Context: an optimization exercise on an open-source flow, tuned for small area, a short achievable clock period and few clock cycles. The choices shown serve that exercise and are no tape-out recipe. The RTL was checked by simulation tests, not by an equivalence proof against the original design. The series may have gaps, and a smaller design here may also do less where the tests do not look. The clock port is modelled as an ideal driver; clocking choices that lean on that would not hold on a real chip. Power and IR drop assume default switching activity.

--- flow/design.v: outline only ---
// module macci: 831 lines
module macci(input  wire  clk,
             input  wire  clk_en,
             input  wire  reset,
             input  wire  [7:0]  n,
             input  wire  start,
             output reg   done,
             input  wire  [31:0] dataa,
             input  wire  [31:0] datab,
             output wire  [31:0] result);
  // ...
==> flow/flow/run.sh <==
#!/bin/bash
# The standard layout (standard.sh: the standard flow's synthesis and ORFS's steps, same
# constraints), with two changes to how it is made:
#  - the timing repair steps aim for MARGIN ns of setup slack beyond the
#    constraints instead of 0, so they size the logic for a shorter period;
#  - the port buffers are sky130_fd_sc_hd__buf_1 (every port still gets one).
# make's whole output goes to flow_make.log; each ORFS step keeps its own log
# under orfs/logs/.
set -euo pipefail
cd "$(dirname "$0")/.."
MARGIN=7.2
bash standard.sh "SETUP_SLACK_MARGIN=$MARGIN" \
  "BUFFER_PORTS_ARGS=-buffer_cell sky130_fd_sc_hd__buf_1" finish > flow_make.log 2>&1
==> flow/standard.sh <==
#!/bin/bash
# synth_recipe.tcl (not shown) runs the flow's synth.tcl, then flattens the netlist and writes it again
# the make line also repeats each setting of config.mk as NAME=value (left out here)
make -C /OpenROAD-flow-scripts/flow DESIGN_CONFIG=/design/flow/config.mk WORK_HOME=/design/flow/orfs CLKGATE_MAP_FILE= SYNTH_SCRIPT=/design/flow/synth_recipe.tcl "${@:-finish}"
==> flow/config.mk <==
export PLATFORM = sky130hd
export DESIGN_NAME = macci
export DESIGN_NICKNAME = macci
export VERILOG_FILES = /design/flow/design.v
export SDC_FILE = /design/flow/constraint.sdc
export NUM_CORES = 4
export LEC_CHECK = 0
export ABC_AREA = 1
export CAP_MARGIN = 20
export CORE_MARGIN = 2
export CORE_UTILIZATION = 65
export SLEW_MARGIN = 20
==> flow/constraint.sdc <==
create_clock -name core_clock -period 11.0 [get_ports {clk}]
set_input_delay 2.2000 -clock core_clock [delete_from_list [all_inputs] [get_ports {clk}]]
set_output_delay 2.2000 -clock core_clock [all_outputs]
set_load 0.01 [all_outputs]
Figure 1. The worst timing path (run 1).
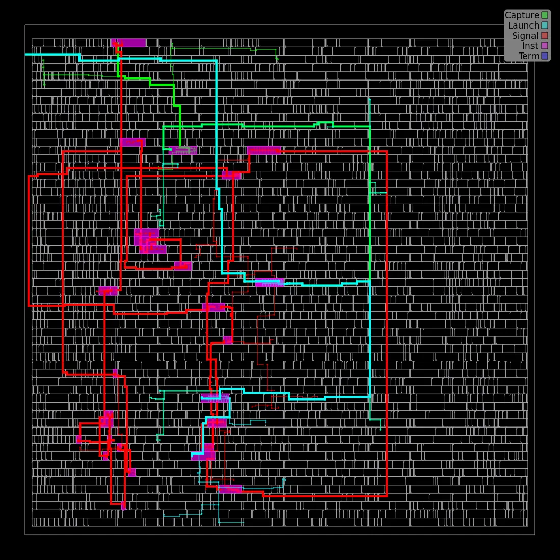
Final Non-Filler Cells: 2,482
Final min period: 4910 ps
fin util: 0.804

Figure 2. Clock distribution (run 1).
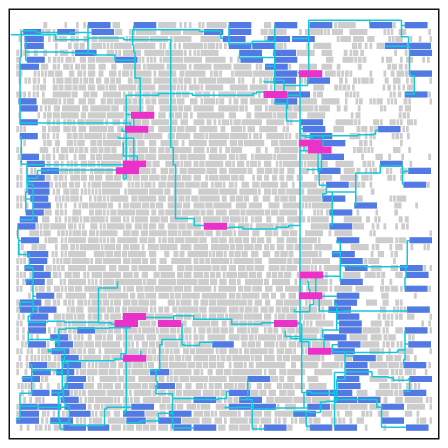
Key: cyan = clock wires [length 2,560 um]; blue = flip-flops [count 163]; magenta = clock-net drivers [count 17]
There are 18 routed clock nets.

Figure 3. PDN straps and rails (run 1).
Pins as bars on the die edge.
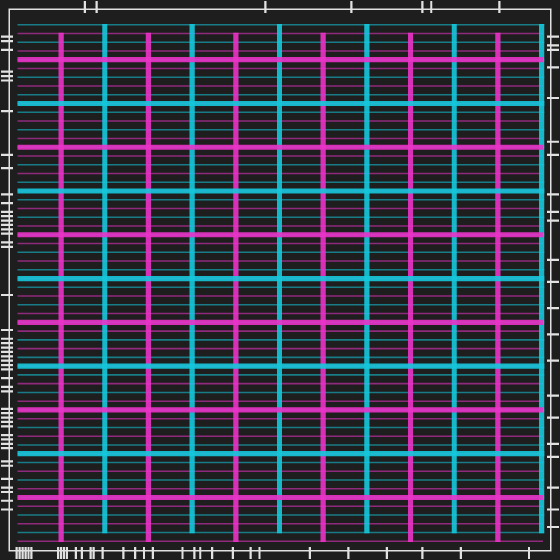
Key: cyan = VDD; magenta = VSS
109 signal pins sit on the boundary. 12 straps on met4.

Figure 4. Cell sizes after repair (run 1).
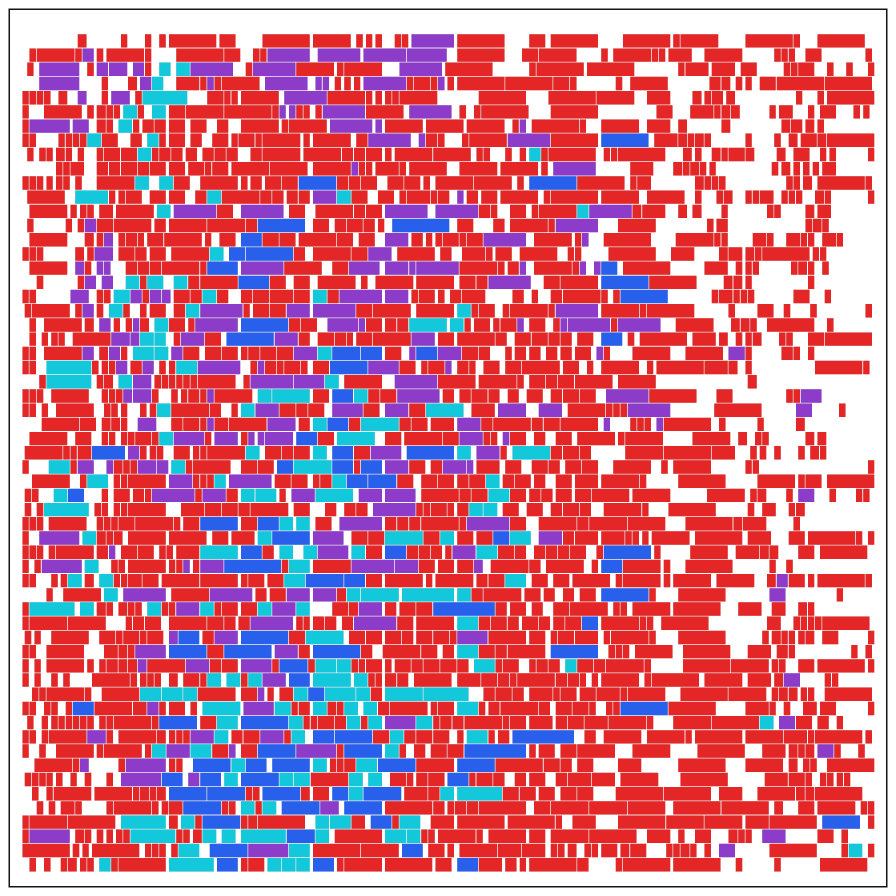
Key: purple = x2 [cells 211]; red = x1 and smaller [cells 1,674]; blue = x6 and larger [cells 91]; cyan = x3 and x4 [cells 171]

==> key figures, run 1 <==
Run status
  – Status: complete, no violations

Logic synthesis
  – Ranking of synthesized cells by area: fa_1 (26%), xor2_1 (14%), dfrtp_1 (14%)
  – XOR/XNOR Fraction of Synth Area: 0.148
  – Post-Synth Adder-Cell Area: 0.304
  – Simple-Gate Fraction of Synth Area: 0.0985
  – Largest family of logic cells by synthesized area: adder cells
  – Synthesis-stage register bit count: 163
  – YS warnings: 1
  – Sequential area share after synthesis: 0.216
  – Complex-gate fraction of the synthesized area: 0.121
  – Netlist Area Pre-Place: 17,400 um^2
  – Share of the synthesized area in the top cell type: 0.261
  – Ys flop type: dfrtp_1
  – Synth Net Count: 2,347
  – Top-count cell post-synth: inv_1

Power and ir drop
  – Clk pwr: 0.630 mW
  – Combinational group share of total power: 0.726
  – Clock power frac: 0.109
  – Peak VDD IR: 0.203 mV
  – Total sequential power: 0.957 mW
  – Internal Power: 2.75 mW
  – Power per Cell Area: 275 nW/um^2
  – Sw power: 3.04 mW
  – Sequential share of power: 0.165

STA
  – Final Hold Viols: 0
  – Slew Viols, Final: 0
  – Final setup margin: 6090 ps
  – Worst hold slack: 363 ps
  – Setup TNS: 0 ps
  – RSZ-0062 raised after global routing: yes

Critical path
  – Crit path launch type: flop
  – Critical Path AT: 5270 ps
  – Endpoint class of the critical path: flop
  – Peak fanout along the critical path: 16
  – Worst Path Required: 11,360 ps
  – CP most frequent cell: nand2_1
  – CP max stage cell: fa_1
  – Critical path's top delay family: adder cells
  – Worst Reg-to-Reg Cells: 26

Min path
  – Hold path cells: 0

Floorplan
  – Tap cells: 335
  – Die height: 168 um
  – Die W: 168 um
  – Full die area: 28,100 um^2
  – Io pins: 109

Final layout
  – Fraction of area in multi-input gates: 0.616
  – Seq. cell area: 3810 um^2
  – Commonest non-fill, non-tap cell in the layout: inv_1
  – Ant diodes: 0
  – Seq/total area: 0.181
  – # nets final: 2,497
  – Final instance area: 21,100 um^2
  – Inverters: 397
  – Fill count: 1,521
  – Buffering overhead: 0.0759

GRT
  – Total congestion overflow: 0
  – GR Util met3: 0.105
  – Met2 Track Usage GR: 0.636
  – Vias in the first global route: 16,100
  – Largest net degree at the start of global routing: 55
  – Gr usage total: 0.407

Detailed routing
  – Met2 wire length: 26.7 mm
  – Top routing layer used: met4
  – Vias per inst: 6.62
  – Antenna Violating Nets Remaining: 0
  – Drt pass-1 iters: 12
  – DR iter-0 viols: 2,873
  – WL met1: 21.0 mm
  – Via count: 16,400
  – Total Wirelength: 63.4 mm

Placement
  – Post-DP Area: 18,000 um^2
  – PortBufs: 102
  – Pre-CTS setup slack: 5350 ps

Clock network
  – Htree depth: 4
  – CTS Sinks: 163
  – CTS Buf Count: 17
  – # resized after CTS: 214
  – Hold buffers post-CTS: 0
Testbench counts for the RTL of run 1, summed over its fixed seeds: cycles 5,395.
--- run 2: outline of the changes from run 1 ---
flow/design.v: 831 -> 901 lines; modules unchanged: 0
  macci: edited, 831 -> 901 lines
==> flow/flow/run.sh (replaced) <==
#!/bin/bash
# The standard layout (standard.sh: the standard flow's synthesis and ORFS's steps, same
# constraints), with three changes to how it is made:
#  - after the standard synthesis, flow/polarity.py removes the inverters that
#    synthesis leaves around full adders (same function, same flip-flops) and
#    the netlist is read in again;
#  - the timing repair steps aim for MARGIN ns of setup slack beyond the
#    constraints instead of 0, so they size the logic for a shorter period;
#  - the port buffers are sky130_fd_sc_hd__buf_1 (every port still gets one).
# Logs: log_synth.log, log_polarity.log and log_layout.log here, and each
# ORFS step's own log under orfs/logs/.
set -euo pipefail
cd "$(dirname "$0")/.."
MARGIN=7.2
R=orfs/results/$FLOW_PLATFORM/macci/base
bash standard.sh synth > log_synth.log 2>&1
python3 flow/polarity.py $R/1_2_yosys.v $R/1_2_yosys.pol.v > log_polarity.log 2>&1
cp $R/1_2_yosys.v $R/1_2_yosys.std.v
mv $R/1_2_yosys.pol.v $R/1_2_yosys.v
rm -f $R/1_synth.odb $R/1_synth.sdc
bash standard.sh "SETUP_SLACK_MARGIN=$MARGIN" \
  "BUFFER_PORTS_ARGS=-buffer_cell sky130_fd_sc_hd__buf_1" finish > log_layout.log 2>&1
==> flow/flow/polarity.py (new file) <==
#!/usr/bin/env python3
"""Inverter clean-up for a mapped sky130 netlist (Yosys write_verilog output).

Full adders are self-dual: FA(~a,~b,~c) = (~sum, ~cout).  Synthesis leaves
many inverters on full-adder pins; this script removes every inverter that
does not drive a port, then picks for each full adder whether to build it on
inverted signals, and for each xor2/xnor2 its output polarity (swapping
xor2 <-> xnor2), so that as few signals as possible need an inverter, and
adds one inv_1 per signal that still needs its complement.
The function of the netlist is unchanged; flip-flops are not touched.

usage: polarity.py IN.v OUT.v
"""
import random
import re
import sys

OUTPINS = {"X", "Y", "Q", "Q_N", "SUM", "COUT", "HI", "LO"}
LIB = "sky130_fd_sc_hd__"

def main(inp, outp):
    src = open(inp).read()
    inst_re = re.compile(r"(?:\(\*[^)]*\*\)\s*)?(" + LIB + r"\w+)\s+(\\\S+\s|[\w$]+)\s*\((.*?)\);", re.S)
    insts = list(inst_re.finditer(src))
    header = src[: insts[0].start()]
    footer = src[insts[-1].end():]
    ports = set()
    m = re.search(r"module\s+\w+\s*\((.*?)\);", src, re.S)
    portnames = [p.strip() for p in m.group(1).split(",")]
    # every bit of an output port is a net whose driver must stay
    outs = set()
    for pm in re.finditer(r"output\s+(\[(\d+):(\d+)\]\s*)?(\w+)\s*;", header):
        if pm.group(1):
            hi, lo = int(pm.group(2)), int(pm.group(3))
            for i in range(min(hi, lo), max(hi, lo) + 1):
                outs.add(f"{pm.group(4)}[{i}]")
        else:
            outs.add(pm.group(4))
    cells = []
    for im in insts:
        typ, name, body = im.group(1), im.group(2).strip(), im.group(3)
        pins = [(p, n.strip()) for p, n in re.findall(r"\.(\w+)\(([^()]*)\)", body)]
        cells.append([typ, name, pins])
    kind = lambda t: t[len(LIB):].rsplit("_", 1)[0]
    driver = {}
    for ci, (typ, name, pins) in enumerate(cells):
        for p, n in pins:
            if p in OUTPINS:
                driver[n] = ci
    removable = set()
    for ci, (typ, name, pins) in enumerate(cells):
        if kind(typ) in ("inv", "clkinv"):
            y = dict(pins)["Y"]
            if y not in outs:
                removable.add(ci)

    def resolve(n):
        b = 0
        while n in driver and driver[n] in removable:
            n = dict(cells[driver[n]][2])["A"]
            b ^= 1
        return n, b

    FA = {ci for ci, c in enumerate(cells) if kind(c[0]) == "fa"}
    XO = {ci for ci, c in enumerate(cells) if kind(c[0]) in ("xor2", "xnor2")}
    # consumers: (cell, pin, root, b); xor inputs never need an inverter
    cons = []
    for ci, (typ, name, pins) in enumerate(cells):
        if ci in removable:
            continue
        for p, n in pins:
            if p in OUTPINS:
                continue
            r, b = resolve(n)
            cons.append((ci, p, r, b))
    var = {ci: 0 for ci in FA | XO}
    rootcons = {}
    for k, (ci, p, r, b) in enumerate(cons):
        rootcons.setdefault(r, []).append(k)
    incons = {}
    for k, (ci, p, r, b) in enumerate(cons):
        incons.setdefault(ci, []).append(k)
    drives = {}
    for n, ci in driver.items():
        drives.setdefault(ci, []).append(n)

    def phase(r):
        ci = driver.get(r)
        return var.get(ci, 0) if ci is not None else 0

    def needs(k):
        ci, p, r, b = cons[k]
        if ci in XO:
            return 0
        return b ^ (var[ci] if ci in FA else 0) ^ phase(r)

    cnt = {r: sum(needs(k) for k in ks) for r, ks in rootcons.items()}
    cost = sum(1 for v in cnt.values() if v)
    start = cost

    def affected(ci):
        ks = set()
        for n in drives.get(ci, []):
            ks.update(rootcons.get(n, []))
        if ci in FA:
            ks.update(incons.get(ci, []))
        return ks

    def flip(ci):
        nonlocal cost
        ks = affected(ci)
        roots = {cons[k][2] for k in ks}
        before = sum(1 for r in roots if cnt[r])
        for k in ks:
            cnt[cons[k][2]] -= needs(k)
        var[ci] ^= 1
        for k in ks:
            cnt[cons[k][2]] += needs(k)
        after = sum(1 for r in roots if cnt[r])
        cost += after - before
        return after - before

    rng = random.Random(1)
    order = sorted(var)
    improved = True
    while improved:
        improved = False
        rng.shuffle(order)
        for ci in order:
            d = flip(ci)
            if d < 0:
                improved = True
            elif d > 0 or rng.random() < 0.5:
                flip(ci)
    sys.stderr.write(f"inverters: {len(removable)} removed, {cost} added "
                     f"(greedy start {start}); flipped {sum(var[c] for c in FA)} of {len(FA)} full adders\n")

    # rebuild
    invnet = {}
    body = []
    def lit(r, want_inv):
        if not want_inv:
            return r
        if r not in invnet:
            invnet[r] = f"_pol{len(invnet)}_"
        return invnet[r]
    def fmt(n):
        return n + " " if n.startswith("\\") else n
    newdecl = []
    for ci, (typ, name, pins) in enumerate(cells):
        if ci in removable:
            continue
        conn = []
        if ci in XO:
            ins = [(p, n) for p, n in pins if p not in OUTPINS]
            outn = [n for p, n in pins if p in OUTPINS][0]
            x = 1 if kind(typ) == "xnor2" else 0
            for p, n in ins:
                r, b = resolve(n)
                x ^= b ^ phase(r)
                conn.append((p, r))
            x ^= var[ci]
            size = typ.rsplit("_", 1)[1]
            typ = f"{LIB}{'xnor2' if x else 'xor2'}_{size}"
            conn.append(("Y" if x else "X", outn))
        else:
            for p, n in pins:
                if p in OUTPINS:
                    conn.append((p, n))
                else:
                    r, b = resolve(n)
                    inv = b ^ (var[ci] if ci in FA else 0) ^ phase(r)
                    conn.append((p, lit(r, inv)))
        body.append(f"  {typ} {fmt(name)} (\n" + ",\n".join(f"    .{p}({fmt(n)})" for p, n in conn) + "\n  );\n")
    for r, y in invnet.items():
        body.append(f"  {LIB}inv_1 {y}inst (\n    .A({fmt(r)}),\n    .Y({y})\n  );\n")
    decl = "".join(f"  wire {y};\n" for y in invnet.values())
    open(outp, "w").write(header + decl + "".join(body) + footer)

if __name__ == "__main__":
    main(sys.argv[1], sys.argv[2])
--- a/flow/config.mk
+++ b/flow/config.mk
@@ -10,3 +10,4 @@
 export CORE_MARGIN = 2
 export CORE_UTILIZATION = 65
+export CTS_BUF_LIST = sky130_fd_sc_hd__clkbuf_4 sky130_fd_sc_hd__clkbuf_8
 export SLEW_MARGIN = 20
Figure 5. Pin map (run 2).
Scale bar: 50 um. Pins as bars across the die edge, other pins in gray.
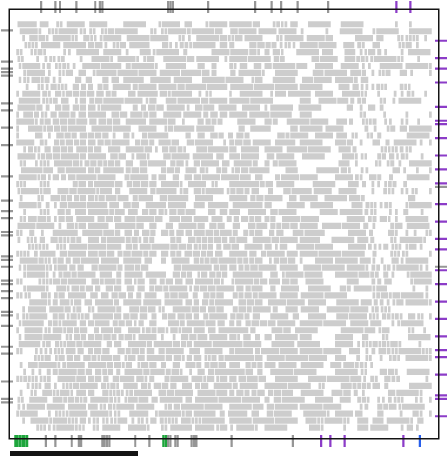
Key: green = `n` [pins 8, direction input, edge bottom]; blue = `reset` [pins 1, direction input, edge bottom]; purple = `result` [pins 32, direction output, edge 26 right, 4 bottom, 2 top]

==> run 2 against run 1 <==
Compared with the run above:
- global-route usage fell by 2.0 points
- sequential share of layout area rose by 2.8 points
- synthesized cell count fell by 5.5%
- register-to-register slack improved by 670 ps
- still clean on timing, DRC and antenna
- die area fell by 0.40%
- via count fell by 9.4%
- cell count fell by 4.8%
==> key figures, run 2 <==
Detailed routing
  – WL met1: 19.9 mm
  – Met2 wire length: 23.7 mm
  – DR iter-0 viols: 1,685
  – # DRC: 0
  – Total Wirelength: 53.7 mm
  – Routed len/inst: 22.7 um
  – Top routing layer used: met4
  – Drt pass-1 iters: 19
  – Antenna Violating Nets Remaining: 0
  – Vias per inst: 6.30
  – Via count: 14,900

Power and ir drop
  – Sw power: 2.92 mW
  – Peak VDD IR: 0.220 mV
  – Power per Cell Area: 282 nW/um^2
  – Total sequential power: 1.02 mW
  – Clock power frac: 0.079
  – Largest power group: combinational logic
  – Clk pwr: 0.449 mW
  – Internal Power: 2.75 mW
  – Overall power: 5.67 mW
  – Combinational group share of total power: 0.741
  – Sequential share of power: 0.180

Final layout
  – Final instance area: 20,100 um^2
  – Seq/total area: 0.209
  – Fraction of area in multi-input gates: 0.619
  – Fill count: 1,783
  – #MultiIn Comb: 1,352
  – Dominant class by area: multi-input gates
  – Commonest non-fill, non-tap cell in the layout: xor2_1
  – Ant diodes: 1
  – Buffering overhead: 0.0782
  – Inverters: 250
  – Seq. cell area: 4200 um^2
  – Fin util: 0.769
  – Final Non-Filler Cells: 2,364
  – Most frequent cells in the layout: xor2_1 (228), o22ai_1 (217), inv_1 (206)
  – # nets final: 2,379

Placement
  – Pre-CTS setup slack: 5710 ps
  – Final RePlAce weighted congestion: 0.948
  – PortBufs: 102
  – Post-DP Area: 17,900 um^2

Critical path
  – CP max stage cell: fa_2
  – Critical Path, Cell by Cell: buf_12, clkinvlp_4, nand3_2, nand2_4, clkinvlp_4, buf_4, buf_6, buf_6, o22ai_2, xnor2_1, fa_2, fa_2, fa_2, fa_2, fa_2, inv_1
  – Critical path's top delay family: adder cells
  – Peak fanout along the critical path: 6
  – Worst Reg-to-Reg Cells: 16
  – Endpoint class of the critical path: flop
  – Crit path launch type: flop
  – Worst Path Required: 11,410 ps
  – CP most frequent cell: fa_2
  – Worst path max stage delay: 550 ps
  – R2R setup slack: 6760 ps
  – Critical Path AT: 4660 ps
  – WP buf/inv: 7

Floorplan
  – Io pins: 109
  – Std-Cell Rows: 59
  – Tap cells: 335
  – Full die area: 28,000 um^2
  – Die height: 167 um
  – Die W: 167 um
  – Core area: 26,100 um^2

Logic synthesis
  – YS warnings: 1
  – Synth Net Count: 2,239
  – Netlist Area Pre-Place: 17,400 um^2

Clock network
  – Clock buffer depth: 2
  – Htree depth: 4
  – CTS Sinks: 179
  – # resized after CTS: 188
  – Root Buffer Master: clkbuf_8
  – CTS Buf Count: 17
  – Clock insertion delay at the later pin of the skew report: 510 ps
  – Hold buffers post-CTS: 0

STA
  – Fin crit share: 0.386
  – Clock Skew: 21.0 ps
  – Setup TNS: 0 ps
  – Worst hold slack: 365 ps
  – Worst-Margin Slew: 933 ps
  – Slew headroom: 0.377
  – Slew Viols, Final: 0
  – Final min period: 4240 ps
  – RSZ-0062 raised after global routing: yes
  – Final Hold Viols: 0
  – Final setup margin: 6760 ps
  – Max frequency: 0.236 GHz

GRT
  – Largest net degree at the start of global routing: 65
  – Met2 Track Usage GR: 0.601
  – Total congestion overflow: 0
  – Vias in the first global route: 15,300
  – GR Util met3: 0.0974
  – Gr usage total: 0.387

Flow run
  – Max Cap Viol: 0

Run status
  – Status: complete, no violations

Min path
  – Hold path cells: 0
Testbench counts for the RTL of run 2, summed over its fixed seeds: cycles 5,395.
Figure 6. Cell sizes after repair (run 2).
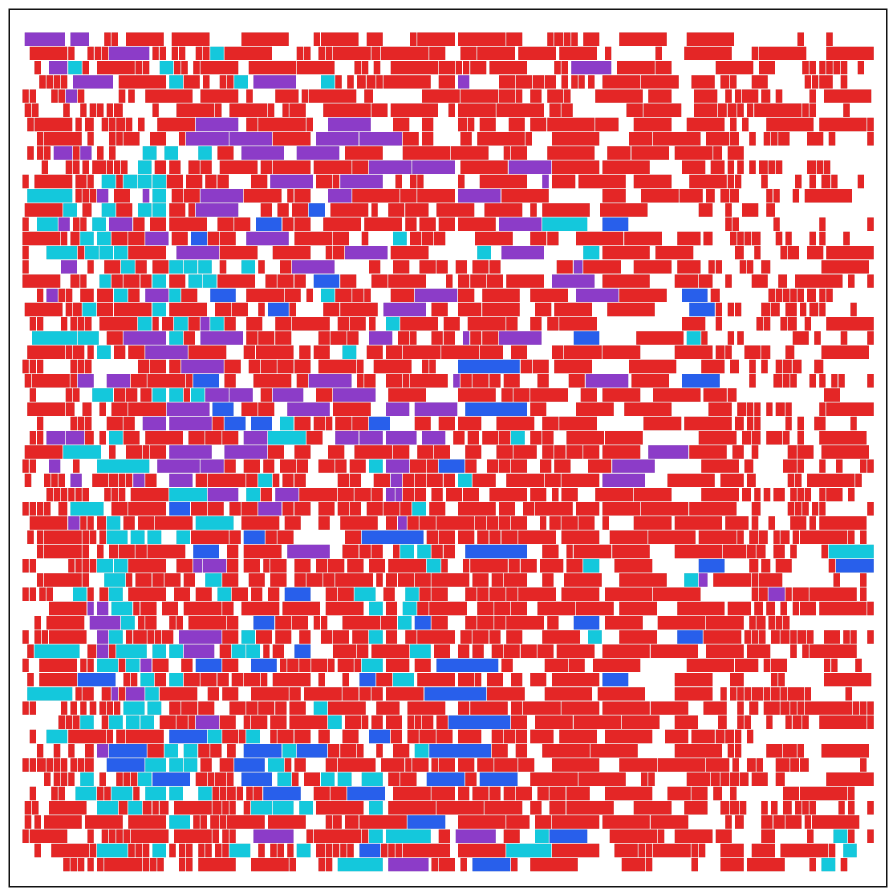
Key: red = x1 and smaller [cells 1,685]; purple = x2 [cells 118]; blue = x6 and larger [cells 58]; cyan = x3 and x4 [cells 167]

--- run 3 (diff from run 2) ---
--- a/flow/design.v
+++ b/flow/design.v
@@ -10,6 +10,5 @@
   wire        go = start & clk_en;
   reg  [31:0] ar;
-  reg  [31:0] br;                  
-  wire [15:0] neg, one, two;        
+  reg  [15:0] neg, one, two;      
   reg         clr0, clr1, rdp;
   reg  [31:0] ps, pc;
@@ -21,53 +20,54 @@
   wire [31:0] s_nx, c_nx;
   always @(posedge clk)
-    br <= datab;
-  assign neg[0] = br[1];
-  assign one[0] = br[0] ^ 1'b0;
-  assign two[0] = (br[1] & ~br[0] & ~1'b0) | (~br[1] & br[0] & 1'b0);
-  assign neg[1] = br[3];
-  assign one[1] = br[2] ^ br[1];
-  assign two[1] = (br[3] & ~br[2] & ~br[1]) | (~br[3] & br[2] & br[1]);
-  assign neg[2] = br[5];
-  assign one[2] = br[4] ^ br[3];
-  assign two[2] = (br[5] & ~br[4] & ~br[3]) | (~br[5] & br[4] & br[3]);
-  assign neg[3] = br[7];
-  assign one[3] = br[6] ^ br[5];
-  assign two[3] = (br[7] & ~br[6] & ~br[5]) | (~br[7] & br[6] & br[5]);
-  assign neg[4] = br[9];
-  assign one[4] = br[8] ^ br[7];
-  assign two[4] = (br[9] & ~br[8] & ~br[7]) | (~br[9] & br[8] & br[7]);
-  assign neg[5] = br[11];
-  assign one[5] = br[10] ^ br[9];
-  assign two[5] = (br[11] & ~br[10] & ~br[9]) | (~br[11] & br[10] & br[9]);
-  assign neg[6] = br[13];
-  assign one[6] = br[12] ^ br[11];
-  assign two[6] = (br[13] & ~br[12] & ~br[11]) | (~br[13] & br[12] & br[11]);
-  assign neg[7] = br[15];
-  assign one[7] = br[14] ^ br[13];
-  assign two[7] = (br[15] & ~br[14] & ~br[13]) | (~br[15] & br[14] & br[13]);
-  assign neg[8] = br[17];
-  assign one[8] = br[16] ^ br[15];
-  assign two[8] = (br[17] & ~br[16] & ~br[15]) | (~br[17] & br[16] & br[15]);
-  assign neg[9] = br[19];
-  assign one[9] = br[18] ^ br[17];
-  assign two[9] = (br[19] & ~br[18] & ~br[17]) | (~br[19] & br[18] & br[17]);
-  assign neg[10] = br[21];
-  assign one[10] = br[20] ^ br[19];
-  assign two[10] = (br[21] & ~br[20] & ~br[19]) | (~br[21] & br[20] & br[19]);
-  assign neg[11] = br[23];
-  assign one[11] = br[22] ^ br[21];
-  assign two[11] = (br[23] & ~br[22] & ~br[21]) | (~br[23] & br[22] & br[21]);
-  assign neg[12] = br[25];
-  assign one[12] = br[24] ^ br[23];
-  assign two[12] = (br[25] & ~br[24] & ~br[23]) | (~br[25] & br[24] & br[23]);
-  assign neg[13] = br[27];
-  assign one[13] = br[26] ^ br[25];
-  assign two[13] = (br[27] & ~br[26] & ~br[25]) | (~br[27] & br[26] & br[25]);
-  assign neg[14] = br[29];
-  assign one[14] = br[28] ^ br[27];
-  assign two[14] = (br[29] & ~br[28] & ~br[27]) | (~br[29] & br[28] & br[27]);
-  assign neg[15] = br[31];
-  assign one[15] = br[30] ^ br[29];
-  assign two[15] = (br[31] & ~br[30] & ~br[29]) | (~br[31] & br[30] & br[29]);
+  begin
+    neg[0] <= datab[1];
+    one[0] <= datab[0] ^ 1'b0;
+    two[0] <= (datab[1] & ~datab[0] & ~1'b0) | (~datab[1] & datab[0] & 1'b0);
+    neg[1] <= datab[3];
+    one[1] <= datab[2] ^ datab[1];
+    two[1] <= (datab[3] & ~datab[2] & ~datab[1]) | (~datab[3] & datab[2] & datab[1]);
+    neg[2] <= datab[5];
+    one[2] <= datab[4] ^ datab[3];
+    two[2] <= (datab[5] & ~datab[4] & ~datab[3]) | (~datab[5] & datab[4] & datab[3]);
+    neg[3] <= datab[7];
+    one[3] <= datab[6] ^ datab[5];
+    two[3] <= (datab[7] & ~datab[6] & ~datab[5]) | (~datab[7] & datab[6] & datab[5]);
+    neg[4] <= datab[9];
+    one[4] <= datab[8] ^ datab[7];
+    two[4] <= (datab[9] & ~datab[8] & ~datab[7]) | (~datab[9] & datab[8] & datab[7]);
+    neg[5] <= datab[11];
+    one[5] <= datab[10] ^ datab[9];
+    two[5] <= (datab[11] & ~datab[10] & ~datab[9]) | (~datab[11] & datab[10] & datab[9]);
+    neg[6] <= datab[13];
+    one[6] <= datab[12] ^ datab[11];
+    two[6] <= (datab[13] & ~datab[12] & ~datab[11]) | (~datab[13] & datab[12] & datab[11]);
+    neg[7] <= datab[15];
+    one[7] <= datab[14] ^ datab[13];
+    two[7] <= (datab[15] & ~datab[14] & ~datab[13]) | (~datab[15] & datab[14] & datab[13]);
+    neg[8] <= datab[17];
+    one[8] <= datab[16] ^ datab[15];
+    two[8] <= (datab[17] & ~datab[16] & ~datab[15]) | (~datab[17] & datab[16] & datab[15]);
+    neg[9] <= datab[19];
+    one[9] <= datab[18] ^ datab[17];
+    two[9] <= (datab[19] & ~datab[18] & ~datab[17]) | (~datab[19] & datab[18] & datab[17]);
+    neg[10] <= datab[21];
+    one[10] <= datab[20] ^ datab[19];
+    two[10] <= (datab[21] & ~datab[20] & ~datab[19]) | (~datab[21] & datab[20] & datab[19]);
+    neg[11] <= datab[23];
+    one[11] <= datab[22] ^ datab[21];
+    two[11] <= (datab[23] & ~datab[22] & ~datab[21]) | (~datab[23] & datab[22] & datab[21]);
+    neg[12] <= datab[25];
+    one[12] <= datab[24] ^ datab[23];
+    two[12] <= (datab[25] & ~datab[24] & ~datab[23]) | (~datab[25] & datab[24] & datab[23]);
+    neg[13] <= datab[27];
+    one[13] <= datab[26] ^ datab[25];
+    two[13] <= (datab[27] & ~datab[26] & ~datab[25]) | (~datab[27] & datab[26] & datab[25]);
+    neg[14] <= datab[29];
+    one[14] <= datab[28] ^ datab[27];
+    two[14] <= (datab[29] & ~datab[28] & ~datab[27]) | (~datab[29] & datab[28] & datab[27]);
+    neg[15] <= datab[31];
+    one[15] <= datab[30] ^ datab[29];
+    two[15] <= (datab[31] & ~datab[30] & ~datab[29]) | (~datab[31] & datab[30] & datab[29]);
+  end
   assign pp0_0 = ((one[0] & ar[0]) | (two[0] & 1'b0)) ^ neg[0];
   assign pp0_1 = ((one[0] & ar[1]) | (two[0] & ar[0])) ^ neg[0];
--- a/flow/flow/polarity.py
+++ b/flow/flow/polarity.py
@@ -12,4 +12,5 @@
 usage: polarity.py IN.v OUT.v
 """
+import math
 import random
 import re
@@ -123,4 +124,12 @@
     rng = random.Random(1)
     order = sorted(var)
+    # simulated annealing over the flips, then a greedy pass
+    temp = 2.0
+    for it in range(300000):
+        ci = order[rng.randrange(len(order))]
+        d = flip(ci)
+        if d > 0 and rng.random() >= math.exp(-d / temp):
+            flip(ci)
+        temp = max(0.05, temp * 0.99997)
     improved = True
     while improved:
--- a/flow/config.mk
+++ b/flow/config.mk
@@ -10,4 +10,3 @@
 export CORE_MARGIN = 2
 export CORE_UTILIZATION = 65
-export CTS_BUF_LIST = sky130_fd_sc_hd__clkbuf_4 sky130_fd_sc_hd__clkbuf_8
 export SLEW_MARGIN = 20
Figure 7. The worst timing path (run 3).
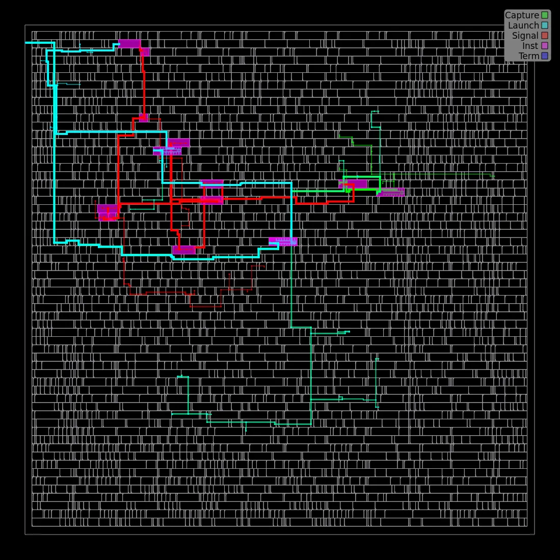
Setup TNS: 0 ps
final setup margin: 7060 ps
Final Non-Filler Cells: 2,376
Final min period: 3940 ps

==> run 3 against run 2 <==
Compared with the run above:
- still clean
- sequential cell count increased by 16
- global-route usage is 1.4 points higher
- routed wire length is 7.8% higher
- synthesized cell count shrank 1.9%
- clock skew fell by 3.2 ps
- cell count is 0.51% higher
- non-clock buffer count increased by 39
- maximum frequency grew 7.6%
- clock-buffer cell count decreased by 2
- critical path depth fell by 7
- critical path type unchanged
- largest cell class unchanged
==> key figures, run 3 <==
Run status
  – Status: complete, no violations

Floorplan
  – Io pins: 109
  – Tap cells: 341
  – Die W: 168 um
  – Std-Cell Rows: 60
  – Core area: 26,700 um^2

GRT
  – GR Util met3: 0.119
  – Met2 Track Usage GR: 0.639
  – Vias in the first global route: 15,400

Placement
  – Final RePlAce weighted congestion: 0.924
  – Post-DP Area: 18,100 um^2

Critical path
  – Worst Reg-to-Reg Cells: 9
  – Critical Path AT: 4310 ps
  – R2R setup slack: 7060 ps
  – Endpoint class of the critical path: flop
  – Crit path launch type: flop
  – Critical Path, Cell by Cell: clkinvlp_4, buf_4, o22ai_1, xnor2_1, fa_1, fa_1, fa_1, fa_1, fa_1

Final layout
  – Fraction of area in multi-input gates: 0.587
  – # nets final: 2,386
  – Fill count: 1,764
  – Most frequent cells in the layout: nand2_1 (233), o22ai_1 (225), fa_1 (214)
  – Fin util: 0.770
  – Seq/total area: 0.221
  – Commonest non-fill, non-tap cell in the layout: nand2_1
  – Inverters: 221
  – Dominant class by area: multi-input gates
  – Final instance area: 20,500 um^2

Detailed routing
  – Via count: 15,300
  – # DRC: 0
  – Routed len/inst: 24.4 um
  – Top routing layer used: met4
  – Met2 wire length: 26.2 mm
  – WL met1: 20.1 mm

Logic synthesis
  – YS warnings: 1
  – Netlist Area Pre-Place: 17,500 um^2

Power and ir drop
  – Sequential share of power: 0.179
  – Clk pwr: 0.694 mW
  – Peak VDD IR: 0.211 mV
  – Clock power frac: 0.113

Flow run
  – Max Cap Viol: 0

Clock network
  – Root Buffer Master: clkbuf_16
  – Hold buffers post-CTS: 0
  – Clock insertion delay at the later pin of the skew report: 460 ps
  – Htree depth: 4
  – # resized after CTS: 84
  – CTS Buf Count: 17

STA
  – Slew headroom: 0.460
  – RSZ-0062 raised after global routing: yes
Testbench counts for the RTL of run 3, summed over its fixed seeds: cycles 5,395.
Figure 8. Cell sizes after repair (run 3).
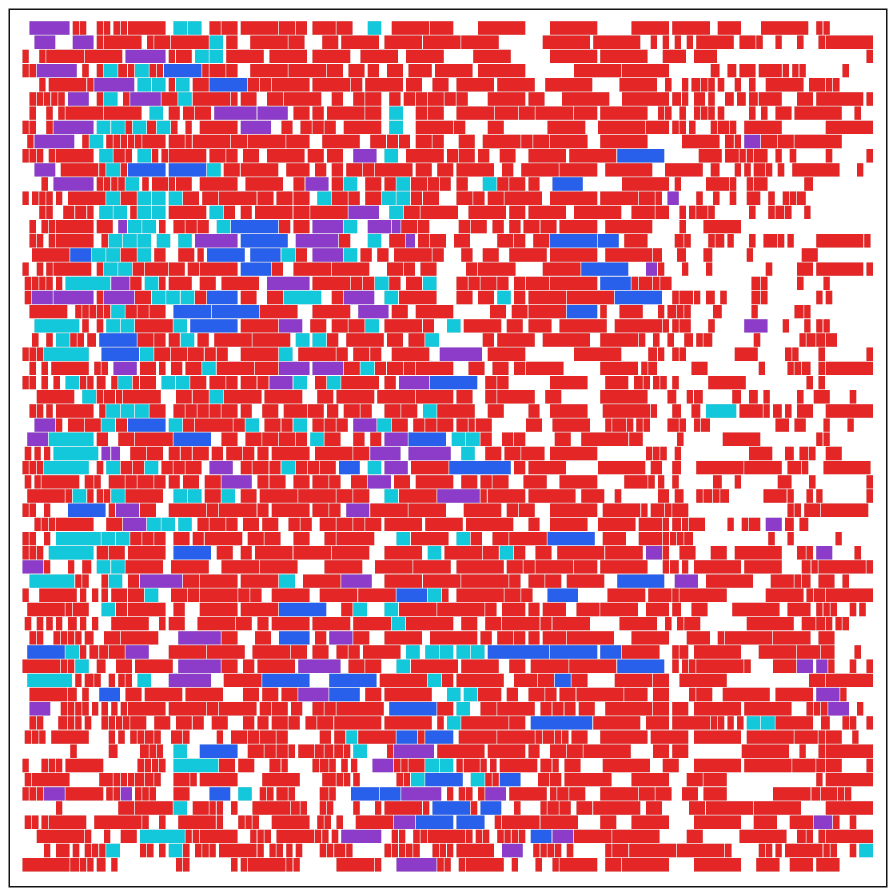
Key: cyan = x3 and x4 [cells 175]; purple = x2 [cells 91]; blue = x6 and larger [cells 63]; red = x1 and smaller [cells 1,706]

--- run 4: outline of the changes from run 3 ---
flow/design.v: 901 -> 892 lines; modules unchanged: 0
  macci: edited, 901 -> 892 lines
==> flow/flow/run.sh (replaced) <==
#!/bin/bash
# The standard layout (standard.sh: the standard flow's synthesis and ORFS's steps, same
# constraints), with these changes to how it is made:
#  - after the standard synthesis, flow/polarity.py removes the inverters that
#    synthesis leaves around full adders (same function, same flip-flops) and
#    the netlist is read in again;
#  - the timing repair steps aim for MARGIN ns of setup slack beyond the
#    constraints instead of 0, so they size the logic for a shorter period;
#  - the port buffers are sky130_fd_sc_hd__buf_1 (every port still gets one);
#  - CTS adds no dummy loads;
#  - after CTS, flow/skew.tcl delays the clock of the internal registers
#    between the multiplier stage and the accumulator stage (ps, pc, dq) by a
#    few clock buffers, moving slack from the second stage to the first.  No
#    register that an input port feeds or that feeds an output port is moved.
# Logs: log_*.log here, and each ORFS step's own log under orfs/logs/.
set -euo pipefail
cd "$(dirname "$0")/.."
MARGIN=7.4
R=orfs/results/$FLOW_PLATFORM/macci/base
KNOBS=("SETUP_SLACK_MARGIN=$MARGIN"
       "BUFFER_PORTS_ARGS=-buffer_cell sky130_fd_sc_hd__buf_1"
       "CTS_ARGS=-sink_clustering_enable -repair_clock_nets -dont_use_dummy_load")
bash standard.sh synth > log_synth.log 2>&1
python3 flow/polarity.py $R/1_2_yosys.v $R/1_2_yosys.pol.v > log_polarity.log 2>&1
cp $R/1_2_yosys.v $R/1_2_yosys.std.v
mv $R/1_2_yosys.pol.v $R/1_2_yosys.v
rm -f $R/1_synth.odb $R/1_synth.sdc
bash standard.sh "${KNOBS[@]}" cts > log_cts.log 2>&1
cp $R/4_cts.odb $R/4_cts.noskew.odb
SKEW_IN=$R/4_cts.noskew.odb SKEW_OUT=$R/4_cts.odb \
  SKEW_BUFS="sky130_fd_sc_hd__clkbuf_1 sky130_fd_sc_hd__clkbuf_1 sky130_fd_sc_hd__clkbuf_2 sky130_fd_sc_hd__clkbuf_8" \
  SKEW_REGS='^(ps|pc|dq)[^a-z]' openroad -exit -no_init flow/skew.tcl > log_skew.log 2>&1
bash standard.sh "${KNOBS[@]}" finish > log_layout.log 2>&1
--- a/flow/flow/polarity.py
+++ b/flow/flow/polarity.py
@@ -2,10 +2,12 @@
 """Inverter clean-up for a mapped sky130 netlist (Yosys write_verilog output).
 
-Full adders are self-dual: FA(~a,~b,~c) = (~sum, ~cout).  Synthesis leaves
-many inverters on full-adder pins; this script removes every inverter that
-does not drive a port, then picks for each full adder whether to build it on
-inverted signals, and for each xor2/xnor2 its output polarity (swapping
-xor2 <-> xnor2), so that as few signals as possible need an inverter, and
-adds one inv_1 per signal that still needs its complement.
+Full adders are self-dual: FA(~a,~b,~c) = (~sum, ~cout); nand2 on
+complemented inputs is the complement of nor2, a21oi of o21ai, and so on.
+Synthesis leaves many inverters on full-adder pins; this script removes every
+inverter that does not drive a port, then picks for each such cell whether to
+build it (as itself or its dual) on complemented signals, and for each
+xor2/xnor2 its output polarity (swapping xor2 <-> xnor2), to minimise the
+area of the inverters still needed plus the area the swaps add, and adds one
+inv_1 per signal that still needs its complement.
 The function of the netlist is unchanged; flip-flops are not touched.
 
@@ -19,4 +21,6 @@
 OUTPINS = {"X", "Y", "Q", "Q_N", "SUM", "COUT", "HI", "LO"}
 LIB = "sky130_fd_sc_hd__"
+ITERS = 1000000
+LIBTXT = open("/OpenROAD-flow-scripts/flow/platforms/sky130hd/lib/sky130_fd_sc_hd__tt_025C_1v80.lib").read()
 
 def main(inp, outp):
@@ -63,5 +67,35 @@
         return n, b
 
-    FA = {ci for ci, c in enumerate(cells) if kind(c[0]) == "fa"}
+    # cells that can be rebuilt on complemented inputs, giving the complement:
+    # kind -> (dual kind, pins that are not complemented)
+    DUAL = {"fa": ("fa", ()), "maj3": ("maj3", ()), "buf": ("buf", ()),
+            "mux2": ("mux2", ("S",)),
+            "nand2": ("nor2", ()), "nor2": ("nand2", ()),
+            "nand3": ("nor3", ()), "nor3": ("nand3", ()),
+            "nand4": ("nor4", ()), "nor4": ("nand4", ()),
+            "and2": ("or2", ()), "or2": ("and2", ()),
+            "and3": ("or3", ()), "or3": ("and3", ()),
+            "a21oi": ("o21ai", ()), "o21ai": ("a21oi", ()),
+            "a22oi": ("o22ai", ()), "o22ai": ("a22oi", ()),
+            "a21o": ("o21a", ()), "o21a": ("a21o", ()),
+            "a22o": ("o22a", ()), "o22a": ("a22o", ()),
+            "a211oi": ("o211ai", ()), "o211ai": ("a211oi", ()),
+            "a31oi": ("o31ai", ()), "o31ai": ("a31oi", ()),
+            "a32oi": ("o32ai", ()), "o32ai": ("a32oi", ()),
+            "a221oi": ("o221ai", ()), "o221ai": ("a221oi", ())}
+    area = {m.group(1): float(m.group(2)) for m in re.finditer(
+        r'cell \("?' + LIB + r'(\w+)"?\)\s*\{.*?area\s*:\s*([0-9.]+)', LIBTXT, re.S)}
+    def dual_type(typ):
+        k = kind(typ)
+        if k not in DUAL:
+            return None
+        size = typ.rsplit("_", 1)[1]
+        d = f"{DUAL[k][0]}_{size}"
+        if d not in area:
+            return None
+        return LIB + d
+    FA = {ci for ci, c in enumerate(cells) if dual_type(c[0]) and kind(c[0]) not in ("buf",)}
+    darea = {ci: area[dual_type(cells[ci][0])[len(LIB):]] - area[cells[ci][0][len(LIB):]] for ci in FA}
+    fixedpins = {ci: DUAL[kind(cells[ci][0])][1] for ci in FA}
     XO = {ci for ci, c in enumerate(cells) if kind(c[0]) in ("xor2", "xnor2")}
     # consumers: (cell, pin, root, b); xor inputs never need an inverter
@@ -94,8 +128,9 @@
         if ci in XO:
             return 0
-        return b ^ (var[ci] if ci in FA else 0) ^ phase(r)
+        return b ^ (var[ci] if ci in FA and p not in fixedpins[ci] else 0) ^ phase(r)
 
     cnt = {r: sum(needs(k) for k in ks) for r, ks in rootcons.items()}
-    cost = sum(1 for v in cnt.values() if v)
+    INV = 3.7536
+    cost = INV * sum(1 for v in cnt.values() if v)
     start = cost
 
@@ -105,5 +140,5 @@
             ks.update(rootcons.get(n, []))
         if ci in FA:
-            ks.update(incons.get(ci, []))
+            ks.update(k for k in incons.get(ci, []) if cons[k][1] not in fixedpins[ci])
         return ks
 
@@ -119,6 +154,9 @@
             cnt[cons[k][2]] += needs(k)
         after = sum(1 for r in roots if cnt[r])
-        cost += after - before
-        return after - before
+        d = INV * (after - before)
+        if ci in darea:
+            d += darea[ci] if var[ci] else -darea[ci]
+        cost += d
+        return d
 
     rng = random.Random(1)
@@ -126,10 +164,11 @@
     # simulated annealing over the flips, then a greedy pass
     temp = 2.0
-    for it in range(300000):
+    decay = (0.05 / 2.0) ** (1.0 / ITERS)
+    for it in range(ITERS):
         ci = order[rng.randrange(len(order))]
         d = flip(ci)
-        if d > 0 and rng.random() >= math.exp(-d / temp):
+        if d > 0 and rng.random() >= math.exp(-d / (INV * temp)):
             flip(ci)
-        temp = max(0.05, temp * 0.99997)
+        temp *= decay
     improved = True
     while improved:
@@ -138,10 +177,12 @@
         for ci in order:
             d = flip(ci)
-            if d < 0:
+            if d < -1e-9:
                 improved = True
-            elif d > 0 or rng.random() < 0.5:
+            elif d > 1e-9 or rng.random() < 0.5:
                 flip(ci)
-    sys.stderr.write(f"inverters: {len(removable)} removed, {cost} added "
-                     f"(greedy start {start}); flipped {sum(var[c] for c in FA)} of {len(FA)} full adders\n")
+    ninv = sum(1 for v in cnt.values() if v)
+    sys.stderr.write(f"inverters: {len(removable)} removed, {ninv} added; "
+                     f"{sum(var[c] for c in FA)} of {len(FA)} cells rebuilt on complemented inputs; "
+                     f"area change {cost - INV * len(removable) + 0.0:.1f} um2 (before: {start - INV * len(removable):.1f})\n")
 
     # rebuild
@@ -179,6 +220,8 @@
                 else:
                     r, b = resolve(n)
-                    inv = b ^ (var[ci] if ci in FA else 0) ^ phase(r)
+                    inv = b ^ (var[ci] if ci in FA and p not in fixedpins[ci] else 0) ^ phase(r)
                     conn.append((p, lit(r, inv)))
+            if ci in FA and var[ci]:
+                typ = dual_type(typ)
         body.append(f"  {typ} {fmt(name)} (\n" + ",\n".join(f"    .{p}({fmt(n)})" for p, n in conn) + "\n  );\n")
     for r, y in invnet.items():
==> flow/flow/skew.tcl (new file) <==
# Delays the clock of the registers between stage 1 and stage 2 (ps, pc, dq):
# for each clock-tree leaf net that drives some of them, a short chain of
# clock buffers is put between that net and those registers' clock pins.
# This is skew between internal register stages only: every path it helps or
# hurts starts and ends at a register of the design.
# env: SKEW_IN, SKEW_OUT (odb), SKEW_BUFS (buffer masters, first to last),
#      SKEW_REGS (regexp of register instance names)
read_db $::env(SKEW_IN)
set db [ord::get_db]
set block [ord::get_db_block]
set bufs $::env(SKEW_BUFS)
set re $::env(SKEW_REGS)
array set groups {}
foreach inst [$block getInsts] {
  if {![regexp $re [$inst getName]]} { continue }
  set ck [$inst findITerm CLK]
  if {$ck == "NULL"} { continue }
  set net [$ck getNet]
  lappend groups([$net getName]) $ck
}
set k 0
foreach netname [lsort [array names groups]] {
  set sinks $groups($netname)
  set sx 0; set sy 0
  foreach ck $sinks {
    set b [[$ck getInst] getBBox]
    set sx [expr {$sx + ([$b xMin] + [$b xMax]) / 2}]
    set sy [expr {$sy + ([$b yMin] + [$b yMax]) / 2}]
  }
  set cx [expr {$sx / [llength $sinks]}]
  set cy [expr {$sy / [llength $sinks]}]
  set drv [$block findNet $netname]
  set i 0
  foreach m $bufs {
    set master [$db findMaster $m]
    set inst [odb::dbInst_create $block $master "skewbuf_${k}_$i"]
    $inst setLocation $cx $cy
    $inst setPlacementStatus PLACED
    set out [odb::dbNet_create $block "skewnet_${k}_$i"]
    $out setSigType CLOCK
    [$inst findITerm A] connect $drv
    [$inst findITerm X] connect $out
    set drv $out
    incr i
  }
  foreach ck $sinks {
    $ck disconnect
    $ck connect $drv
  }
  puts "skew: [llength $sinks] registers on $netname behind $i buffers"
  incr k
}
detailed_placement
check_placement -verbose
write_db $::env(SKEW_OUT)
Figure 9. The worst timing path (run 4).
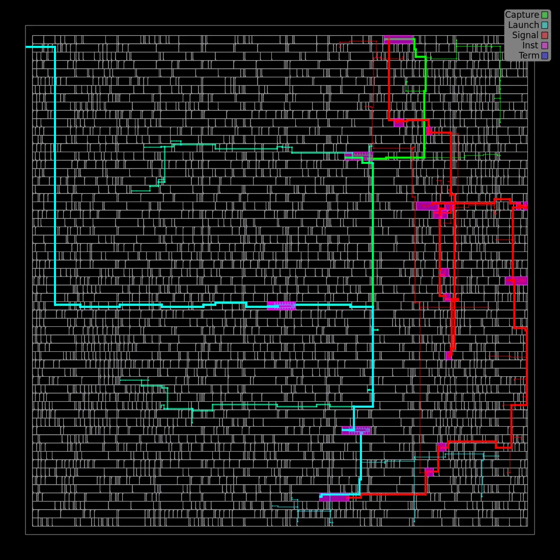
Final min period: 3460 ps
Final Non-Filler Cells: 2,256
fin util: 0.741

==> run 4 against run 3 <==
Compared with the run above:
- first-iteration DRC count decreased by 32%
- clock-buffer cell count did not move
- largest power group unchanged
- maximum frequency grew 14%
==> key figures, run 4 <==
Detailed routing
  – Via count: 14,100
  – Total Wirelength: 49.9 mm
  – DR iter-0 viols: 1,520
  – Drt pass-1 iters: 8
  – Top routing layer used: met4
  – Met2 wire length: 22.9 mm
  – Vias per inst: 6.27
  – # DRC: 0
  – Routed len/inst: 22.1 um
  – Antenna Violating Nets Remaining: 0
  – WL met1: 18.7 mm

Final layout
  – Seq. cell area: 4340 um^2
  – Fraction of area in multi-input gates: 0.628
  – Seq/total area: 0.226
  – Inverters: 114
  – Most frequent cells in the layout: o22ai_1 (241), xor2_1 (223), nand2_1 (222)
  – Fill count: 1,925
  – #MultiIn Comb: 1,396
  – # nets final: 2,286
  – Final instance area: 19,200 um^2
  – Dominant class by area: multi-input gates
  – Buffering overhead: 0.0782
  – Commonest non-fill, non-tap cell in the layout: o22ai_1
  – Ant diodes: 1

Clock network
  – # resized after CTS: 130
  – Clock buffer depth: 2
  – CTS clk-pin slew, worst paths: 80 ps
  – Root Buffer Master: clkbuf_16
  – Clock insertion delay at the later pin of the skew report: 920 ps
  – Htree depth: 4
  – CTS Sinks: 186
  – Hold buffers post-CTS: 0
  – CTS Buf Count: 17

GRT
  – First-pass GRT wire length: 80.5 mm
  – GR Util met3: 0.0758
  – Gr usage total: 0.375
  – Vias in the first global route: 15,200
  – Met2 Track Usage GR: 0.595
  – Total congestion overflow: 0

Min path
  – Hold path cells: 1

STA
  – Fin crit share: 0.315
  – Slew Viols, Final: 0
  – Worst-Margin Slew: 717 ps
  – Max frequency: 0.289 GHz
  – Final setup margin: 7540 ps
  – RSZ-0062 raised after global routing: no
  – Setup TNS: 0 ps
  – Worst hold slack: 308 ps
  – Slew headroom: 0.522
  – Final Hold Viols: 0

Placement
  – PortBufs: 102
  – Post-DP Area: 17,600 um^2
  – Final RePlAce weighted congestion: 0.948
  – Pre-CTS setup slack: 6610 ps

Critical path
  – Worst Reg-to-Reg Cells: 13
  – CP most frequent cell: a21oi_1
  – CP max stage cell: dfrtp_2
  – Critical path's top delay family: compound AO/OA/AOI/OAI gates
  – Critical Path, Cell by Cell: clkinvlp_4, buf_4, buf_12, nand2_1, inv_1, fa_1, ha_1, a21o_1, o21bai_1, a21oi_1, nand3_1, a21oi_1, xnor2_1
  – Worst Path Required: 11,340 ps
  – Peak fanout along the critical path: 11
  – Crit path launch type: flop
  – Endpoint class of the critical path: flop
  – Worst setup path class: reg -> reg
  – R2R setup slack: 7540 ps
  – Critical Path AT: 3810 ps
  – WP buf/inv: 4

Floorplan
  – Die height: 166 um
  – Tap cells: 335
  – Die W: 166 um
  – Std-Cell Rows: 59
  – Core area: 26,000 um^2
  – Io pins: 109

Power and ir drop
  – Sw power: 2.95 mW
  – Combinational group share of total power: 0.680
  – Largest power group: combinational logic
  – Overall power: 5.91 mW
  – Clock power frac: 0.132
  – Clk pwr: 0.778 mW
  – Sequential share of power: 0.188
  – Peak VDD IR: 0.334 mV
  – Power per Cell Area: 307 nW/um^2

Logic synthesis
  – YS warnings: 1
  – Netlist Area Pre-Place: 17,200 um^2
  – Synth Net Count: 2,191
  – Avg Inst Size Synth: 9.39 um^2

Run status
  – Status: complete, no violations
Testbench counts for the RTL of run 4, summed over its fixed seeds: cycles 5,395.
Figure 10. PDN straps and rails (run 4).
Pins as bars on the die edge.
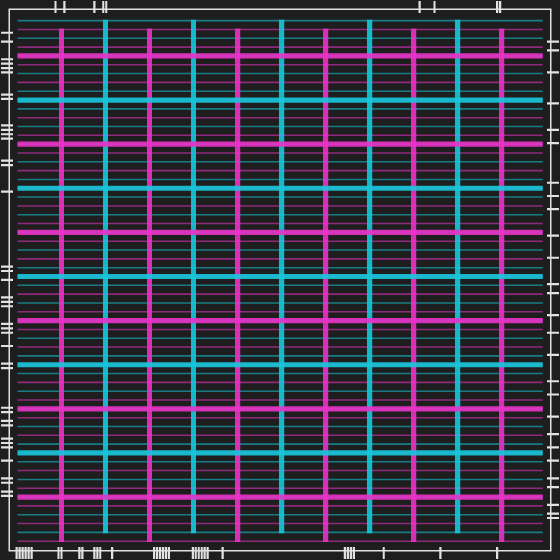
Key: cyan = VDD; magenta = VSS
109 signal pins sit on the boundary. 11 straps on met4. The core has 59 rows. 11 straps on met5.

--- run 5 (diff from run 4) ---
--- a/flow/config.mk
+++ b/flow/config.mk
@@ -9,4 +9,4 @@
 export CAP_MARGIN = 20
 export CORE_MARGIN = 2
-export CORE_UTILIZATION = 65
+export CORE_UTILIZATION = 70
 export SLEW_MARGIN = 20
Figure 11. Clock distribution (run 5).
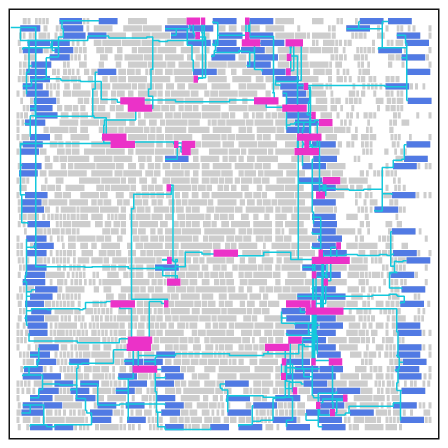
Key: blue = flip-flops [count 186]; magenta = clock-net drivers [count 61]; cyan = clock wires [length 3,160 um]
Position of the flops: widely spread.

==> run 5 against run 4 <==
Compared with the run above:
- final area increased by 0.94%
- sequential cell count unchanged
- cell count down 0.13%
- clock-buffer cell count did not move
- maximum frequency grew 1.3%
- non-clock buffer count rose by 9
- via count is 4.1% higher
- area after synthesis unchanged
- sequential power hardly changed
- clock power down 5.3%
- global-route usage rose by 5.0 points
- largest power group unchanged
- highest routed layer is now met5
==> key figures, run 5 <==
Run status
  – Status: complete, no violations

STA
  – Worst-Margin Slew: 736 ps
  – Max frequency: 0.292 GHz
  – Worst hold slack: 266 ps
  – Final Hold Viols: 0
  – Fin crit share: 0.311
  – Slew Viols, Final: 0
  – Slew headroom: 0.506

GRT
  – Largest net degree at the start of global routing: 76
  – Met2 Track Usage GR: 0.670
  – Total congestion overflow: 0
  – Vias in the first global route: 15,500

Placement
  – Final RePlAce weighted congestion: 0.987
  – Post-DP Area: 17,600 um^2
  – Post-DP HPWL: 33.5 mm

Clock network
  – CTS Buf Count: 17
  – Hold buffers post-CTS: 0
  – # resized after CTS: 154
  – CTS clk-pin slew, worst paths: 60 ps
  – Clock buffer depth: 2
  – CTS Sinks: 186
  – Clock insertion delay at the later pin of the skew report: 1070 ps

Floorplan
  – Core area: 24,200 um^2
  – Die height: 161 um
  – Std-Cell Rows: 57
  – Io pins: 109
  – Die W: 161 um
  – Full die area: 25,800 um^2

Critical path
  – Critical Path, Cell by Cell: fa_1, fa_1, ha_1, a21oi_1, a21boi_0, o21ai_0, a21oi_1, nand2_1, xor2_1
  – Worst path max stage delay: 570 ps
  – Worst setup path class: reg -> reg
  – Crit path launch type: flop
  – CP max stage cell: fa_1
  – WP buf/inv: 0
  – Endpoint class of the critical path: flop
  – Worst Reg-to-Reg Cells: 9
  – Peak fanout along the critical path: 5
  – Worst Path Required: 11,310 ps
  – Critical Path AT: 3730 ps
  – R2R setup slack: 7580 ps

Min path
  – Hold path cells: 0

Final layout
  – Buffering overhead: 0.0862
  – #MultiIn Comb: 1,396
  – Fill count: 1,514
  – Dominant class by area: multi-input gates
  – Inverters: 114
  – Seq/total area: 0.224
  – Seq. cell area: 4350 um^2
  – Ant diodes: 0
  – Fraction of area in multi-input gates: 0.623
  – Commonest non-fill, non-tap cell in the layout: o22ai_1

Logic synthesis
  – YS warnings: 1
  – Avg Inst Size Synth: 9.39 um^2
  – Synth Net Count: 2,191
  – Netlist Area Pre-Place: 17,200 um^2

Detailed routing
  – Antenna Violating Nets Remaining: 0
  – Drt pass-1 iters: 6
  – Vias per inst: 6.53
  – # DRC: 0
  – Met2 wire length: 24.0 mm
  – DR iter-0 viols: 1,864
  – Top routing layer used: met5
  – WL met1: 17.9 mm
  – Routed len/inst: 23.4 um

Power and ir drop
  – Combinational group share of total power: 0.688
  – Overall power: 5.94 mW
  – Internal Power: 2.97 mW
  – Largest power group: combinational logic
  – Power per Cell Area: 306 nW/um^2
  – Clk pwr: 0.737 mW
  – Peak VDD IR: 0.247 mV

Flow run
  – Max Cap Viol: 0
Figure 12. The worst timing path (run 5).
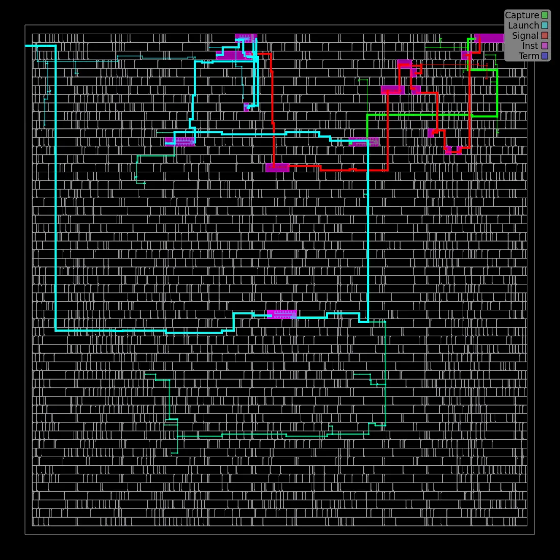
Final min period: 3420 ps
fin util: 0.804
Final Non-Filler Cells: 2,253
final setup margin: 7580 ps

--- run 6 (diff from run 5) ---
--- a/flow/design.v
+++ b/flow/design.v
@@ -865,9 +865,8 @@
   assign s2 = {t264c, t263c, t262c, t261c, t260c, t259c, t258c, t257c, t256c, t255c, t254c, t253c, t252c, t251c, t250c, t249c, t248c, t247c, t246c, t245c, t244c, t243c, t242c, t241c, t240c, t239c, t238c, t237c, t236c, t235c, t234c, t234s};
   assign c2 = {t265s, t264s, t263s, t262s, t261s, t260s, t259s, t258s, t257s, t256s, t255s, t254s, t253s, t252s, t251s, t250s, t249s, t248s, t247s, t246s, t245s, t244s, t243s, t242s, t241s, t240s, t239s, t238s, t237s, t236s, t235s, accg[0]};
-  always @(posedge clk)
-    arn <= (go & n[0]) ? ~dataa : 32'hffffffff;
   always @(posedge clk or posedge reset)
   begin
     if (reset) begin
+      arn  <= 32'hffffffff;
       clr0 <= 1'b0;
       clr1 <= 1'b0;
@@ -879,4 +878,5 @@
       acc  <= 32'h0;
     end else begin
+      arn <= (go & n[0]) ? ~dataa : 32'hffffffff;
       clr0 <= go & n[1];
       clr1 <= clr0;
--- a/flow/config.mk
+++ b/flow/config.mk
@@ -9,4 +9,4 @@
 export CAP_MARGIN = 20
 export CORE_MARGIN = 2
-export CORE_UTILIZATION = 70
+export CORE_UTILIZATION = 65
 export SLEW_MARGIN = 20
Figure 13. Cell sizes after repair (run 6).
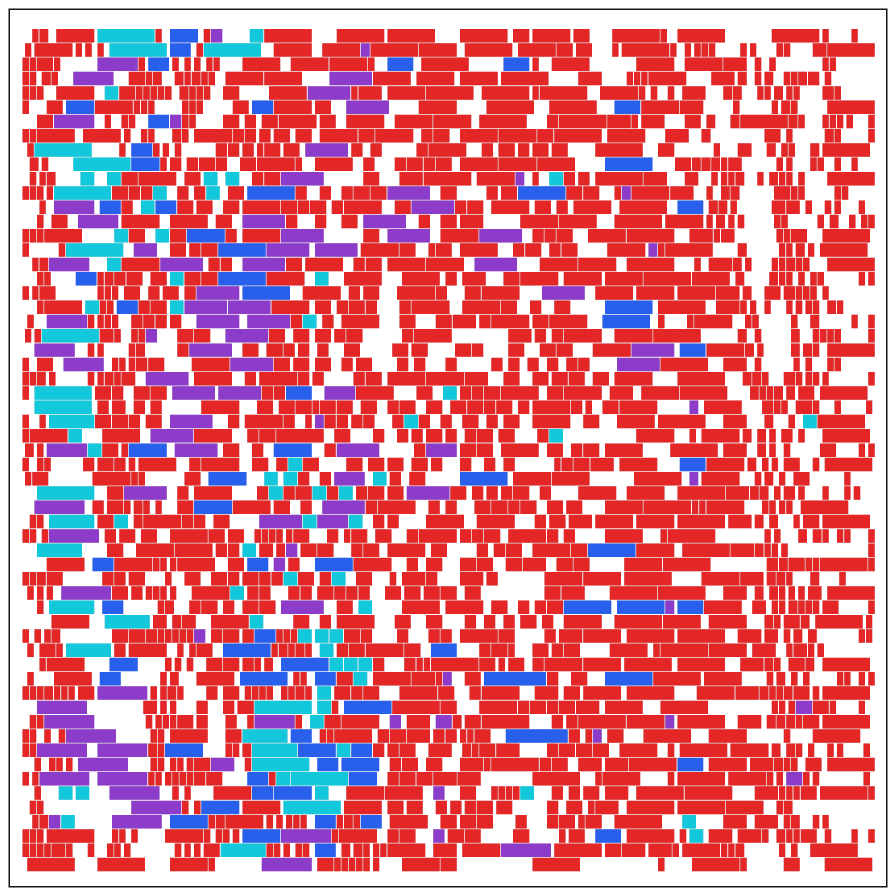
Key: red = x1 and smaller [cells 1,667]; purple = x2 [cells 99]; blue = x6 and larger [cells 71]; cyan = x3 and x4 [cells 84]

==> run 6 against run 5 <==
Compared with the run above:
- routed wire length fell by 2.9%
- global-route usage is 4.3 points lower
- final area is 0.48% higher
- combinational power down 3%
- maximum frequency decreased by 0.62%
- area after synthesis up 0.32%
- via count down 3.6%
- clock power decreased by 0.8%
- largest cell class unchanged
==> key figures, run 6 <==
Final layout
  – Most frequent cells in the layout: o22ai_1 (242), nand2_1 (223), xor2_1 (221)
  – Ant diodes: 0
  – Fill count: 1,882
  – Seq/total area: 0.234
  – #MultiIn Comb: 1,369
  – Commonest non-fill, non-tap cell in the layout: o22ai_1
  – Final Non-Filler Cells: 2,256

STA
  – Worst-Margin Slew: 823 ps
  – Fin crit share: 0.313
  – Final min period: 3440 ps
  – Setup TNS: 0 ps
  – RSZ-0062 raised after global routing: no
  – Clock Skew: 474 ps

Detailed routing
  – Top routing layer used: met5
  – Met2 wire length: 23.3 mm
  – # DRC: 0
  – Drt pass-1 iters: 8
  – Total Wirelength: 51.2 mm

Clock network
  – Htree depth: 4
  – Clock insertion delay at the later pin of the skew report: 890 ps
  – Root Buffer Master: clkbuf_16
  – CTS Buf Count: 17

Critical path
  – Critical Path, Cell by Cell: fa_1, fa_1, ha_1, nand2_1, nor3_1, nand3_1, nand3_1, nand2_1
  – WP buf/inv: 0
  – Worst Path Required: 11,320 ps
  – Worst Reg-to-Reg Cells: 8

GRT
  – Met2 Track Usage GR: 0.603
  – Largest net degree at the start of global routing: 69

Floorplan
  – Tap cells: 335
  – Die height: 167 um
  – Std-Cell Rows: 59
  – Die W: 167 um

Logic synthesis
  – YS warnings: 1
  – Avg Inst Size Synth: 9.60 um^2
  – Synth Net Count: 2,157

Placement
  – PortBufs: 102
  – Post-DP HPWL: 33.3 mm
  – Pre-CTS setup slack: 6610 ps

Power and ir drop
  – Clock power frac: 0.126
  – Sw power: 2.88 mW
  – Clk pwr: 0.731 mW
  – Combinational group share of total power: 0.683

Run status
  – Status: complete, no violations

Min path
  – Hold path cells: 0

Flow run
  – Max Cap Viol: 0
Testbench counts for the RTL of run 6, summed over its fixed seeds: cycles 5,395.
Figure 14. PDN straps and rails (run 6).
Pins as bars on the die edge.
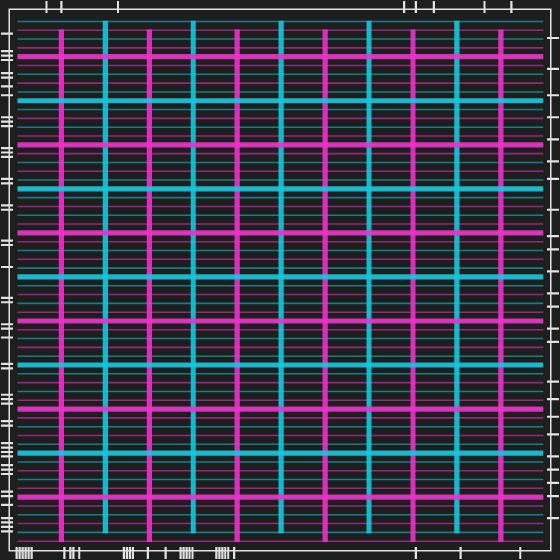
Key: magenta = VSS; cyan = VDD
11 straps on met5. 11 straps on met4.

--- run 7 (diff from run 6) ---
--- a/flow/flow/run.sh
+++ b/flow/flow/run.sh
@@ -16,5 +16,5 @@
 set -euo pipefail
 cd "$(dirname "$0")/.."
-MARGIN=7.4
+MARGIN=7.3
 R=orfs/results/$FLOW_PLATFORM/macci/base
 KNOBS=("SETUP_SLACK_MARGIN=$MARGIN"
Figure 15. Pin map (run 7).
Scale bar: 50 um. Pins as bars across the die edge, other pins in gray.
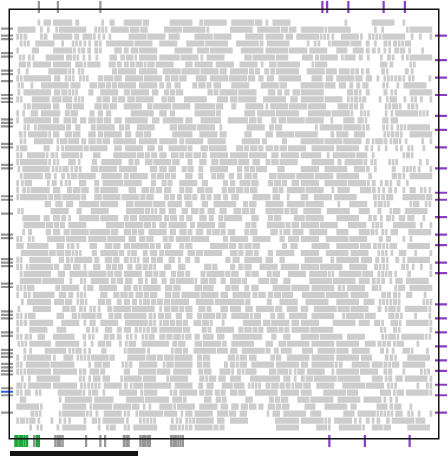
Key: green = `n` [pins 8, direction input, edge bottom]; blue = `reset` [pins 1, direction input, edge left]; purple = `result` [pins 32, direction output, edge 24 right, 5 top, 3 bottom]

==> run 7 against run 6 <==
Compared with the run above:
- die area unchanged
- core utilization is 0.29 points lower
- non-clock buffer count rose by 3
- clock skew down 36 ps
- global-route usage decreased by 0.48 points
- clock power down 0.5%
- via count up 0.82%
- sequential cell count unchanged
==> key figures, run 7 <==
Placement
  – Post-DP HPWL: 33.2 mm
  – Final RePlAce weighted congestion: 0.984
  – PortBufs: 102

Critical path
  – Peak fanout along the critical path: 9
  – Endpoint class of the critical path: flop
  – CP most frequent cell: fa_1
  – CP max stage cell: dfstp_4
  – Worst Path Required: 11,710 ps
  – Critical Path AT: 4130 ps
  – R2R setup slack: 7580 ps
  – WP buf/inv: 1
  – Crit path launch type: flop
  – Critical path's top delay family: adder cells
  – Critical Path, Cell by Cell: buf_12, o22ai_1, xor2_1, fa_1, fa_1, fa_1, fa_1, fa_1
  – Worst Reg-to-Reg Cells: 8

Detailed routing
  – Vias per inst: 6.34
  – Total Wirelength: 51.1 mm
  – Routed len/inst: 22.6 um
  – WL met1: 18.8 mm
  – DR iter-0 viols: 1,670
  – Top routing layer used: met4
  – Drt pass-1 iters: 6
  – Via count: 14,300
  – Antenna Violating Nets Remaining: 0
  – # DRC: 0

Clock network
  – Clock buffer depth: 2
  – Htree depth: 4
  – Root Buffer Master: clkbuf_16
  – CTS Buf Count: 17
  – Clock insertion delay at the later pin of the skew report: 840 ps
  – CTS clk-pin slew, worst paths: 70 ps
  – Hold buffers post-CTS: 0
  – CTS Sinks: 186

Power and ir drop
  – Clock power frac: 0.124
  – Peak VDD IR: 0.424 mV
  – Largest power group: combinational logic
  – Power per Cell Area: 300 nW/um^2
  – Clk pwr: 0.727 mW
  – Overall power: 5.84 mW

STA
  – Slew headroom: 0.363
  – Worst hold slack: 245 ps
  – Worst-Margin Slew: 955 ps
  – Slew Viols, Final: 0
  – Fin crit share: 0.311
  – Setup TNS: 0 ps
  – Final Hold Viols: 0
  – Final min period: 3420 ps

Final layout
  – Fraction of area in multi-input gates: 0.611
  – # nets final: 2,290
  – Seq/total area: 0.235
  – Ant diodes: 0
  – Final Non-Filler Cells: 2,259
  – Fill count: 1,896
  – Commonest non-fill, non-tap cell in the layout: o22ai_1
  – Dominant class by area: multi-input gates
  – Fin util: 0.746
  – Seq. cell area: 4570 um^2
  – Inverters: 109
  – Most frequent cells in the layout: o22ai_1 (242), nand2_1 (223), xor2_1 (221)
  – Buffering overhead: 0.0875

GRT
  – GR Util met3: 0.0715
  – Largest net degree at the start of global routing: 72
  – Met2 Track Usage GR: 0.602
  – Gr usage total: 0.378

Floorplan
  – Std-Cell Rows: 59
  – Die W: 167 um
  – Io pins: 109
  – Full die area: 27,800 um^2
  – Core area: 26,100 um^2
  – Die height: 167 um
  – Tap cells: 335

Min path
  – Hold path cells: 0

Logic synthesis
  – Synth Net Count: 2,157

Flow run
  – Max Cap Viol: 0

Run status
  – Status: complete, no violations
Figure 16. PDN straps and rails (run 7).
Pins as bars on the die edge.
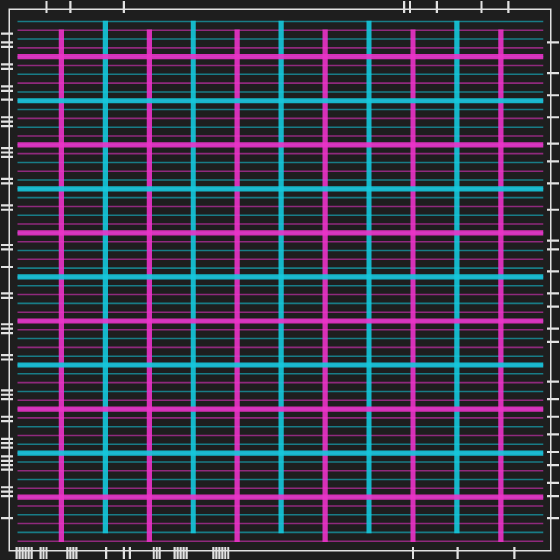
Key: cyan = VDD; magenta = VSS
11 straps on met5. 60 met1 rails follow the rows. 109 signal pins sit on the boundary. The core has 59 rows. 11 straps on met4.

--- run 8 (diff from run 7) ---
--- a/flow/flow/run.sh
+++ b/flow/flow/run.sh
@@ -16,5 +16,5 @@
 set -euo pipefail
 cd "$(dirname "$0")/.."
-MARGIN=7.3
+MARGIN=7.5
 R=orfs/results/$FLOW_PLATFORM/macci/base
 KNOBS=("SETUP_SLACK_MARGIN=$MARGIN"
Figure 17. PDN straps and rails (run 8).
Pins as bars on the die edge.
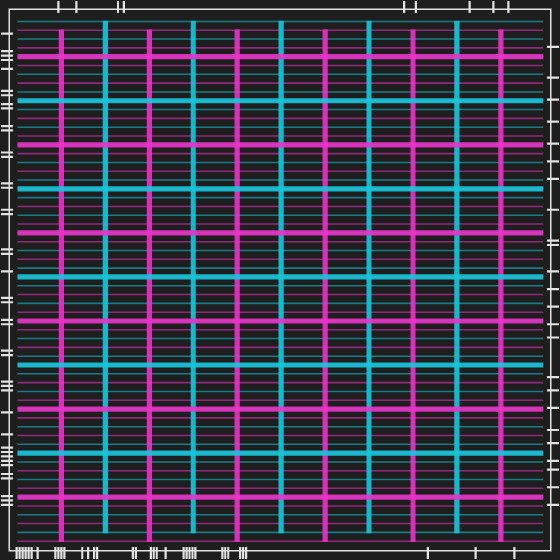
Key: cyan = VDD; magenta = VSS
11 straps on met5. The core has 59 rows. 11 straps on met4.

==> run 8 against run 7 <==
Compared with the run above:
- die area is the same
- clock skew grew 27 ps
- maximum frequency is essentially flat
- sequential power is essentially flat
- clock-buffer cell count is the same
- area after synthesis is the same
- critical path depth is the same
- first-iteration DRC count shrank 2.2%
- critical endpoint unchanged
==> key figures, run 8 <==
Placement
  – Pre-CTS setup slack: 6590 ps
  – PortBufs: 102
  – Final RePlAce weighted congestion: 0.989
  – Post-DP HPWL: 33.3 mm

Floorplan
  – Full die area: 27,800 um^2
  – Core area: 26,100 um^2
  – Tap cells: 335
  – Io pins: 109
  – Die W: 167 um
  – Std-Cell Rows: 59
  – Die height: 167 um

STA
  – Worst hold slack: 331 ps
  – Final Hold Viols: 0
  – Worst-Margin Slew: 728 ps
  – Clock Skew: 464 ps
  – Slew headroom: 0.514
  – Final setup margin: 7580 ps
  – Slew Viols, Final: 0
  – Final min period: 3420 ps
  – Setup TNS: 0 ps

Final layout
  – Fill count: 1,731
  – Most frequent cells in the layout: o22ai_1 (233), nand2_1 (224), xor2_1 (220)
  – Fin util: 0.770
  – Ant diodes: 0
  – Buffering overhead: 0.105
  – Seq. cell area: 4560 um^2
  – Commonest non-fill, non-tap cell in the layout: o22ai_1
  – #MultiIn Comb: 1,369
  – Inverters: 109
  – Seq/total area: 0.227
  – # nets final: 2,312
  – Final Non-Filler Cells: 2,281

Clock network
  – Clock buffer depth: 2
  – Clock insertion delay at the later pin of the skew report: 870 ps
  – Hold buffers post-CTS: 0
  – CTS Sinks: 186
  – # resized after CTS: 167
  – CTS clk-pin slew, worst paths: 80 ps
  – Root Buffer Master: clkbuf_16
  – CTS Buf Count: 17
  – Htree depth: 4

GRT
  – GR Util met3: 0.0913
  – Met2 Track Usage GR: 0.626
  – Total congestion overflow: 0
  – Gr usage total: 0.398
  – Vias in the first global route: 15,200
  – First-pass GRT wire length: 84.3 mm
  – Largest net degree at the start of global routing: 73

Flow run
  – Max Cap Viol: 0

Detailed routing
  – Via count: 14,500
  – Drt pass-1 iters: 9
  – Met2 wire length: 24.1 mm
  – DR iter-0 viols: 1,633
  – Antenna Violating Nets Remaining: 0
  – Vias per inst: 6.37
  – Routed len/inst: 23.3 um
  – WL met1: 18.8 mm
  – Top routing layer used: met4
  – Total Wirelength: 53.3 mm
  – # DRC: 0

Critical path
  – Endpoint class of the critical path: flop
  – Worst Reg-to-Reg Cells: 8
  – WP buf/inv: 1
  – Peak fanout along the critical path: 5
  – CP most frequent cell: fa_1
  – Critical Path, Cell by Cell: buf_12, o22ai_1, xor2_1, fa_1, fa_1, fa_1, fa_1, fa_2
  – Critical Path AT: 4080 ps
  – CP max stage cell: fa_1
  – Critical path's top delay family: adder cells
  – Worst Path Required: 11,670 ps
  – R2R setup slack: 7580 ps
  – Worst setup path class: reg -> reg
  – Crit path launch type: flop

Power and ir drop
  – Overall power: 5.91 mW
  – Peak VDD IR: 0.359 mV
  – Largest power group: combinational logic
  – Total sequential power: 1.11 mW
  – Sequential share of power: 0.188
  – Combinational group share of total power: 0.688
  – Sw power: 2.94 mW
  – Clk pwr: 0.731 mW

Logic synthesis
  – Netlist Area Pre-Place: 17,200 um^2
  – YS warnings: 1
  – Synth Net Count: 2,157

Min path
  – Hold path cells: 1

Run status
  – Status: complete, no violations
Figure 18. Clock distribution (run 8).
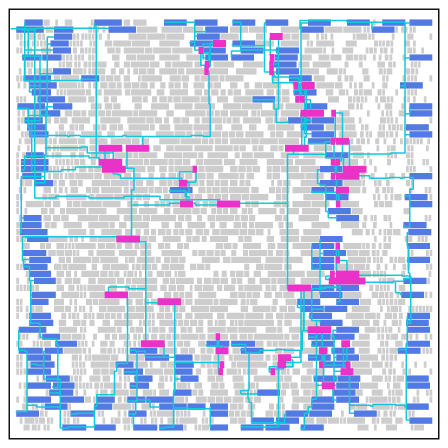
Key: cyan = clock wires [length 3,150 um]; magenta = clock-net drivers [count 61]; blue = flip-flops [count 186]
Position of the flops: widely spread.

--- run 9 (diff from run 8) ---
--- a/flow/flow/run.sh
+++ b/flow/flow/run.sh
@@ -16,5 +16,5 @@
 set -euo pipefail
 cd "$(dirname "$0")/.."
-MARGIN=7.5
+MARGIN=7.1
 R=orfs/results/$FLOW_PLATFORM/macci/base
 KNOBS=("SETUP_SLACK_MARGIN=$MARGIN"
Figure 19. Cell sizes after repair (run 9).
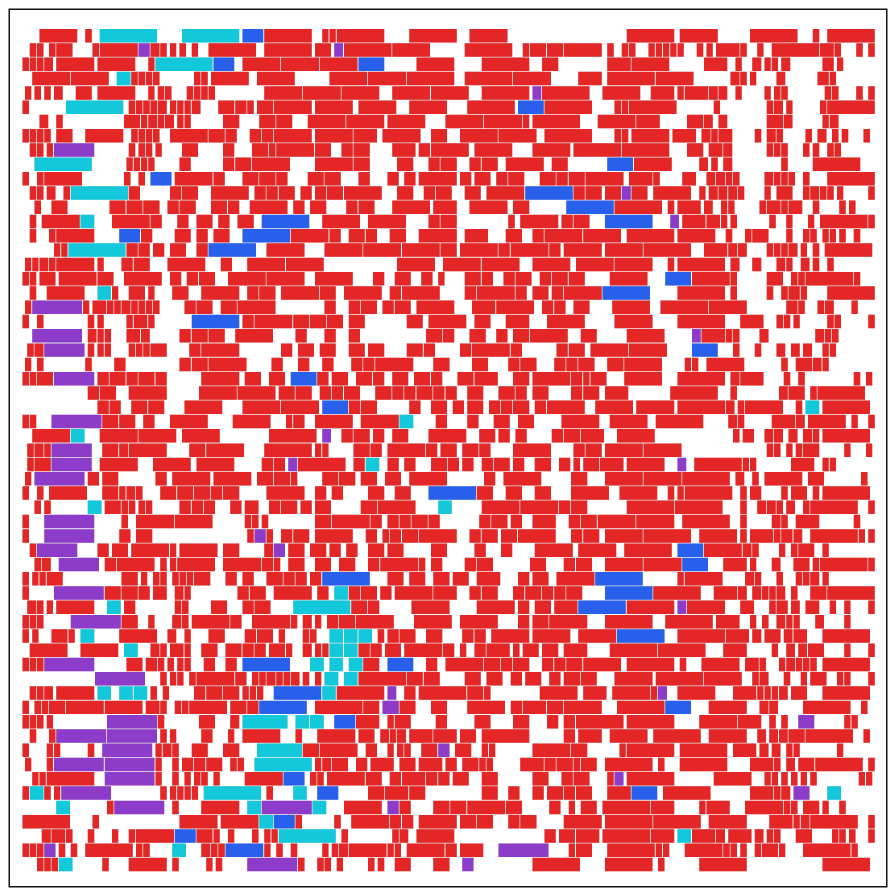
Key: cyan = x3 and x4 [cells 52]; blue = x6 and larger [cells 39]; red = x1 and smaller [cells 1,730]; purple = x2 [cells 51]

==> run 9 against run 8 <==
Compared with the run above:
- final area down 7.1%
- clock-buffer cell count unchanged
- first-iteration DRC count down 6.4%
- area after synthesis stayed put
- global-route usage down 4.2 points
- die area stayed put
- register-to-register slack got worse by 230 ps
- critical endpoint is now pc[31]
- via count decreased by 5.2%
- setup slack got worse by 230 ps
- critical path depth grew 9
- power is 3.5% lower
- clock power up 1%
==> key figures, run 9 <==
Run status
  – Status: complete, no violations

Placement
  – Final RePlAce weighted congestion: 0.960
  – Post-DP HPWL: 33.0 mm
  – Pre-CTS setup slack: 6640 ps
  – PortBufs: 102
  – Post-DP Area: 17,600 um^2

Clock network
  – Post-CTS Setup Bufs: 19
  – Clock insertion delay at the later pin of the skew report: 850 ps
  – Root Buffer Master: clkbuf_16
  – CTS clk-pin slew, worst paths: 70 ps
  – CTS Sinks: 186
  – Htree depth: 4
  – Hold buffers post-CTS: 0
  – CTS tree: done
  – Clock buffer depth: 2
  – # resized after CTS: 33
  – CTS Buf Count: 17

STA
  – Max frequency: 0.275 GHz
  – Final setup margin: 7360 ps
  – RSZ-0062 raised after global routing: no
  – Setup TNS: 0 ps
  – Clock Skew: 443 ps
  – Final Hold Viols: 0
  – Fin crit share: 0.331
  – Slew Viols, Final: 0
  – Final min period: 3640 ps
  – Worst-Margin Slew: 986 ps
  – Slew headroom: 0.343
  – Worst hold slack: 185 ps

Power and ir drop
  – Sequential share of power: 0.195
  – Power per Cell Area: 306 nW/um^2
  – Largest power group: combinational logic
  – Internal Power: 2.88 mW
  – Peak VDD IR: 0.386 mV
  – Combinational group share of total power: 0.675
  – Overall power: 5.71 mW
  – Comb power: 3.86 mW
  – Clk pwr: 0.741 mW
  – Sw power: 2.83 mW
  – Total sequential power: 1.11 mW
  – Clock power frac: 0.130

Critical path
  – WP buf/inv: 2
  – Peak fanout along the critical path: 16
  – Crit path launch type: flop
  – CP most frequent cell: nand2_1
  – Worst Path Required: 11,760 ps
  – Worst Reg-to-Reg Cells: 17
  – CP max stage cell: dfxtp_1
  – Critical Path AT: 4400 ps
  – Worst path max stage delay: 860 ps
  – Worst setup path class: reg -> reg
  – R2R setup slack: 7360 ps
  – Critical path's top delay family: adder cells
  – Critical Path, Cell by Cell: o22ai_1, xor2_1, fa_1, fa_1, fa_1, fa_1, xor2_1, nand3b_1, nand2_1, nand2_1, nand2_1, inv_1, nand2_1, nand2_1, nor2_1, inv_1, nand2_1
  – Endpoint class of the critical path: flop

Floorplan
  – Tap cells: 335
  – Std-Cell Rows: 59
  – Full die area: 27,800 um^2
  – Io pins: 109
  – Die height: 167 um
  – Core area: 26,100 um^2
  – Initial Utilization: 0.661
  – Die W: 167 um

Detailed routing
  – Drt pass-1 iters: 6
  – Total Wirelength: 47.9 mm
  – Top routing layer used: met4
  – Via count: 13,800
  – WL met1: 18.4 mm
  – Antenna Violating Nets Remaining: 0
  – Vias per inst: 6.24
  – Routed len/inst: 21.7 um
  – # DRC: 0
  – Met2 wire length: 22.0 mm
  – DR iter-0 viols: 1,528

Final layout
  – Clkbuf count: 17
  – Inverters: 109
  – Layout cells sized above 1: 0.0759
  – Seq cells: 186
  – Seq. cell area: 4510 um^2
  – Area Overhead vs Synth: 8.39%
  – Final instance area: 18,700 um^2
  – Final Non-Filler Cells: 2,207
  – Most frequent cells in the layout: o22ai_1 (244), nand2_1 (226), fa_1 (223)
  – Ant diodes: 0
  – Fraction of area in multi-input gates: 0.633
  – Seq/total area: 0.242
  – # nets final: 2,238
  – Buffering overhead: 0.0564
  – Commonest non-fill, non-tap cell in the layout: o22ai_1
  – Clock-cell share of area: 0.0228
  – Multi-input logic area: 11,800 um^2
  – Dominant class by area: multi-input gates
  – Fill count: 2,015
  – Fin util: 0.716
  – #MultiIn Comb: 1,369

GRT
  – Total congestion overflow: 0
  – GR Util met3: 0.0649
  – Met2 Track Usage GR: 0.565
  – First-pass GRT wire length: 76.1 mm
  – Global routing's busiest layer: met2
  – Largest net degree at the start of global routing: 75
  – Gr usage total: 0.356
  – Met1 GRT Util: 0.455
  – Vias in the first global route: 14,200

Flow run
  – Max Cap Viol: 0

Min path
  – Hold path cells: 1

Logic synthesis
  – Netlist Area Pre-Place: 17,200 um^2
  – YS warnings: 1
  – Synth Net Count: 2,157
  – Avg Inst Size Synth: 9.60 um^2
Figure 20. PDN straps and rails (run 9).
Pins as bars on the die edge.
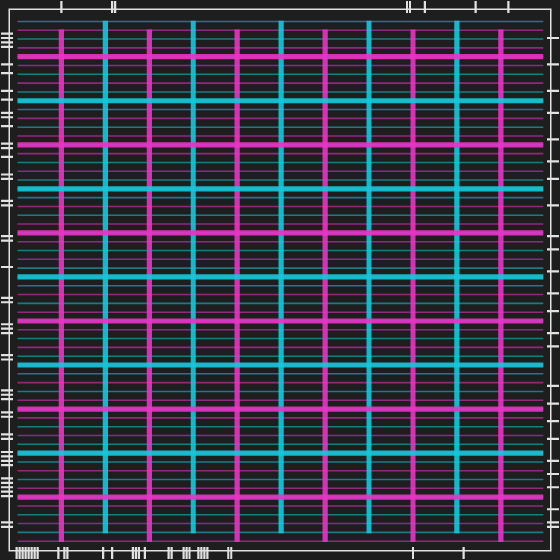
Key: magenta = VSS; cyan = VDD
11 straps on met4. 109 signal pins sit on the boundary.

--- run 10 (diff from run 9) ---
--- a/flow/flow/run.sh
+++ b/flow/flow/run.sh
@@ -16,5 +16,5 @@
 set -euo pipefail
 cd "$(dirname "$0")/.."
-MARGIN=7.1
+MARGIN=7.3
 R=orfs/results/$FLOW_PLATFORM/macci/base
 KNOBS=("SETUP_SLACK_MARGIN=$MARGIN"
--- a/flow/config.mk
+++ b/flow/config.mk
@@ -9,4 +9,4 @@
 export CAP_MARGIN = 20
 export CORE_MARGIN = 2
-export CORE_UTILIZATION = 65
+export CORE_UTILIZATION = 60
 export SLEW_MARGIN = 20
Figure 21. Clock distribution (run 10).
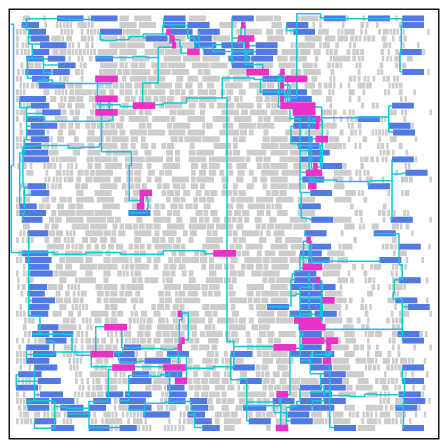
Key: magenta = clock-net drivers [count 61]; cyan = clock wires [length 2,920 um]; blue = flip-flops [count 186]
Position of the flops: widely spread.

==> run 10 against run 9 <==
Compared with the run above:
- still clean
- combinational power is 2% higher
- sequential power barely moved
- setup slack improved by 130 ps
- clock power decreased by 3.8%
- routed wire length up 6.0%
==> key figures, run 10 <==
Power and ir drop
  – Largest power group: combinational logic
  – Combinational group share of total power: 0.682
  – Peak VDD IR: 0.205 mV
  – Internal Power: 2.88 mW
  – Sw power: 2.88 mW
  – Overall power: 5.76 mW
  – Comb power: 3.93 mW
  – Clk pwr: 0.713 mW
  – Clock power frac: 0.124
  – Power per Cell Area: 301 nW/um^2
  – Sequential share of power: 0.194
  – Total sequential power: 1.12 mW

STA
  – Slew headroom: 0.447
  – Setup TNS: 0 ps
  – Max frequency: 0.285 GHz
  – Slew Viols, Final: 0
  – Worst-Margin Slew: 829 ps
  – Final Hold Viols: 0
  – Final min period: 3510 ps
  – Final setup margin: 7490 ps
  – Fin crit share: 0.319
  – RSZ-0062 raised after global routing: no

Final layout
  – Clkbuf count: 17
  – Seq cells: 186
  – Commonest non-fill, non-tap cell in the layout: o22ai_1
  – Most frequent cells in the layout: o22ai_1 (244), nand2_1 (226), xor2_1 (221)
  – Fill count: 2,321
  – Ant diodes: 0
  – Fraction of area in multi-input gates: 0.620
  – Inverters: 109
  – Area Overhead vs Synth: 11.2%
  – # nets final: 2,266
  – Fin util: 0.672
  – Seq. cell area: 4560 um^2
  – Multi-input logic area: 11,900 um^2
  – Seq/total area: 0.238
  – Layout cells sized above 1: 0.104
  – Final instance area: 19,100 um^2
  – Final Non-Filler Cells: 2,284
  – Dominant class by area: multi-input gates
  – Clock-cell share of area: 0.0222
  – Buffering overhead: 0.0711

Critical path
  – WP buf/inv: 2
  – Worst setup path class: reg -> reg
  – Critical path's top delay family: adder cells
  – Critical Path, Cell by Cell: buf_6, o22ai_1, xor2_1, fa_1, fa_1, fa_1, fa_1, xor2_1, nand3b_1, nand2_1, nand2_1, nand2_1, nand3_1, nand2_1, nor2_1, inv_1, nand2_1
  – Worst path max stage delay: 520 ps
  – Worst Reg-to-Reg Cells: 17
  – Peak fanout along the critical path: 30
  – Endpoint class of the critical path: flop
  – CP most frequent cell: nand2_1
  – R2R setup slack: 7490 ps
  – Crit path launch type: flop
  – Worst Path Required: 11,710 ps
  – Critical Path AT: 4230 ps
  – CP max stage cell: fa_1

GRT
  – First-pass GRT wire length: 80.1 mm
  – Global routing's busiest layer: met2
  – Met2 Track Usage GR: 0.560
  – GR Util met3: 0.0607
  – Met1 GRT Util: 0.434
  – Vias in the first global route: 14,600
  – Gr usage total: 0.351

Detailed routing
  – Antenna Violating Nets Remaining: 0
  – Routed len/inst: 22.3 um
  – Drt pass-1 iters: 6
  – Vias per inst: 6.13
  – Met2 wire length: 23.4 mm
  – Total Wirelength: 50.8 mm
  – Top routing layer used: met4

Floorplan
  – Die height: 173 um
  – Io pins: 109
  – Std-Cell Rows: 62
  – Full die area: 30,100 um^2
  – Core area: 28,500 um^2
  – Initial Utilization: 0.605
  – Tap cells: 384
  – Die W: 173 um

Logic synthesis
  – Synth Net Count: 2,157
  – Netlist Area Pre-Place: 17,200 um^2
  – Avg Inst Size Synth: 9.60 um^2
  – Cells after Synth: 1,793
  – YS warnings: 1

Clock network
  – Clock buffer depth: 2
  – CTS Sinks: 186
  – CTS clk-pin slew, worst paths: 70 ps
  – # resized after CTS: 88
  – CTS Buf Count: 17
  – Root Buffer Master: clkbuf_16
  – Clock insertion delay at the later pin of the skew report: 890 ps
  – CTS tree: done
  – Htree depth: 4
  – Hold buffers post-CTS: 0
  – Post-CTS Setup Bufs: 50

Placement
  – Post-DP Area: 17,700 um^2
  – Post-DP HPWL: 34.7 mm
  – Final RePlAce weighted congestion: 0.937

Min path
  – Hold path cells: 0

Run status
  – Status: complete, no violations

Flow run
  – Max Cap Viol: 0
Figure 22. PDN straps and rails (run 10).
Pins as bars on the die edge.
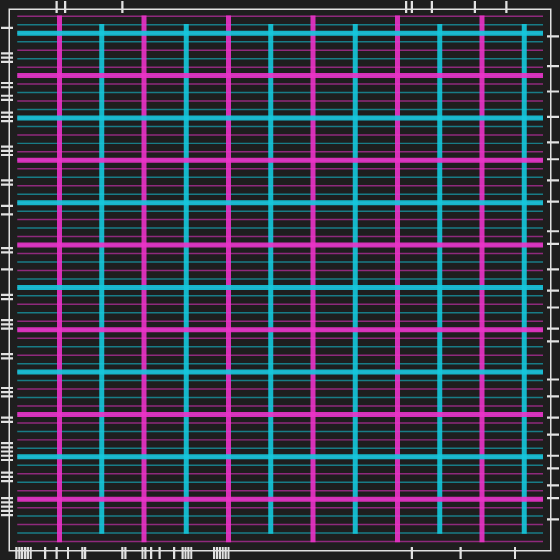
Key: magenta = VSS; cyan = VDD
12 straps on met4. The core has 62 rows. 109 signal pins sit on the boundary.

--- run 11 (diff from run 10) ---
--- a/flow/design.v
+++ b/flow/design.v
@@ -865,8 +865,9 @@
   assign s2 = {t264c, t263c, t262c, t261c, t260c, t259c, t258c, t257c, t256c, t255c, t254c, t253c, t252c, t251c, t250c, t249c, t248c, t247c, t246c, t245c, t244c, t243c, t242c, t241c, t240c, t239c, t238c, t237c, t236c, t235c, t234c, t234s};
   assign c2 = {t265s, t264s, t263s, t262s, t261s, t260s, t259s, t258s, t257s, t256s, t255s, t254s, t253s, t252s, t251s, t250s, t249s, t248s, t247s, t246s, t245s, t244s, t243s, t242s, t241s, t240s, t239s, t238s, t237s, t236s, t235s, accg[0]};
+  always @(posedge clk)
+    arn <= (go & n[0]) ? ~dataa : 32'hffffffff;
   always @(posedge clk or posedge reset)
   begin
     if (reset) begin
-      arn  <= 32'hffffffff;
       clr0 <= 1'b0;
       clr1 <= 1'b0;
@@ -878,5 +879,4 @@
       acc  <= 32'h0;
     end else begin
-      arn <= (go & n[0]) ? ~dataa : 32'hffffffff;
       clr0 <= go & n[1];
       clr1 <= clr0;
--- a/flow/flow/run.sh
+++ b/flow/flow/run.sh
@@ -29,5 +29,5 @@
 cp $R/4_cts.odb $R/4_cts.noskew.odb
 SKEW_IN=$R/4_cts.noskew.odb SKEW_OUT=$R/4_cts.odb \
-  SKEW_BUFS="sky130_fd_sc_hd__clkbuf_1 sky130_fd_sc_hd__clkbuf_1 sky130_fd_sc_hd__clkbuf_2 sky130_fd_sc_hd__clkbuf_8" \
+  SKEW_BUFS="sky130_fd_sc_hd__clkbuf_1 sky130_fd_sc_hd__clkbuf_1 sky130_fd_sc_hd__clkbuf_1 sky130_fd_sc_hd__clkbuf_2 sky130_fd_sc_hd__clkbuf_8" \
   SKEW_REGS='^(ps|pc|dq)[^a-z]' openroad -exit -no_init flow/skew.tcl > log_skew.log 2>&1
 bash standard.sh "${KNOBS[@]}" finish > log_layout.log 2>&1
--- a/flow/config.mk
+++ b/flow/config.mk
@@ -9,4 +9,4 @@
 export CAP_MARGIN = 20
 export CORE_MARGIN = 2
-export CORE_UTILIZATION = 60
+export CORE_UTILIZATION = 65
 export SLEW_MARGIN = 20
Figure 23. Cell sizes after repair (run 11).
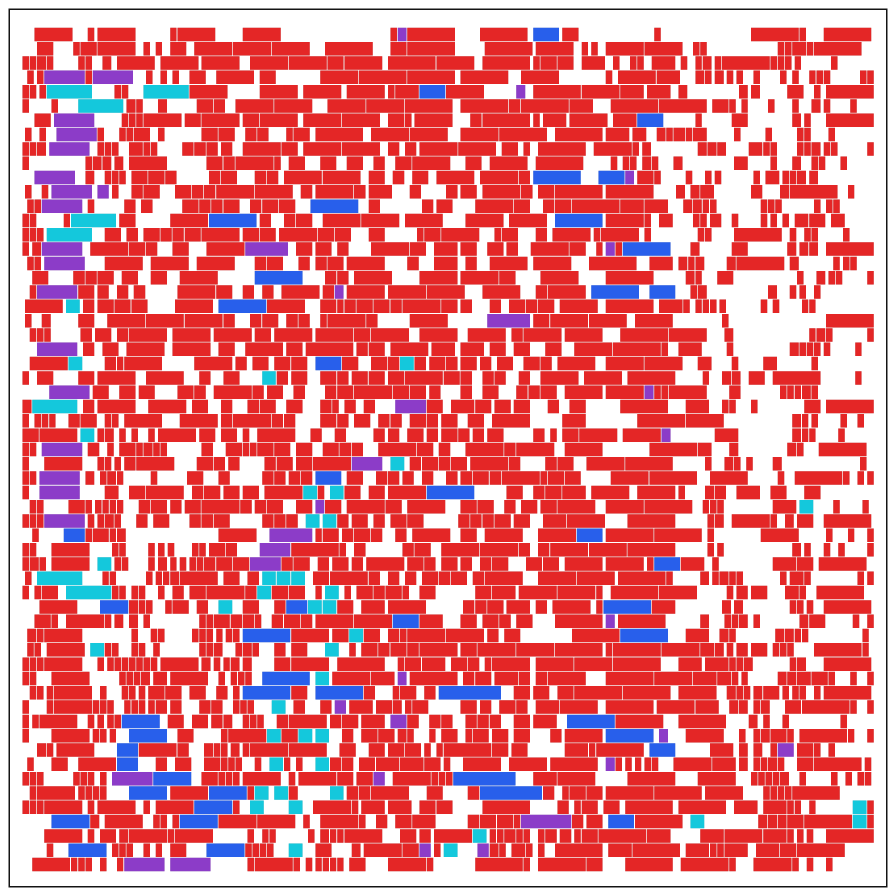
Key: red = x1 and smaller [cells 1,782]; purple = x2 [cells 47]; cyan = x3 and x4 [cells 49]; blue = x6 and larger [cells 47]

==> run 11 against run 10 <==
Compared with the run above:
- maximum frequency rose by 0.37%
- combinational power up 3%
- non-clock buffer count shrank 7
- final area fell by 1.1%
- sequential share of layout area decreased by 1.1 points
- largest cell class unchanged
- critical path type unchanged
==> key figures, run 11 <==
Final layout
  – Seq. cell area: 4310 um^2
  – Fill count: 1,953
  – Buffering overhead: 0.0709
  – Layout cells sized above 1: 0.0743
  – Clock-cell share of area: 0.0225
  – Seq/total area: 0.228
  – Multi-input logic area: 12,000 um^2
  – #MultiIn Comb: 1,396
  – Most frequent cells in the layout: o22ai_1 (243), xor2_1 (224), nand2_1 (222)
  – Final Non-Filler Cells: 2,260
  – Ant diodes: 0
  – Fin util: 0.728
  – Final instance area: 18,900 um^2

Critical path
  – Peak fanout along the critical path: 13
  – Critical Path, Cell by Cell: clkinvlp_4, nand2_1, inv_1, fa_1, ha_1, a21oi_1, o21ai_0, a21oi_1, nand3_1, a21oi_1, xnor2_1
  – R2R setup slack: 7500 ps
  – Critical path's top delay family: compound AO/OA/AOI/OAI gates
  – Worst Path Required: 11,350 ps
  – Endpoint class of the critical path: flop
  – Crit path launch type: flop
  – Worst setup path class: reg -> reg

Detailed routing
  – Top routing layer used: met4
  – WL met1: 17.9 mm
  – DR iter-0 viols: 1,470
  – Routed len/inst: 21.8 um
  – Via count: 14,200
  – # DRC: 0
  – Vias per inst: 6.28

Clock network
  – CTS tree: done
  – Post-CTS Setup Bufs: 18
  – CTS Sinks: 186
  – Htree depth: 4
  – Hold buffers post-CTS: 0

Logic synthesis
  – Netlist Area Pre-Place: 17,200 um^2
  – YS warnings: 1
  – Avg Inst Size Synth: 9.39 um^2
  – Synth Net Count: 2,191

Placement
  – Pre-CTS setup slack: 6640 ps
  – Final RePlAce weighted congestion: 0.950
  – PortBufs: 102

Run status
  – Status: complete, no violations

Power and ir drop
  – Internal Power: 2.96 mW
  – Clock power frac: 0.132
  – Clk pwr: 0.782 mW
  – Sw power: 2.97 mW
  – Sequential share of power: 0.186
  – Largest power group: combinational logic
  – Peak VDD IR: 0.390 mV
  – Overall power: 5.93 mW

Floorplan
  – Full die area: 27,700 um^2
  – Core area: 26,000 um^2
  – Die height: 166 um
  – Std-Cell Rows: 59
  – Initial Utilization: 0.660
  – Die W: 166 um
  – Io pins: 109

STA
  – Slew Viols, Final: 0
  – Final min period: 3500 ps
  – RSZ-0062 raised after global routing: no
  – Worst hold slack: 196 ps
  – Setup TNS: 0 ps

GRT
  – Vias in the first global route: 14,900
  – Met2 Track Usage GR: 0.591
  – First-pass GRT wire length: 78.7 mm
  – Largest net degree at the start of global routing: 58

Min path
  – Hold path cells: 0
Testbench counts for the RTL of run 11, summed over its fixed seeds: cycles 5,395.
Figure 24. PDN straps and rails (run 11).
Pins as bars on the die edge.
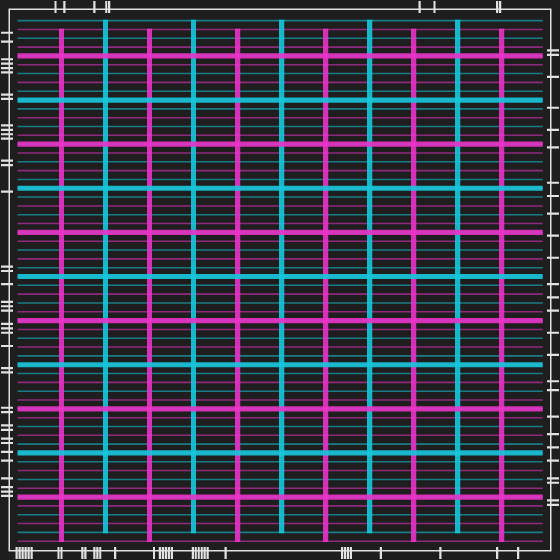
Key: magenta = VSS; cyan = VDD
11 straps on met5. 11 straps on met4. 109 signal pins sit on the boundary. 60 met1 rails follow the rows. The core has 59 rows.

--- run 12 (diff from run 11) ---
--- a/flow/design.v
+++ b/flow/design.v
@@ -22,53 +22,42 @@
   always @(posedge clk)
   begin
-    neg[0] <= datab[1];
     onen[0] <= ~(datab[0] ^ 1'b0);
     twon[0] <= ~((datab[1] & ~datab[0] & ~1'b0) | (~datab[1] & datab[0] & 1'b0));
-    neg[1] <= datab[3];
     onen[1] <= ~(datab[2] ^ datab[1]);
     twon[1] <= ~((datab[3] & ~datab[2] & ~datab[1]) | (~datab[3] & datab[2] & datab[1]));
-    neg[2] <= datab[5];
     onen[2] <= ~(datab[4] ^ datab[3]);
     twon[2] <= ~((datab[5] & ~datab[4] & ~datab[3]) | (~datab[5] & datab[4] & datab[3]));
-    neg[3] <= datab[7];
     onen[3] <= ~(datab[6] ^ datab[5]);
     twon[3] <= ~((datab[7] & ~datab[6] & ~datab[5]) | (~datab[7] & datab[6] & datab[5]));
-    neg[4] <= datab[9];
     onen[4] <= ~(datab[8] ^ datab[7]);
     twon[4] <= ~((datab[9] & ~datab[8] & ~datab[7]) | (~datab[9] & datab[8] & datab[7]));
-    neg[5] <= datab[11];
     onen[5] <= ~(datab[10] ^ datab[9]);
     twon[5] <= ~((datab[11] & ~datab[10] & ~datab[9]) | (~datab[11] & datab[10] & datab[9]));
-    neg[6] <= datab[13];
     onen[6] <= ~(datab[12] ^ datab[11]);
     twon[6] <= ~((datab[13] & ~datab[12] & ~datab[11]) | (~datab[13] & datab[12] & datab[11]));
-    neg[7] <= datab[15];
     onen[7] <= ~(datab[14] ^ datab[13]);
     twon[7] <= ~((datab[15] & ~datab[14] & ~datab[13]) | (~datab[15] & datab[14] & datab[13]));
-    neg[8] <= datab[17];
     onen[8] <= ~(datab[16] ^ datab[15]);
     twon[8] <= ~((datab[17] & ~datab[16] & ~datab[15]) | (~datab[17] & datab[16] & datab[15]));
-    neg[9] <= datab[19];
     onen[9] <= ~(datab[18] ^ datab[17]);
     twon[9] <= ~((datab[19] & ~datab[18] & ~datab[17]) | (~datab[19] & datab[18] & datab[17]));
-    neg[10] <= datab[21];
     onen[10] <= ~(datab[20] ^ datab[19]);
     twon[10] <= ~((datab[21] & ~datab[20] & ~datab[19]) | (~datab[21] & datab[20] & datab[19]));
-    neg[11] <= datab[23];
     onen[11] <= ~(datab[22] ^ datab[21]);
     twon[11] <= ~((datab[23] & ~datab[22] & ~datab[21]) | (~datab[23] & datab[22] & datab[21]));
-    neg[12] <= datab[25];
     onen[12] <= ~(datab[24] ^ datab[23]);
     twon[12] <= ~((datab[25] & ~datab[24] & ~datab[23]) | (~datab[25] & datab[24] & datab[23]));
-    neg[13] <= datab[27];
     onen[13] <= ~(datab[26] ^ datab[25]);
     twon[13] <= ~((datab[27] & ~datab[26] & ~datab[25]) | (~datab[27] & datab[26] & datab[25]));
-    neg[14] <= datab[29];
     onen[14] <= ~(datab[28] ^ datab[27]);
     twon[14] <= ~((datab[29] & ~datab[28] & ~datab[27]) | (~datab[29] & datab[28] & datab[27]));
-    neg[15] <= datab[31];
     onen[15] <= ~(datab[30] ^ datab[29]);
     twon[15] <= ~((datab[31] & ~datab[30] & ~datab[29]) | (~datab[31] & datab[30] & datab[29]));
   end
+  always @(posedge clk or posedge reset)
+    if (reset)
+      neg <= 16'h0;
+    else
+      neg <= {datab[31], datab[29], datab[27], datab[25], datab[23], datab[21], datab[19], datab[17], datab[15], datab[13], datab[11], datab[9], datab[7], datab[5], datab[3], datab[1]};
   assign pp0_0 = ~((onen[0] | arn[0]) & (twon[0] | 1'b1)) ^ neg[0];
   assign pp0_1 = ~((onen[0] | arn[1]) & (twon[0] | arn[0])) ^ neg[0];
@@ -865,9 +854,8 @@
   assign s2 = {t264c, t263c, t262c, t261c, t260c, t259c, t258c, t257c, t256c, t255c, t254c, t253c, t252c, t251c, t250c, t249c, t248c, t247c, t246c, t245c, t244c, t243c, t242c, t241c, t240c, t239c, t238c, t237c, t236c, t235c, t234c, t234s};
   assign c2 = {t265s, t264s, t263s, t262s, t261s, t260s, t259s, t258s, t257s, t256s, t255s, t254s, t253s, t252s, t251s, t250s, t249s, t248s, t247s, t246s, t245s, t244s, t243s, t242s, t241s, t240s, t239s, t238s, t237s, t236s, t235s, accg[0]};
-  always @(posedge clk)
-    arn <= (go & n[0]) ? ~dataa : 32'hffffffff;
   always @(posedge clk or posedge reset)
   begin
     if (reset) begin
+      arn  <= 32'hffffffff;
       clr0 <= 1'b0;
       clr1 <= 1'b0;
@@ -879,4 +867,5 @@
       acc  <= 32'h0;
     end else begin
+      arn <= (go & n[0]) ? ~dataa : 32'hffffffff;
       clr0 <= go & n[1];
       clr1 <= clr0;
--- a/flow/flow/run.sh
+++ b/flow/flow/run.sh
@@ -29,5 +29,5 @@
 cp $R/4_cts.odb $R/4_cts.noskew.odb
 SKEW_IN=$R/4_cts.noskew.odb SKEW_OUT=$R/4_cts.odb \
-  SKEW_BUFS="sky130_fd_sc_hd__clkbuf_1 sky130_fd_sc_hd__clkbuf_1 sky130_fd_sc_hd__clkbuf_1 sky130_fd_sc_hd__clkbuf_2 sky130_fd_sc_hd__clkbuf_8" \
+  SKEW_BUFS="sky130_fd_sc_hd__clkbuf_1 sky130_fd_sc_hd__clkbuf_1 sky130_fd_sc_hd__clkbuf_2 sky130_fd_sc_hd__clkbuf_8" \
   SKEW_REGS='^(ps|pc|dq)[^a-z]' openroad -exit -no_init flow/skew.tcl > log_skew.log 2>&1
 bash standard.sh "${KNOBS[@]}" finish > log_layout.log 2>&1
Figure 25. PDN straps and rails (run 12).
Pins as bars on the die edge.
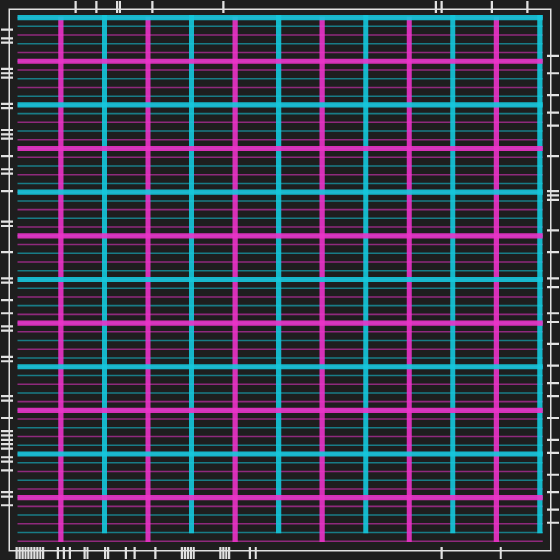
Key: cyan = VDD; magenta = VSS
109 signal pins sit on the boundary. 12 straps on met5. 12 straps on met4.

==> run 12 against run 11 <==
Compared with the run above:
- cell count rose by 1.4%
- global-route usage rose by 1.3 points
- die area rose by 2.2%
- sequential share of layout area rose by 0.80 points
- critical path type unchanged
- critical endpoint is now acc[22]
==> key figures, run 12 <==
GRT
  – Vias in the first global route: 15,500
  – Largest net degree at the start of global routing: 65
  – Global routing's busiest layer: met2
  – Met2 Track Usage GR: 0.606
  – Met1 GRT Util: 0.464
  – Initial antenna violation count: 1
  – First-pass GRT wire length: 81.9 mm
  – Gr usage total: 0.381
  – Total congestion overflow: 0
  – GR Util met3: 0.0731

Placement
  – Post-DP Area: 17,900 um^2
  – Post-DP HPWL: 34.9 mm
  – Final RePlAce weighted congestion: 0.938
  – Pre-CTS setup slack: 6590 ps
  – PortBufs: 102

Detailed routing
  – DR iter-0 viols: 1,754
  – Vias per inst: 6.33
  – Top routing layer used: met5
  – Via count: 14,500
  – Met2 wire length: 23.9 mm
  – Routed len/inst: 22.6 um
  – WL met1: 18.7 mm
  – # DRC: 0
  – Antenna Violating Nets Remaining: 0
  – Drt pass-1 iters: 7
  – Total Wirelength: 51.9 mm

Final layout
  – Area Overhead vs Synth: 12.0%
  – Multi-input logic area: 12,100 um^2
  – Seq. cell area: 4630 um^2
  – Final instance area: 19,700 um^2
  – Seq/total area: 0.236
  – Seq cells: 186
  – #MultiIn Comb: 1,390
  – Layout cells sized above 1: 0.124
  – Dominant class by area: multi-input gates
  – # nets final: 2,316
  – Fraction of area in multi-input gates: 0.615
  – Most frequent cells in the layout: o22ai_1 (243), xor2_1 (220), fa_1 (203)
  – Clock-cell share of area: 0.0216
  – Inverters: 120
  – Buffering overhead: 0.0818
  – Clkbuf count: 17
  – Ant diodes: 0
  – Commonest non-fill, non-tap cell in the layout: o22ai_1
  – Fill count: 1,928

Clock network
  – # resized after CTS: 96
  – Root Buffer Master: clkbuf_16
  – Post-CTS Setup Bufs: 63
  – Htree depth: 4
  – CTS tree: done
  – CTS Sinks: 186
  – Clock insertion delay at the later pin of the skew report: 920 ps
  – CTS Buf Count: 17
  – CTS clk-pin slew, worst paths: 80 ps
  – Hold buffers post-CTS: 0
  – Clock buffer depth: 2

Power and ir drop
  – Total sequential power: 1.11 mW
  – Clock power frac: 0.123
  – Internal Power: 2.97 mW
  – Clk pwr: 0.736 mW
  – Power per Cell Area: 304 nW/um^2
  – Largest power group: combinational logic
  – Combinational group share of total power: 0.691
  – Comb power: 4.12 mW
  – Sw power: 3.00 mW
  – Peak VDD IR: 0.172 mV
  – Overall power: 5.97 mW
  – Sequential share of power: 0.186

Floorplan
  – Core area: 26,700 um^2
  – Die height: 168 um
  – Std-Cell Rows: 60
  – Io pins: 109
  – Die W: 168 um
  – Tap cells: 341
  – Full die area: 28,300 um^2
  – Initial Utilization: 0.657

Logic synthesis
  – Avg Inst Size Synth: 9.61 um^2
  – Cells after Synth: 1,825
  – YS warnings: 1
  – Netlist Area Pre-Place: 17,500 um^2
  – Synth Net Count: 2,189

STA
  – Max frequency: 0.282 GHz
  – Worst-Margin Slew: 786 ps
  – Fin crit share: 0.322
  – Slew headroom: 0.476
  – Worst hold slack: 325 ps
  – Slew Viols, Final: 0
  – Final min period: 3550 ps
  – Setup TNS: 0 ps
  – Final Hold Viols: 0
  – RSZ-0062 raised after global routing: no
  – Clock Skew: 517 ps

Critical path
  – Critical Path, Cell by Cell: clkinvlp_4, nand2_1, inv_1, fa_1, ha_1, a21oi_1, a21boi_0, nand2_1, a21oi_1, nand2_1, xor2_1
  – CP max stage cell: dfrtp_2
  – CP most frequent cell: nand2_1
  – Critical Path AT: 3860 ps
  – Worst Path Required: 11,310 ps
  – Endpoint class of the critical path: flop
  – Worst path max stage delay: 610 ps
  – WP buf/inv: 2
  – Worst Reg-to-Reg Cells: 11
  – Critical path's top delay family: compound AO/OA/AOI/OAI gates
  – Worst setup path class: reg -> reg

Min path
  – Hold path cells: 2

Flow run
  – Max Cap Viol: 0

Run status
  – Status: complete, no violations
Testbench counts for the RTL of run 12, summed over its fixed seeds: cycles 5,395.
Figure 26. The worst timing path (run 12).
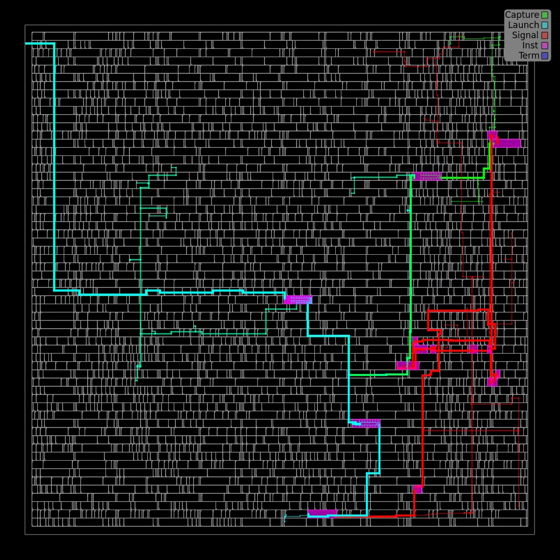
fin util: 0.736
final setup margin: 7450 ps
Final Non-Filler Cells: 2,291

--- run 13 (diff from run 12) ---
--- a/flow/flow/run.sh
+++ b/flow/flow/run.sh
@@ -16,5 +16,5 @@
 set -euo pipefail
 cd "$(dirname "$0")/.."
-MARGIN=7.3
+MARGIN=7.4
 R=orfs/results/$FLOW_PLATFORM/macci/base
 KNOBS=("SETUP_SLACK_MARGIN=$MARGIN"
Figure 27. Pin map (run 13).
Scale bar: 50 um. Pins as bars across the die edge, other pins in gray.
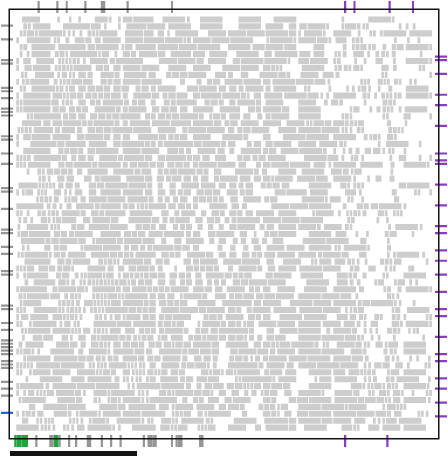
Key: purple = `result` [pins 32, direction output, edge 26 right, 4 top, 2 bottom]; green = `n` [pins 8, direction input, edge bottom]; blue = `reset` [pins 1, direction input, edge left]

==> run 13 against run 12 <==
Compared with the run above:
- first-iteration DRC count decreased by 1.3%
- routed wire length grew 4.3%
- maximum frequency is 2.6% higher
- critical path depth down 4
- highest routed layer is now met4
- combinational power rose by 2%
- worst hold slack got worse by 26 ps
- clock-buffer cell count unchanged
- global-route usage up 1.6 points
==> key figures, run 13 <==
Run status
  – Status: complete, no violations

STA
  – Setup TNS: 0 ps
  – Worst-Margin Slew: 844 ps
  – Final setup margin: 7540 ps
  – Worst hold slack: 299 ps
  – Fin crit share: 0.314
  – Final min period: 3460 ps
  – Slew Viols, Final: 0
  – Slew headroom: 0.437

Clock network
  – CTS clk-pin slew, worst paths: 70 ps
  – CTS Sinks: 186
  – CTS Buf Count: 17
  – # resized after CTS: 162
  – CTS tree: done
  – Root Buffer Master: clkbuf_16
  – Htree depth: 4
  – Post-CTS Setup Bufs: 95
  – Clock insertion delay at the later pin of the skew report: 870 ps

Critical path
  – CP most frequent cell: fa_2
  – Worst Reg-to-Reg Cells: 7
  – CP max stage cell: dfstp_4
  – Critical path's top delay family: adder cells
  – Critical Path AT: 4150 ps
  – R2R setup slack: 7540 ps
  – Worst Path Required: 11,690 ps
  – Peak fanout along the critical path: 16
  – Worst path max stage delay: 800 ps

Floorplan
  – Core area: 26,700 um^2
  – Full die area: 28,300 um^2
  – Tap cells: 341
  – Die height: 168 um
  – Io pins: 109
  – Std-Cell Rows: 60
  – Initial Utilization: 0.657

Final layout
  – Clkbuf count: 17
  – Inverters: 120
  – #MultiIn Comb: 1,390
  – Ant diodes: 0
  – Most frequent cells in the layout: o22ai_1 (239), xor2_1 (220), nand2_1 (198)
  – Layout cells sized above 1: 0.158
  – Area Overhead vs Synth: 15.3%
  – Final instance area: 20,200 um^2
  – Fin util: 0.757
  – Commonest non-fill, non-tap cell in the layout: o22ai_1
  – Buffering overhead: 0.102
  – Multi-input logic area: 12,200 um^2
  – Clock-cell share of area: 0.0210
  – Seq cells: 186

GRT
  – Total congestion overflow: 0
  – Met1 GRT Util: 0.474
  – GR Util met3: 0.0804
  – Met2 Track Usage GR: 0.645
  – First-pass GRT wire length: 84.6 mm
  – Gr usage total: 0.397
  – Largest net degree at the start of global routing: 70

Placement
  – Post-DP HPWL: 34.8 mm
  – PortBufs: 102
  – Final RePlAce weighted congestion: 0.939

Detailed routing
  – Vias per inst: 6.37
  – Drt pass-1 iters: 6
  – Top routing layer used: met4
  – Via count: 14,800
  – Total Wirelength: 54.1 mm
  – Met2 wire length: 25.0 mm
  – Antenna Violating Nets Remaining: 0
  – WL met1: 19.1 mm

Power and ir drop
  – Overall power: 6.07 mW
  – Clk pwr: 0.751 mW
  – Total sequential power: 1.11 mW
  – Comb power: 4.21 mW
  – Sequential share of power: 0.183
  – Largest power group: combinational logic
  – Sw power: 3.05 mW
  – Combinational group share of total power: 0.693

Logic synthesis
  – Cells after Synth: 1,825
  – Netlist Area Pre-Place: 17,500 um^2
  – YS warnings: 1
  – Synth Net Count: 2,189

Flow run
  – Max Cap Viol: 0

Min path
  – Hold path cells: 0
Figure 28. PDN straps and rails (run 13).
Pins as bars on the die edge.
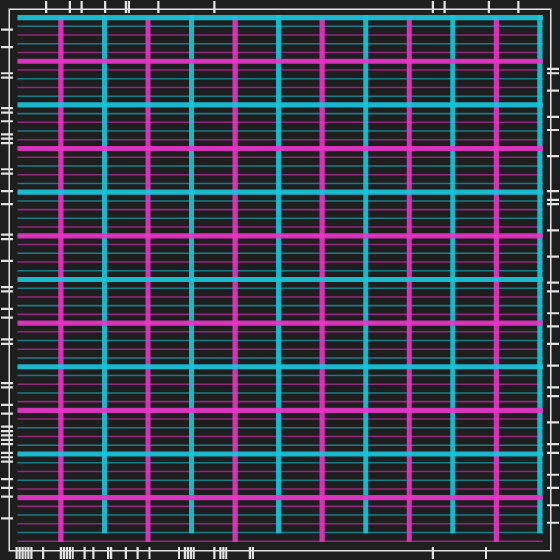
Key: magenta = VSS; cyan = VDD
12 straps on met5. 12 straps on met4. The core has 60 rows.

## Run 14: large edit since run 13, in outline
flow/design.v: 881 -> 892 lines; modules unchanged: 0
  macci: edited, 881 -> 892 lines
==> flow/flow/run.sh (replaced) <==
#!/bin/bash
# The standard layout (standard.sh: the standard flow's synthesis and ORFS's steps, same
# constraints), with these changes to how it is made:
#  - after the standard synthesis, flow/polarity.py removes the inverters that
#    synthesis leaves around full adders (same function, same flip-flops) and
#    the netlist is read in again;
#  - the timing repair steps aim for MARGIN ns of setup slack beyond the
#    constraints instead of 0, so they size the logic for a shorter period;
#  - the port buffers are sky130_fd_sc_hd__buf_1 (every port still gets one);
#  - CTS adds no dummy loads.
# Logs: log_*.log here, and each ORFS step's own log under orfs/logs/.
set -euo pipefail
cd "$(dirname "$0")/.."
MARGIN=7.2
R=orfs/results/$FLOW_PLATFORM/macci/base
KNOBS=("SETUP_SLACK_MARGIN=$MARGIN"
       "BUFFER_PORTS_ARGS=-buffer_cell sky130_fd_sc_hd__buf_1"
       "CTS_ARGS=-sink_clustering_enable -repair_clock_nets -dont_use_dummy_load")
bash standard.sh synth > log_synth.log 2>&1
python3 flow/polarity.py $R/1_2_yosys.v $R/1_2_yosys.pol.v > log_polarity.log 2>&1
cp $R/1_2_yosys.v $R/1_2_yosys.std.v
mv $R/1_2_yosys.pol.v $R/1_2_yosys.v
rm -f $R/1_synth.odb $R/1_synth.sdc
bash standard.sh "${KNOBS[@]}" finish > log_layout.log 2>&1
removed: flow/flow/skew.tcl
Figure 29. Cell sizes after repair (run 14).
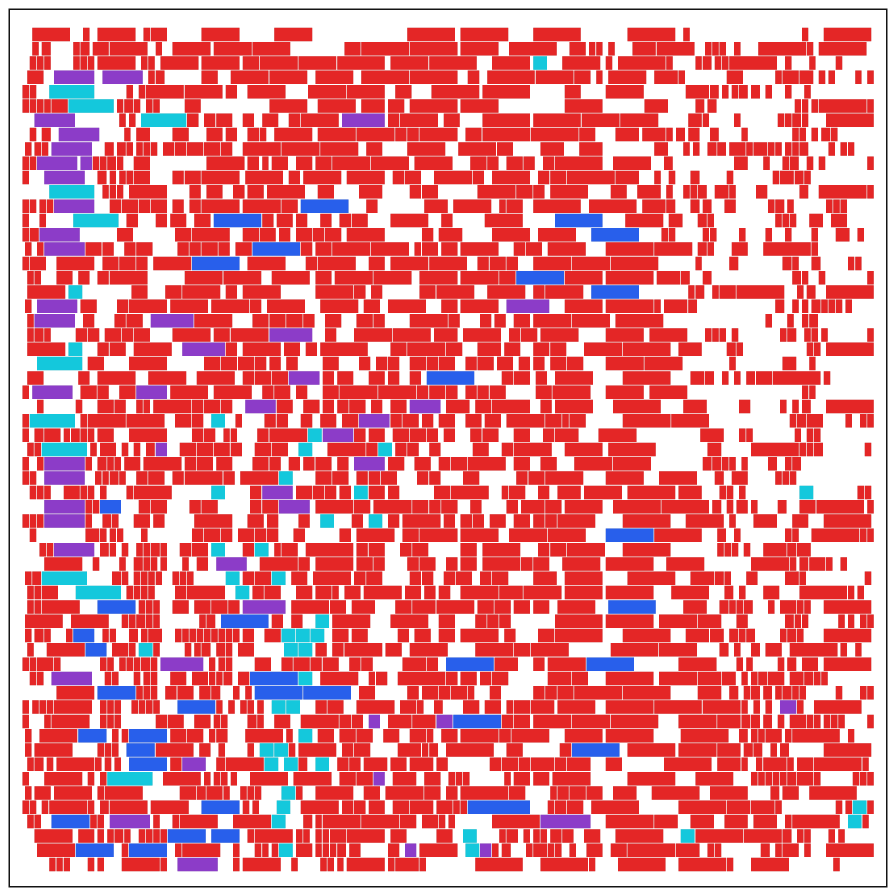
Key: purple = x2 [cells 48]; blue = x6 and larger [cells 36]; cyan = x3 and x4 [cells 54]; red = x1 and smaller [cells 1,730]

==> run 14 against run 13 <==
Compared with the run above:
- maximum frequency fell by 7.6%
- sequential cell count stayed put
- area after synthesis shrank 2.2%
- power shrank 6.7%
- setup slack got worse by 290 ps
- sequential power hardly changed
- via count fell by 6.1%
- critical path type unchanged
==> key figures, run 14 <==
Final layout
  – Commonest non-fill, non-tap cell in the layout: o22ai_1
  – Fill count: 1,987
  – Final Non-Filler Cells: 2,203
  – Ant diodes: 0
  – Seq/total area: 0.232
  – Layout cells sized above 1: 0.0739
  – Clock-cell share of area: 0.0228
  – Seq cells: 186
  – Dominant class by area: multi-input gates
  – Final instance area: 18,700 um^2
  – Fin util: 0.718
  – Most frequent cells in the layout: o22ai_1 (242), xor2_1 (223), nand2_1 (221)
  – Area Overhead vs Synth: 8.76%

Critical path
  – WP buf/inv: 1
  – Worst Path Required: 11,360 ps
  – Peak fanout along the critical path: 33
  – CP most frequent cell: fa_1
  – Endpoint class of the critical path: flop
  – Worst Reg-to-Reg Cells: 8
  – R2R setup slack: 7260 ps
  – Critical Path AT: 4110 ps
  – Critical path's top delay family: adder cells

Placement
  – PortBufs: 102
  – Post-DP Area: 17,600 um^2
  – Pre-CTS setup slack: 6610 ps
  – Post-DP HPWL: 33.8 mm
  – Final RePlAce weighted congestion: 0.929

Power and ir drop
  – Largest power group: combinational logic
  – Overall power: 5.66 mW
  – Clk pwr: 0.523 mW
  – Clock power frac: 0.092
  – Total sequential power: 1.10 mW
  – Sw power: 2.87 mW
  – Combinational group share of total power: 0.713
  – Peak VDD IR: 0.345 mV

STA
  – Final Hold Viols: 0
  – Final setup margin: 7260 ps
  – Slew Viols, Final: 0
  – Final min period: 3740 ps
  – Fin crit share: 0.340
  – Slew headroom: 0.438
  – Max frequency: 0.267 GHz
  – Worst-Margin Slew: 844 ps

Detailed routing
  – Top routing layer used: met4
  – Drt pass-1 iters: 5
  – WL met1: 18.2 mm
  – Vias per inst: 6.32
  – DR iter-0 viols: 1,394
  – Total Wirelength: 48.3 mm
  – # DRC: 0
  – Met2 wire length: 22.3 mm

GRT
  – GR Util met3: 0.0663
  – Gr usage total: 0.352
  – Vias in the first global route: 14,300
  – Total congestion overflow: 0
  – Initial antenna violation count: 0
  – Met1 GRT Util: 0.446
  – Largest net degree at the start of global routing: 64
  – Global routing's busiest layer: met2
  – Met2 Track Usage GR: 0.564

Clock network
  – # resized after CTS: 57
  – Hold buffers post-CTS: 0
  – CTS Buf Count: 17
  – Htree depth: 4
  – Clock insertion delay at the later pin of the skew report: 450 ps
  – Post-CTS Setup Bufs: 15
  – CTS Sinks: 186
  – Root Buffer Master: clkbuf_16

Logic synthesis
  – Avg Inst Size Synth: 9.39 um^2
  – Cells after Synth: 1,827
  – Netlist Area Pre-Place: 17,200 um^2
  – YS warnings: 1

Floorplan
  – Tap cells: 335
  – Io pins: 109
  – Die W: 166 um
  – Std-Cell Rows: 59

Run status
  – Status: complete, no violations

Flow run
  – Max Cap Viol: 0

Min path
  – Hold path cells: 0
Testbench counts for the RTL of run 14, summed over its fixed seeds: cycles 5,395.
Figure 30. Pin map (run 14).
Scale bar: 50 um. Pins as bars across the die edge, other pins in gray.
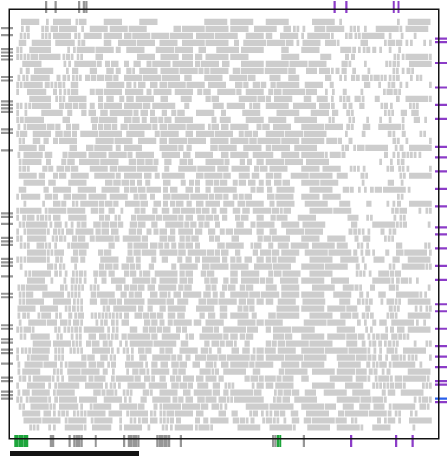
Key: purple = `result` [pins 32, direction output, edge 25 right, 4 top, 3 bottom]; green = `n` [pins 8, direction input, edge bottom]; blue = `reset` [pins 1, direction input, edge right]
All pins by edge: 39 left, 35 bottom, 26 right, 9 top.

-- what the ideal ports hide --
In the flow no input, the clock included, has a driving cell. The finished layouts below were timed again as built, in two steps.
Step 1, drivers: a clkbuf_16 drives clk and a buf_2 each remaining input, both assumed.
Step 2, shift: input delay + t, output delay - t, t = (earliest + latest rising clock arrival at the registers) / 2. This alone moves slack from input paths to output paths.
a / b / c = ideal / step 1 / step 2; a / b = the first two.
| run | t, ns | setup slack, ns | hold WS [ns] | clock arrival spread, ns |
|---|---|---|---|---|
| run 1 | 0.506 | 6.086 / 6.086 / 6.086 | 0.363 / 0.363 / 0.363 | 0.018 / 0.018 |
| run 2 | 0.550 | 6.757 / 6.757 / 6.757 | 0.365 / 0.365 / 0.365 | 0.021 / 0.022 |
| run 3 | 0.508 | 7.056 / 7.056 / 7.056 | 0.390 / 0.390 / 0.390 | 0.018 / 0.018 |
| run 4 | 0.723 | 7.536 / 7.536 / 7.364 | 0.308 / 0.308 / 0.308 | 0.531 / 0.531 |
| run 5 | 0.793 | 7.581 / 7.581 / 7.285 | 0.266 / 0.266 / 0.266 | 0.664 / 0.663 |
| run 6 | 0.702 | 7.559 / 7.559 / 7.443 | 0.233 / 0.233 / 0.233 | 0.486 / 0.487 |
| run 7 | 0.676 | 7.582 / 7.582 / 7.103 | 0.245 / 0.245 / 0.245 | 0.447 / 0.447 |
| run 8 | 0.690 | 7.584 / 7.584 / 7.294 | 0.331 / 0.331 / 0.331 | 0.464 / 0.464 |
| run 9 | 0.683 | 7.357 / 7.357 / 6.893 | 0.185 / 0.185 / 0.185 | 0.451 / 0.451 |
| run 10 | 0.699 | 7.487 / 7.487 / 7.459 | 0.296 / 0.296 / 0.296 | 0.481 / 0.482 |
| run 11 | 0.761 | 7.500 / 7.500 / 7.500 | 0.196 / 0.196 / 0.196 | 0.617 / 0.616 |
| run 12 | 0.720 | 7.453 / 7.453 / 7.188 | 0.325 / 0.325 / 0.325 | 0.516 / 0.516 |
| run 13 | 0.688 | 7.544 / 7.544 / 7.274 | 0.299 / 0.299 / 0.299 | 0.477 / 0.476 |
| run 14 | 0.480 | 7.258 / 7.258 / 7.258 | 0.351 / 0.351 / 0.351 | 0.030 / 0.030 |
In 10 of these runs the clock reaches the registers at very different times; t lies between them, and the last value is a rough guide only. The setup slack of run 7, which loses most, moves by 0.000 ns with the drivers and by -0.479 ns with both steps. The worst setup slack also covers recovery checks on asynchronous resets.
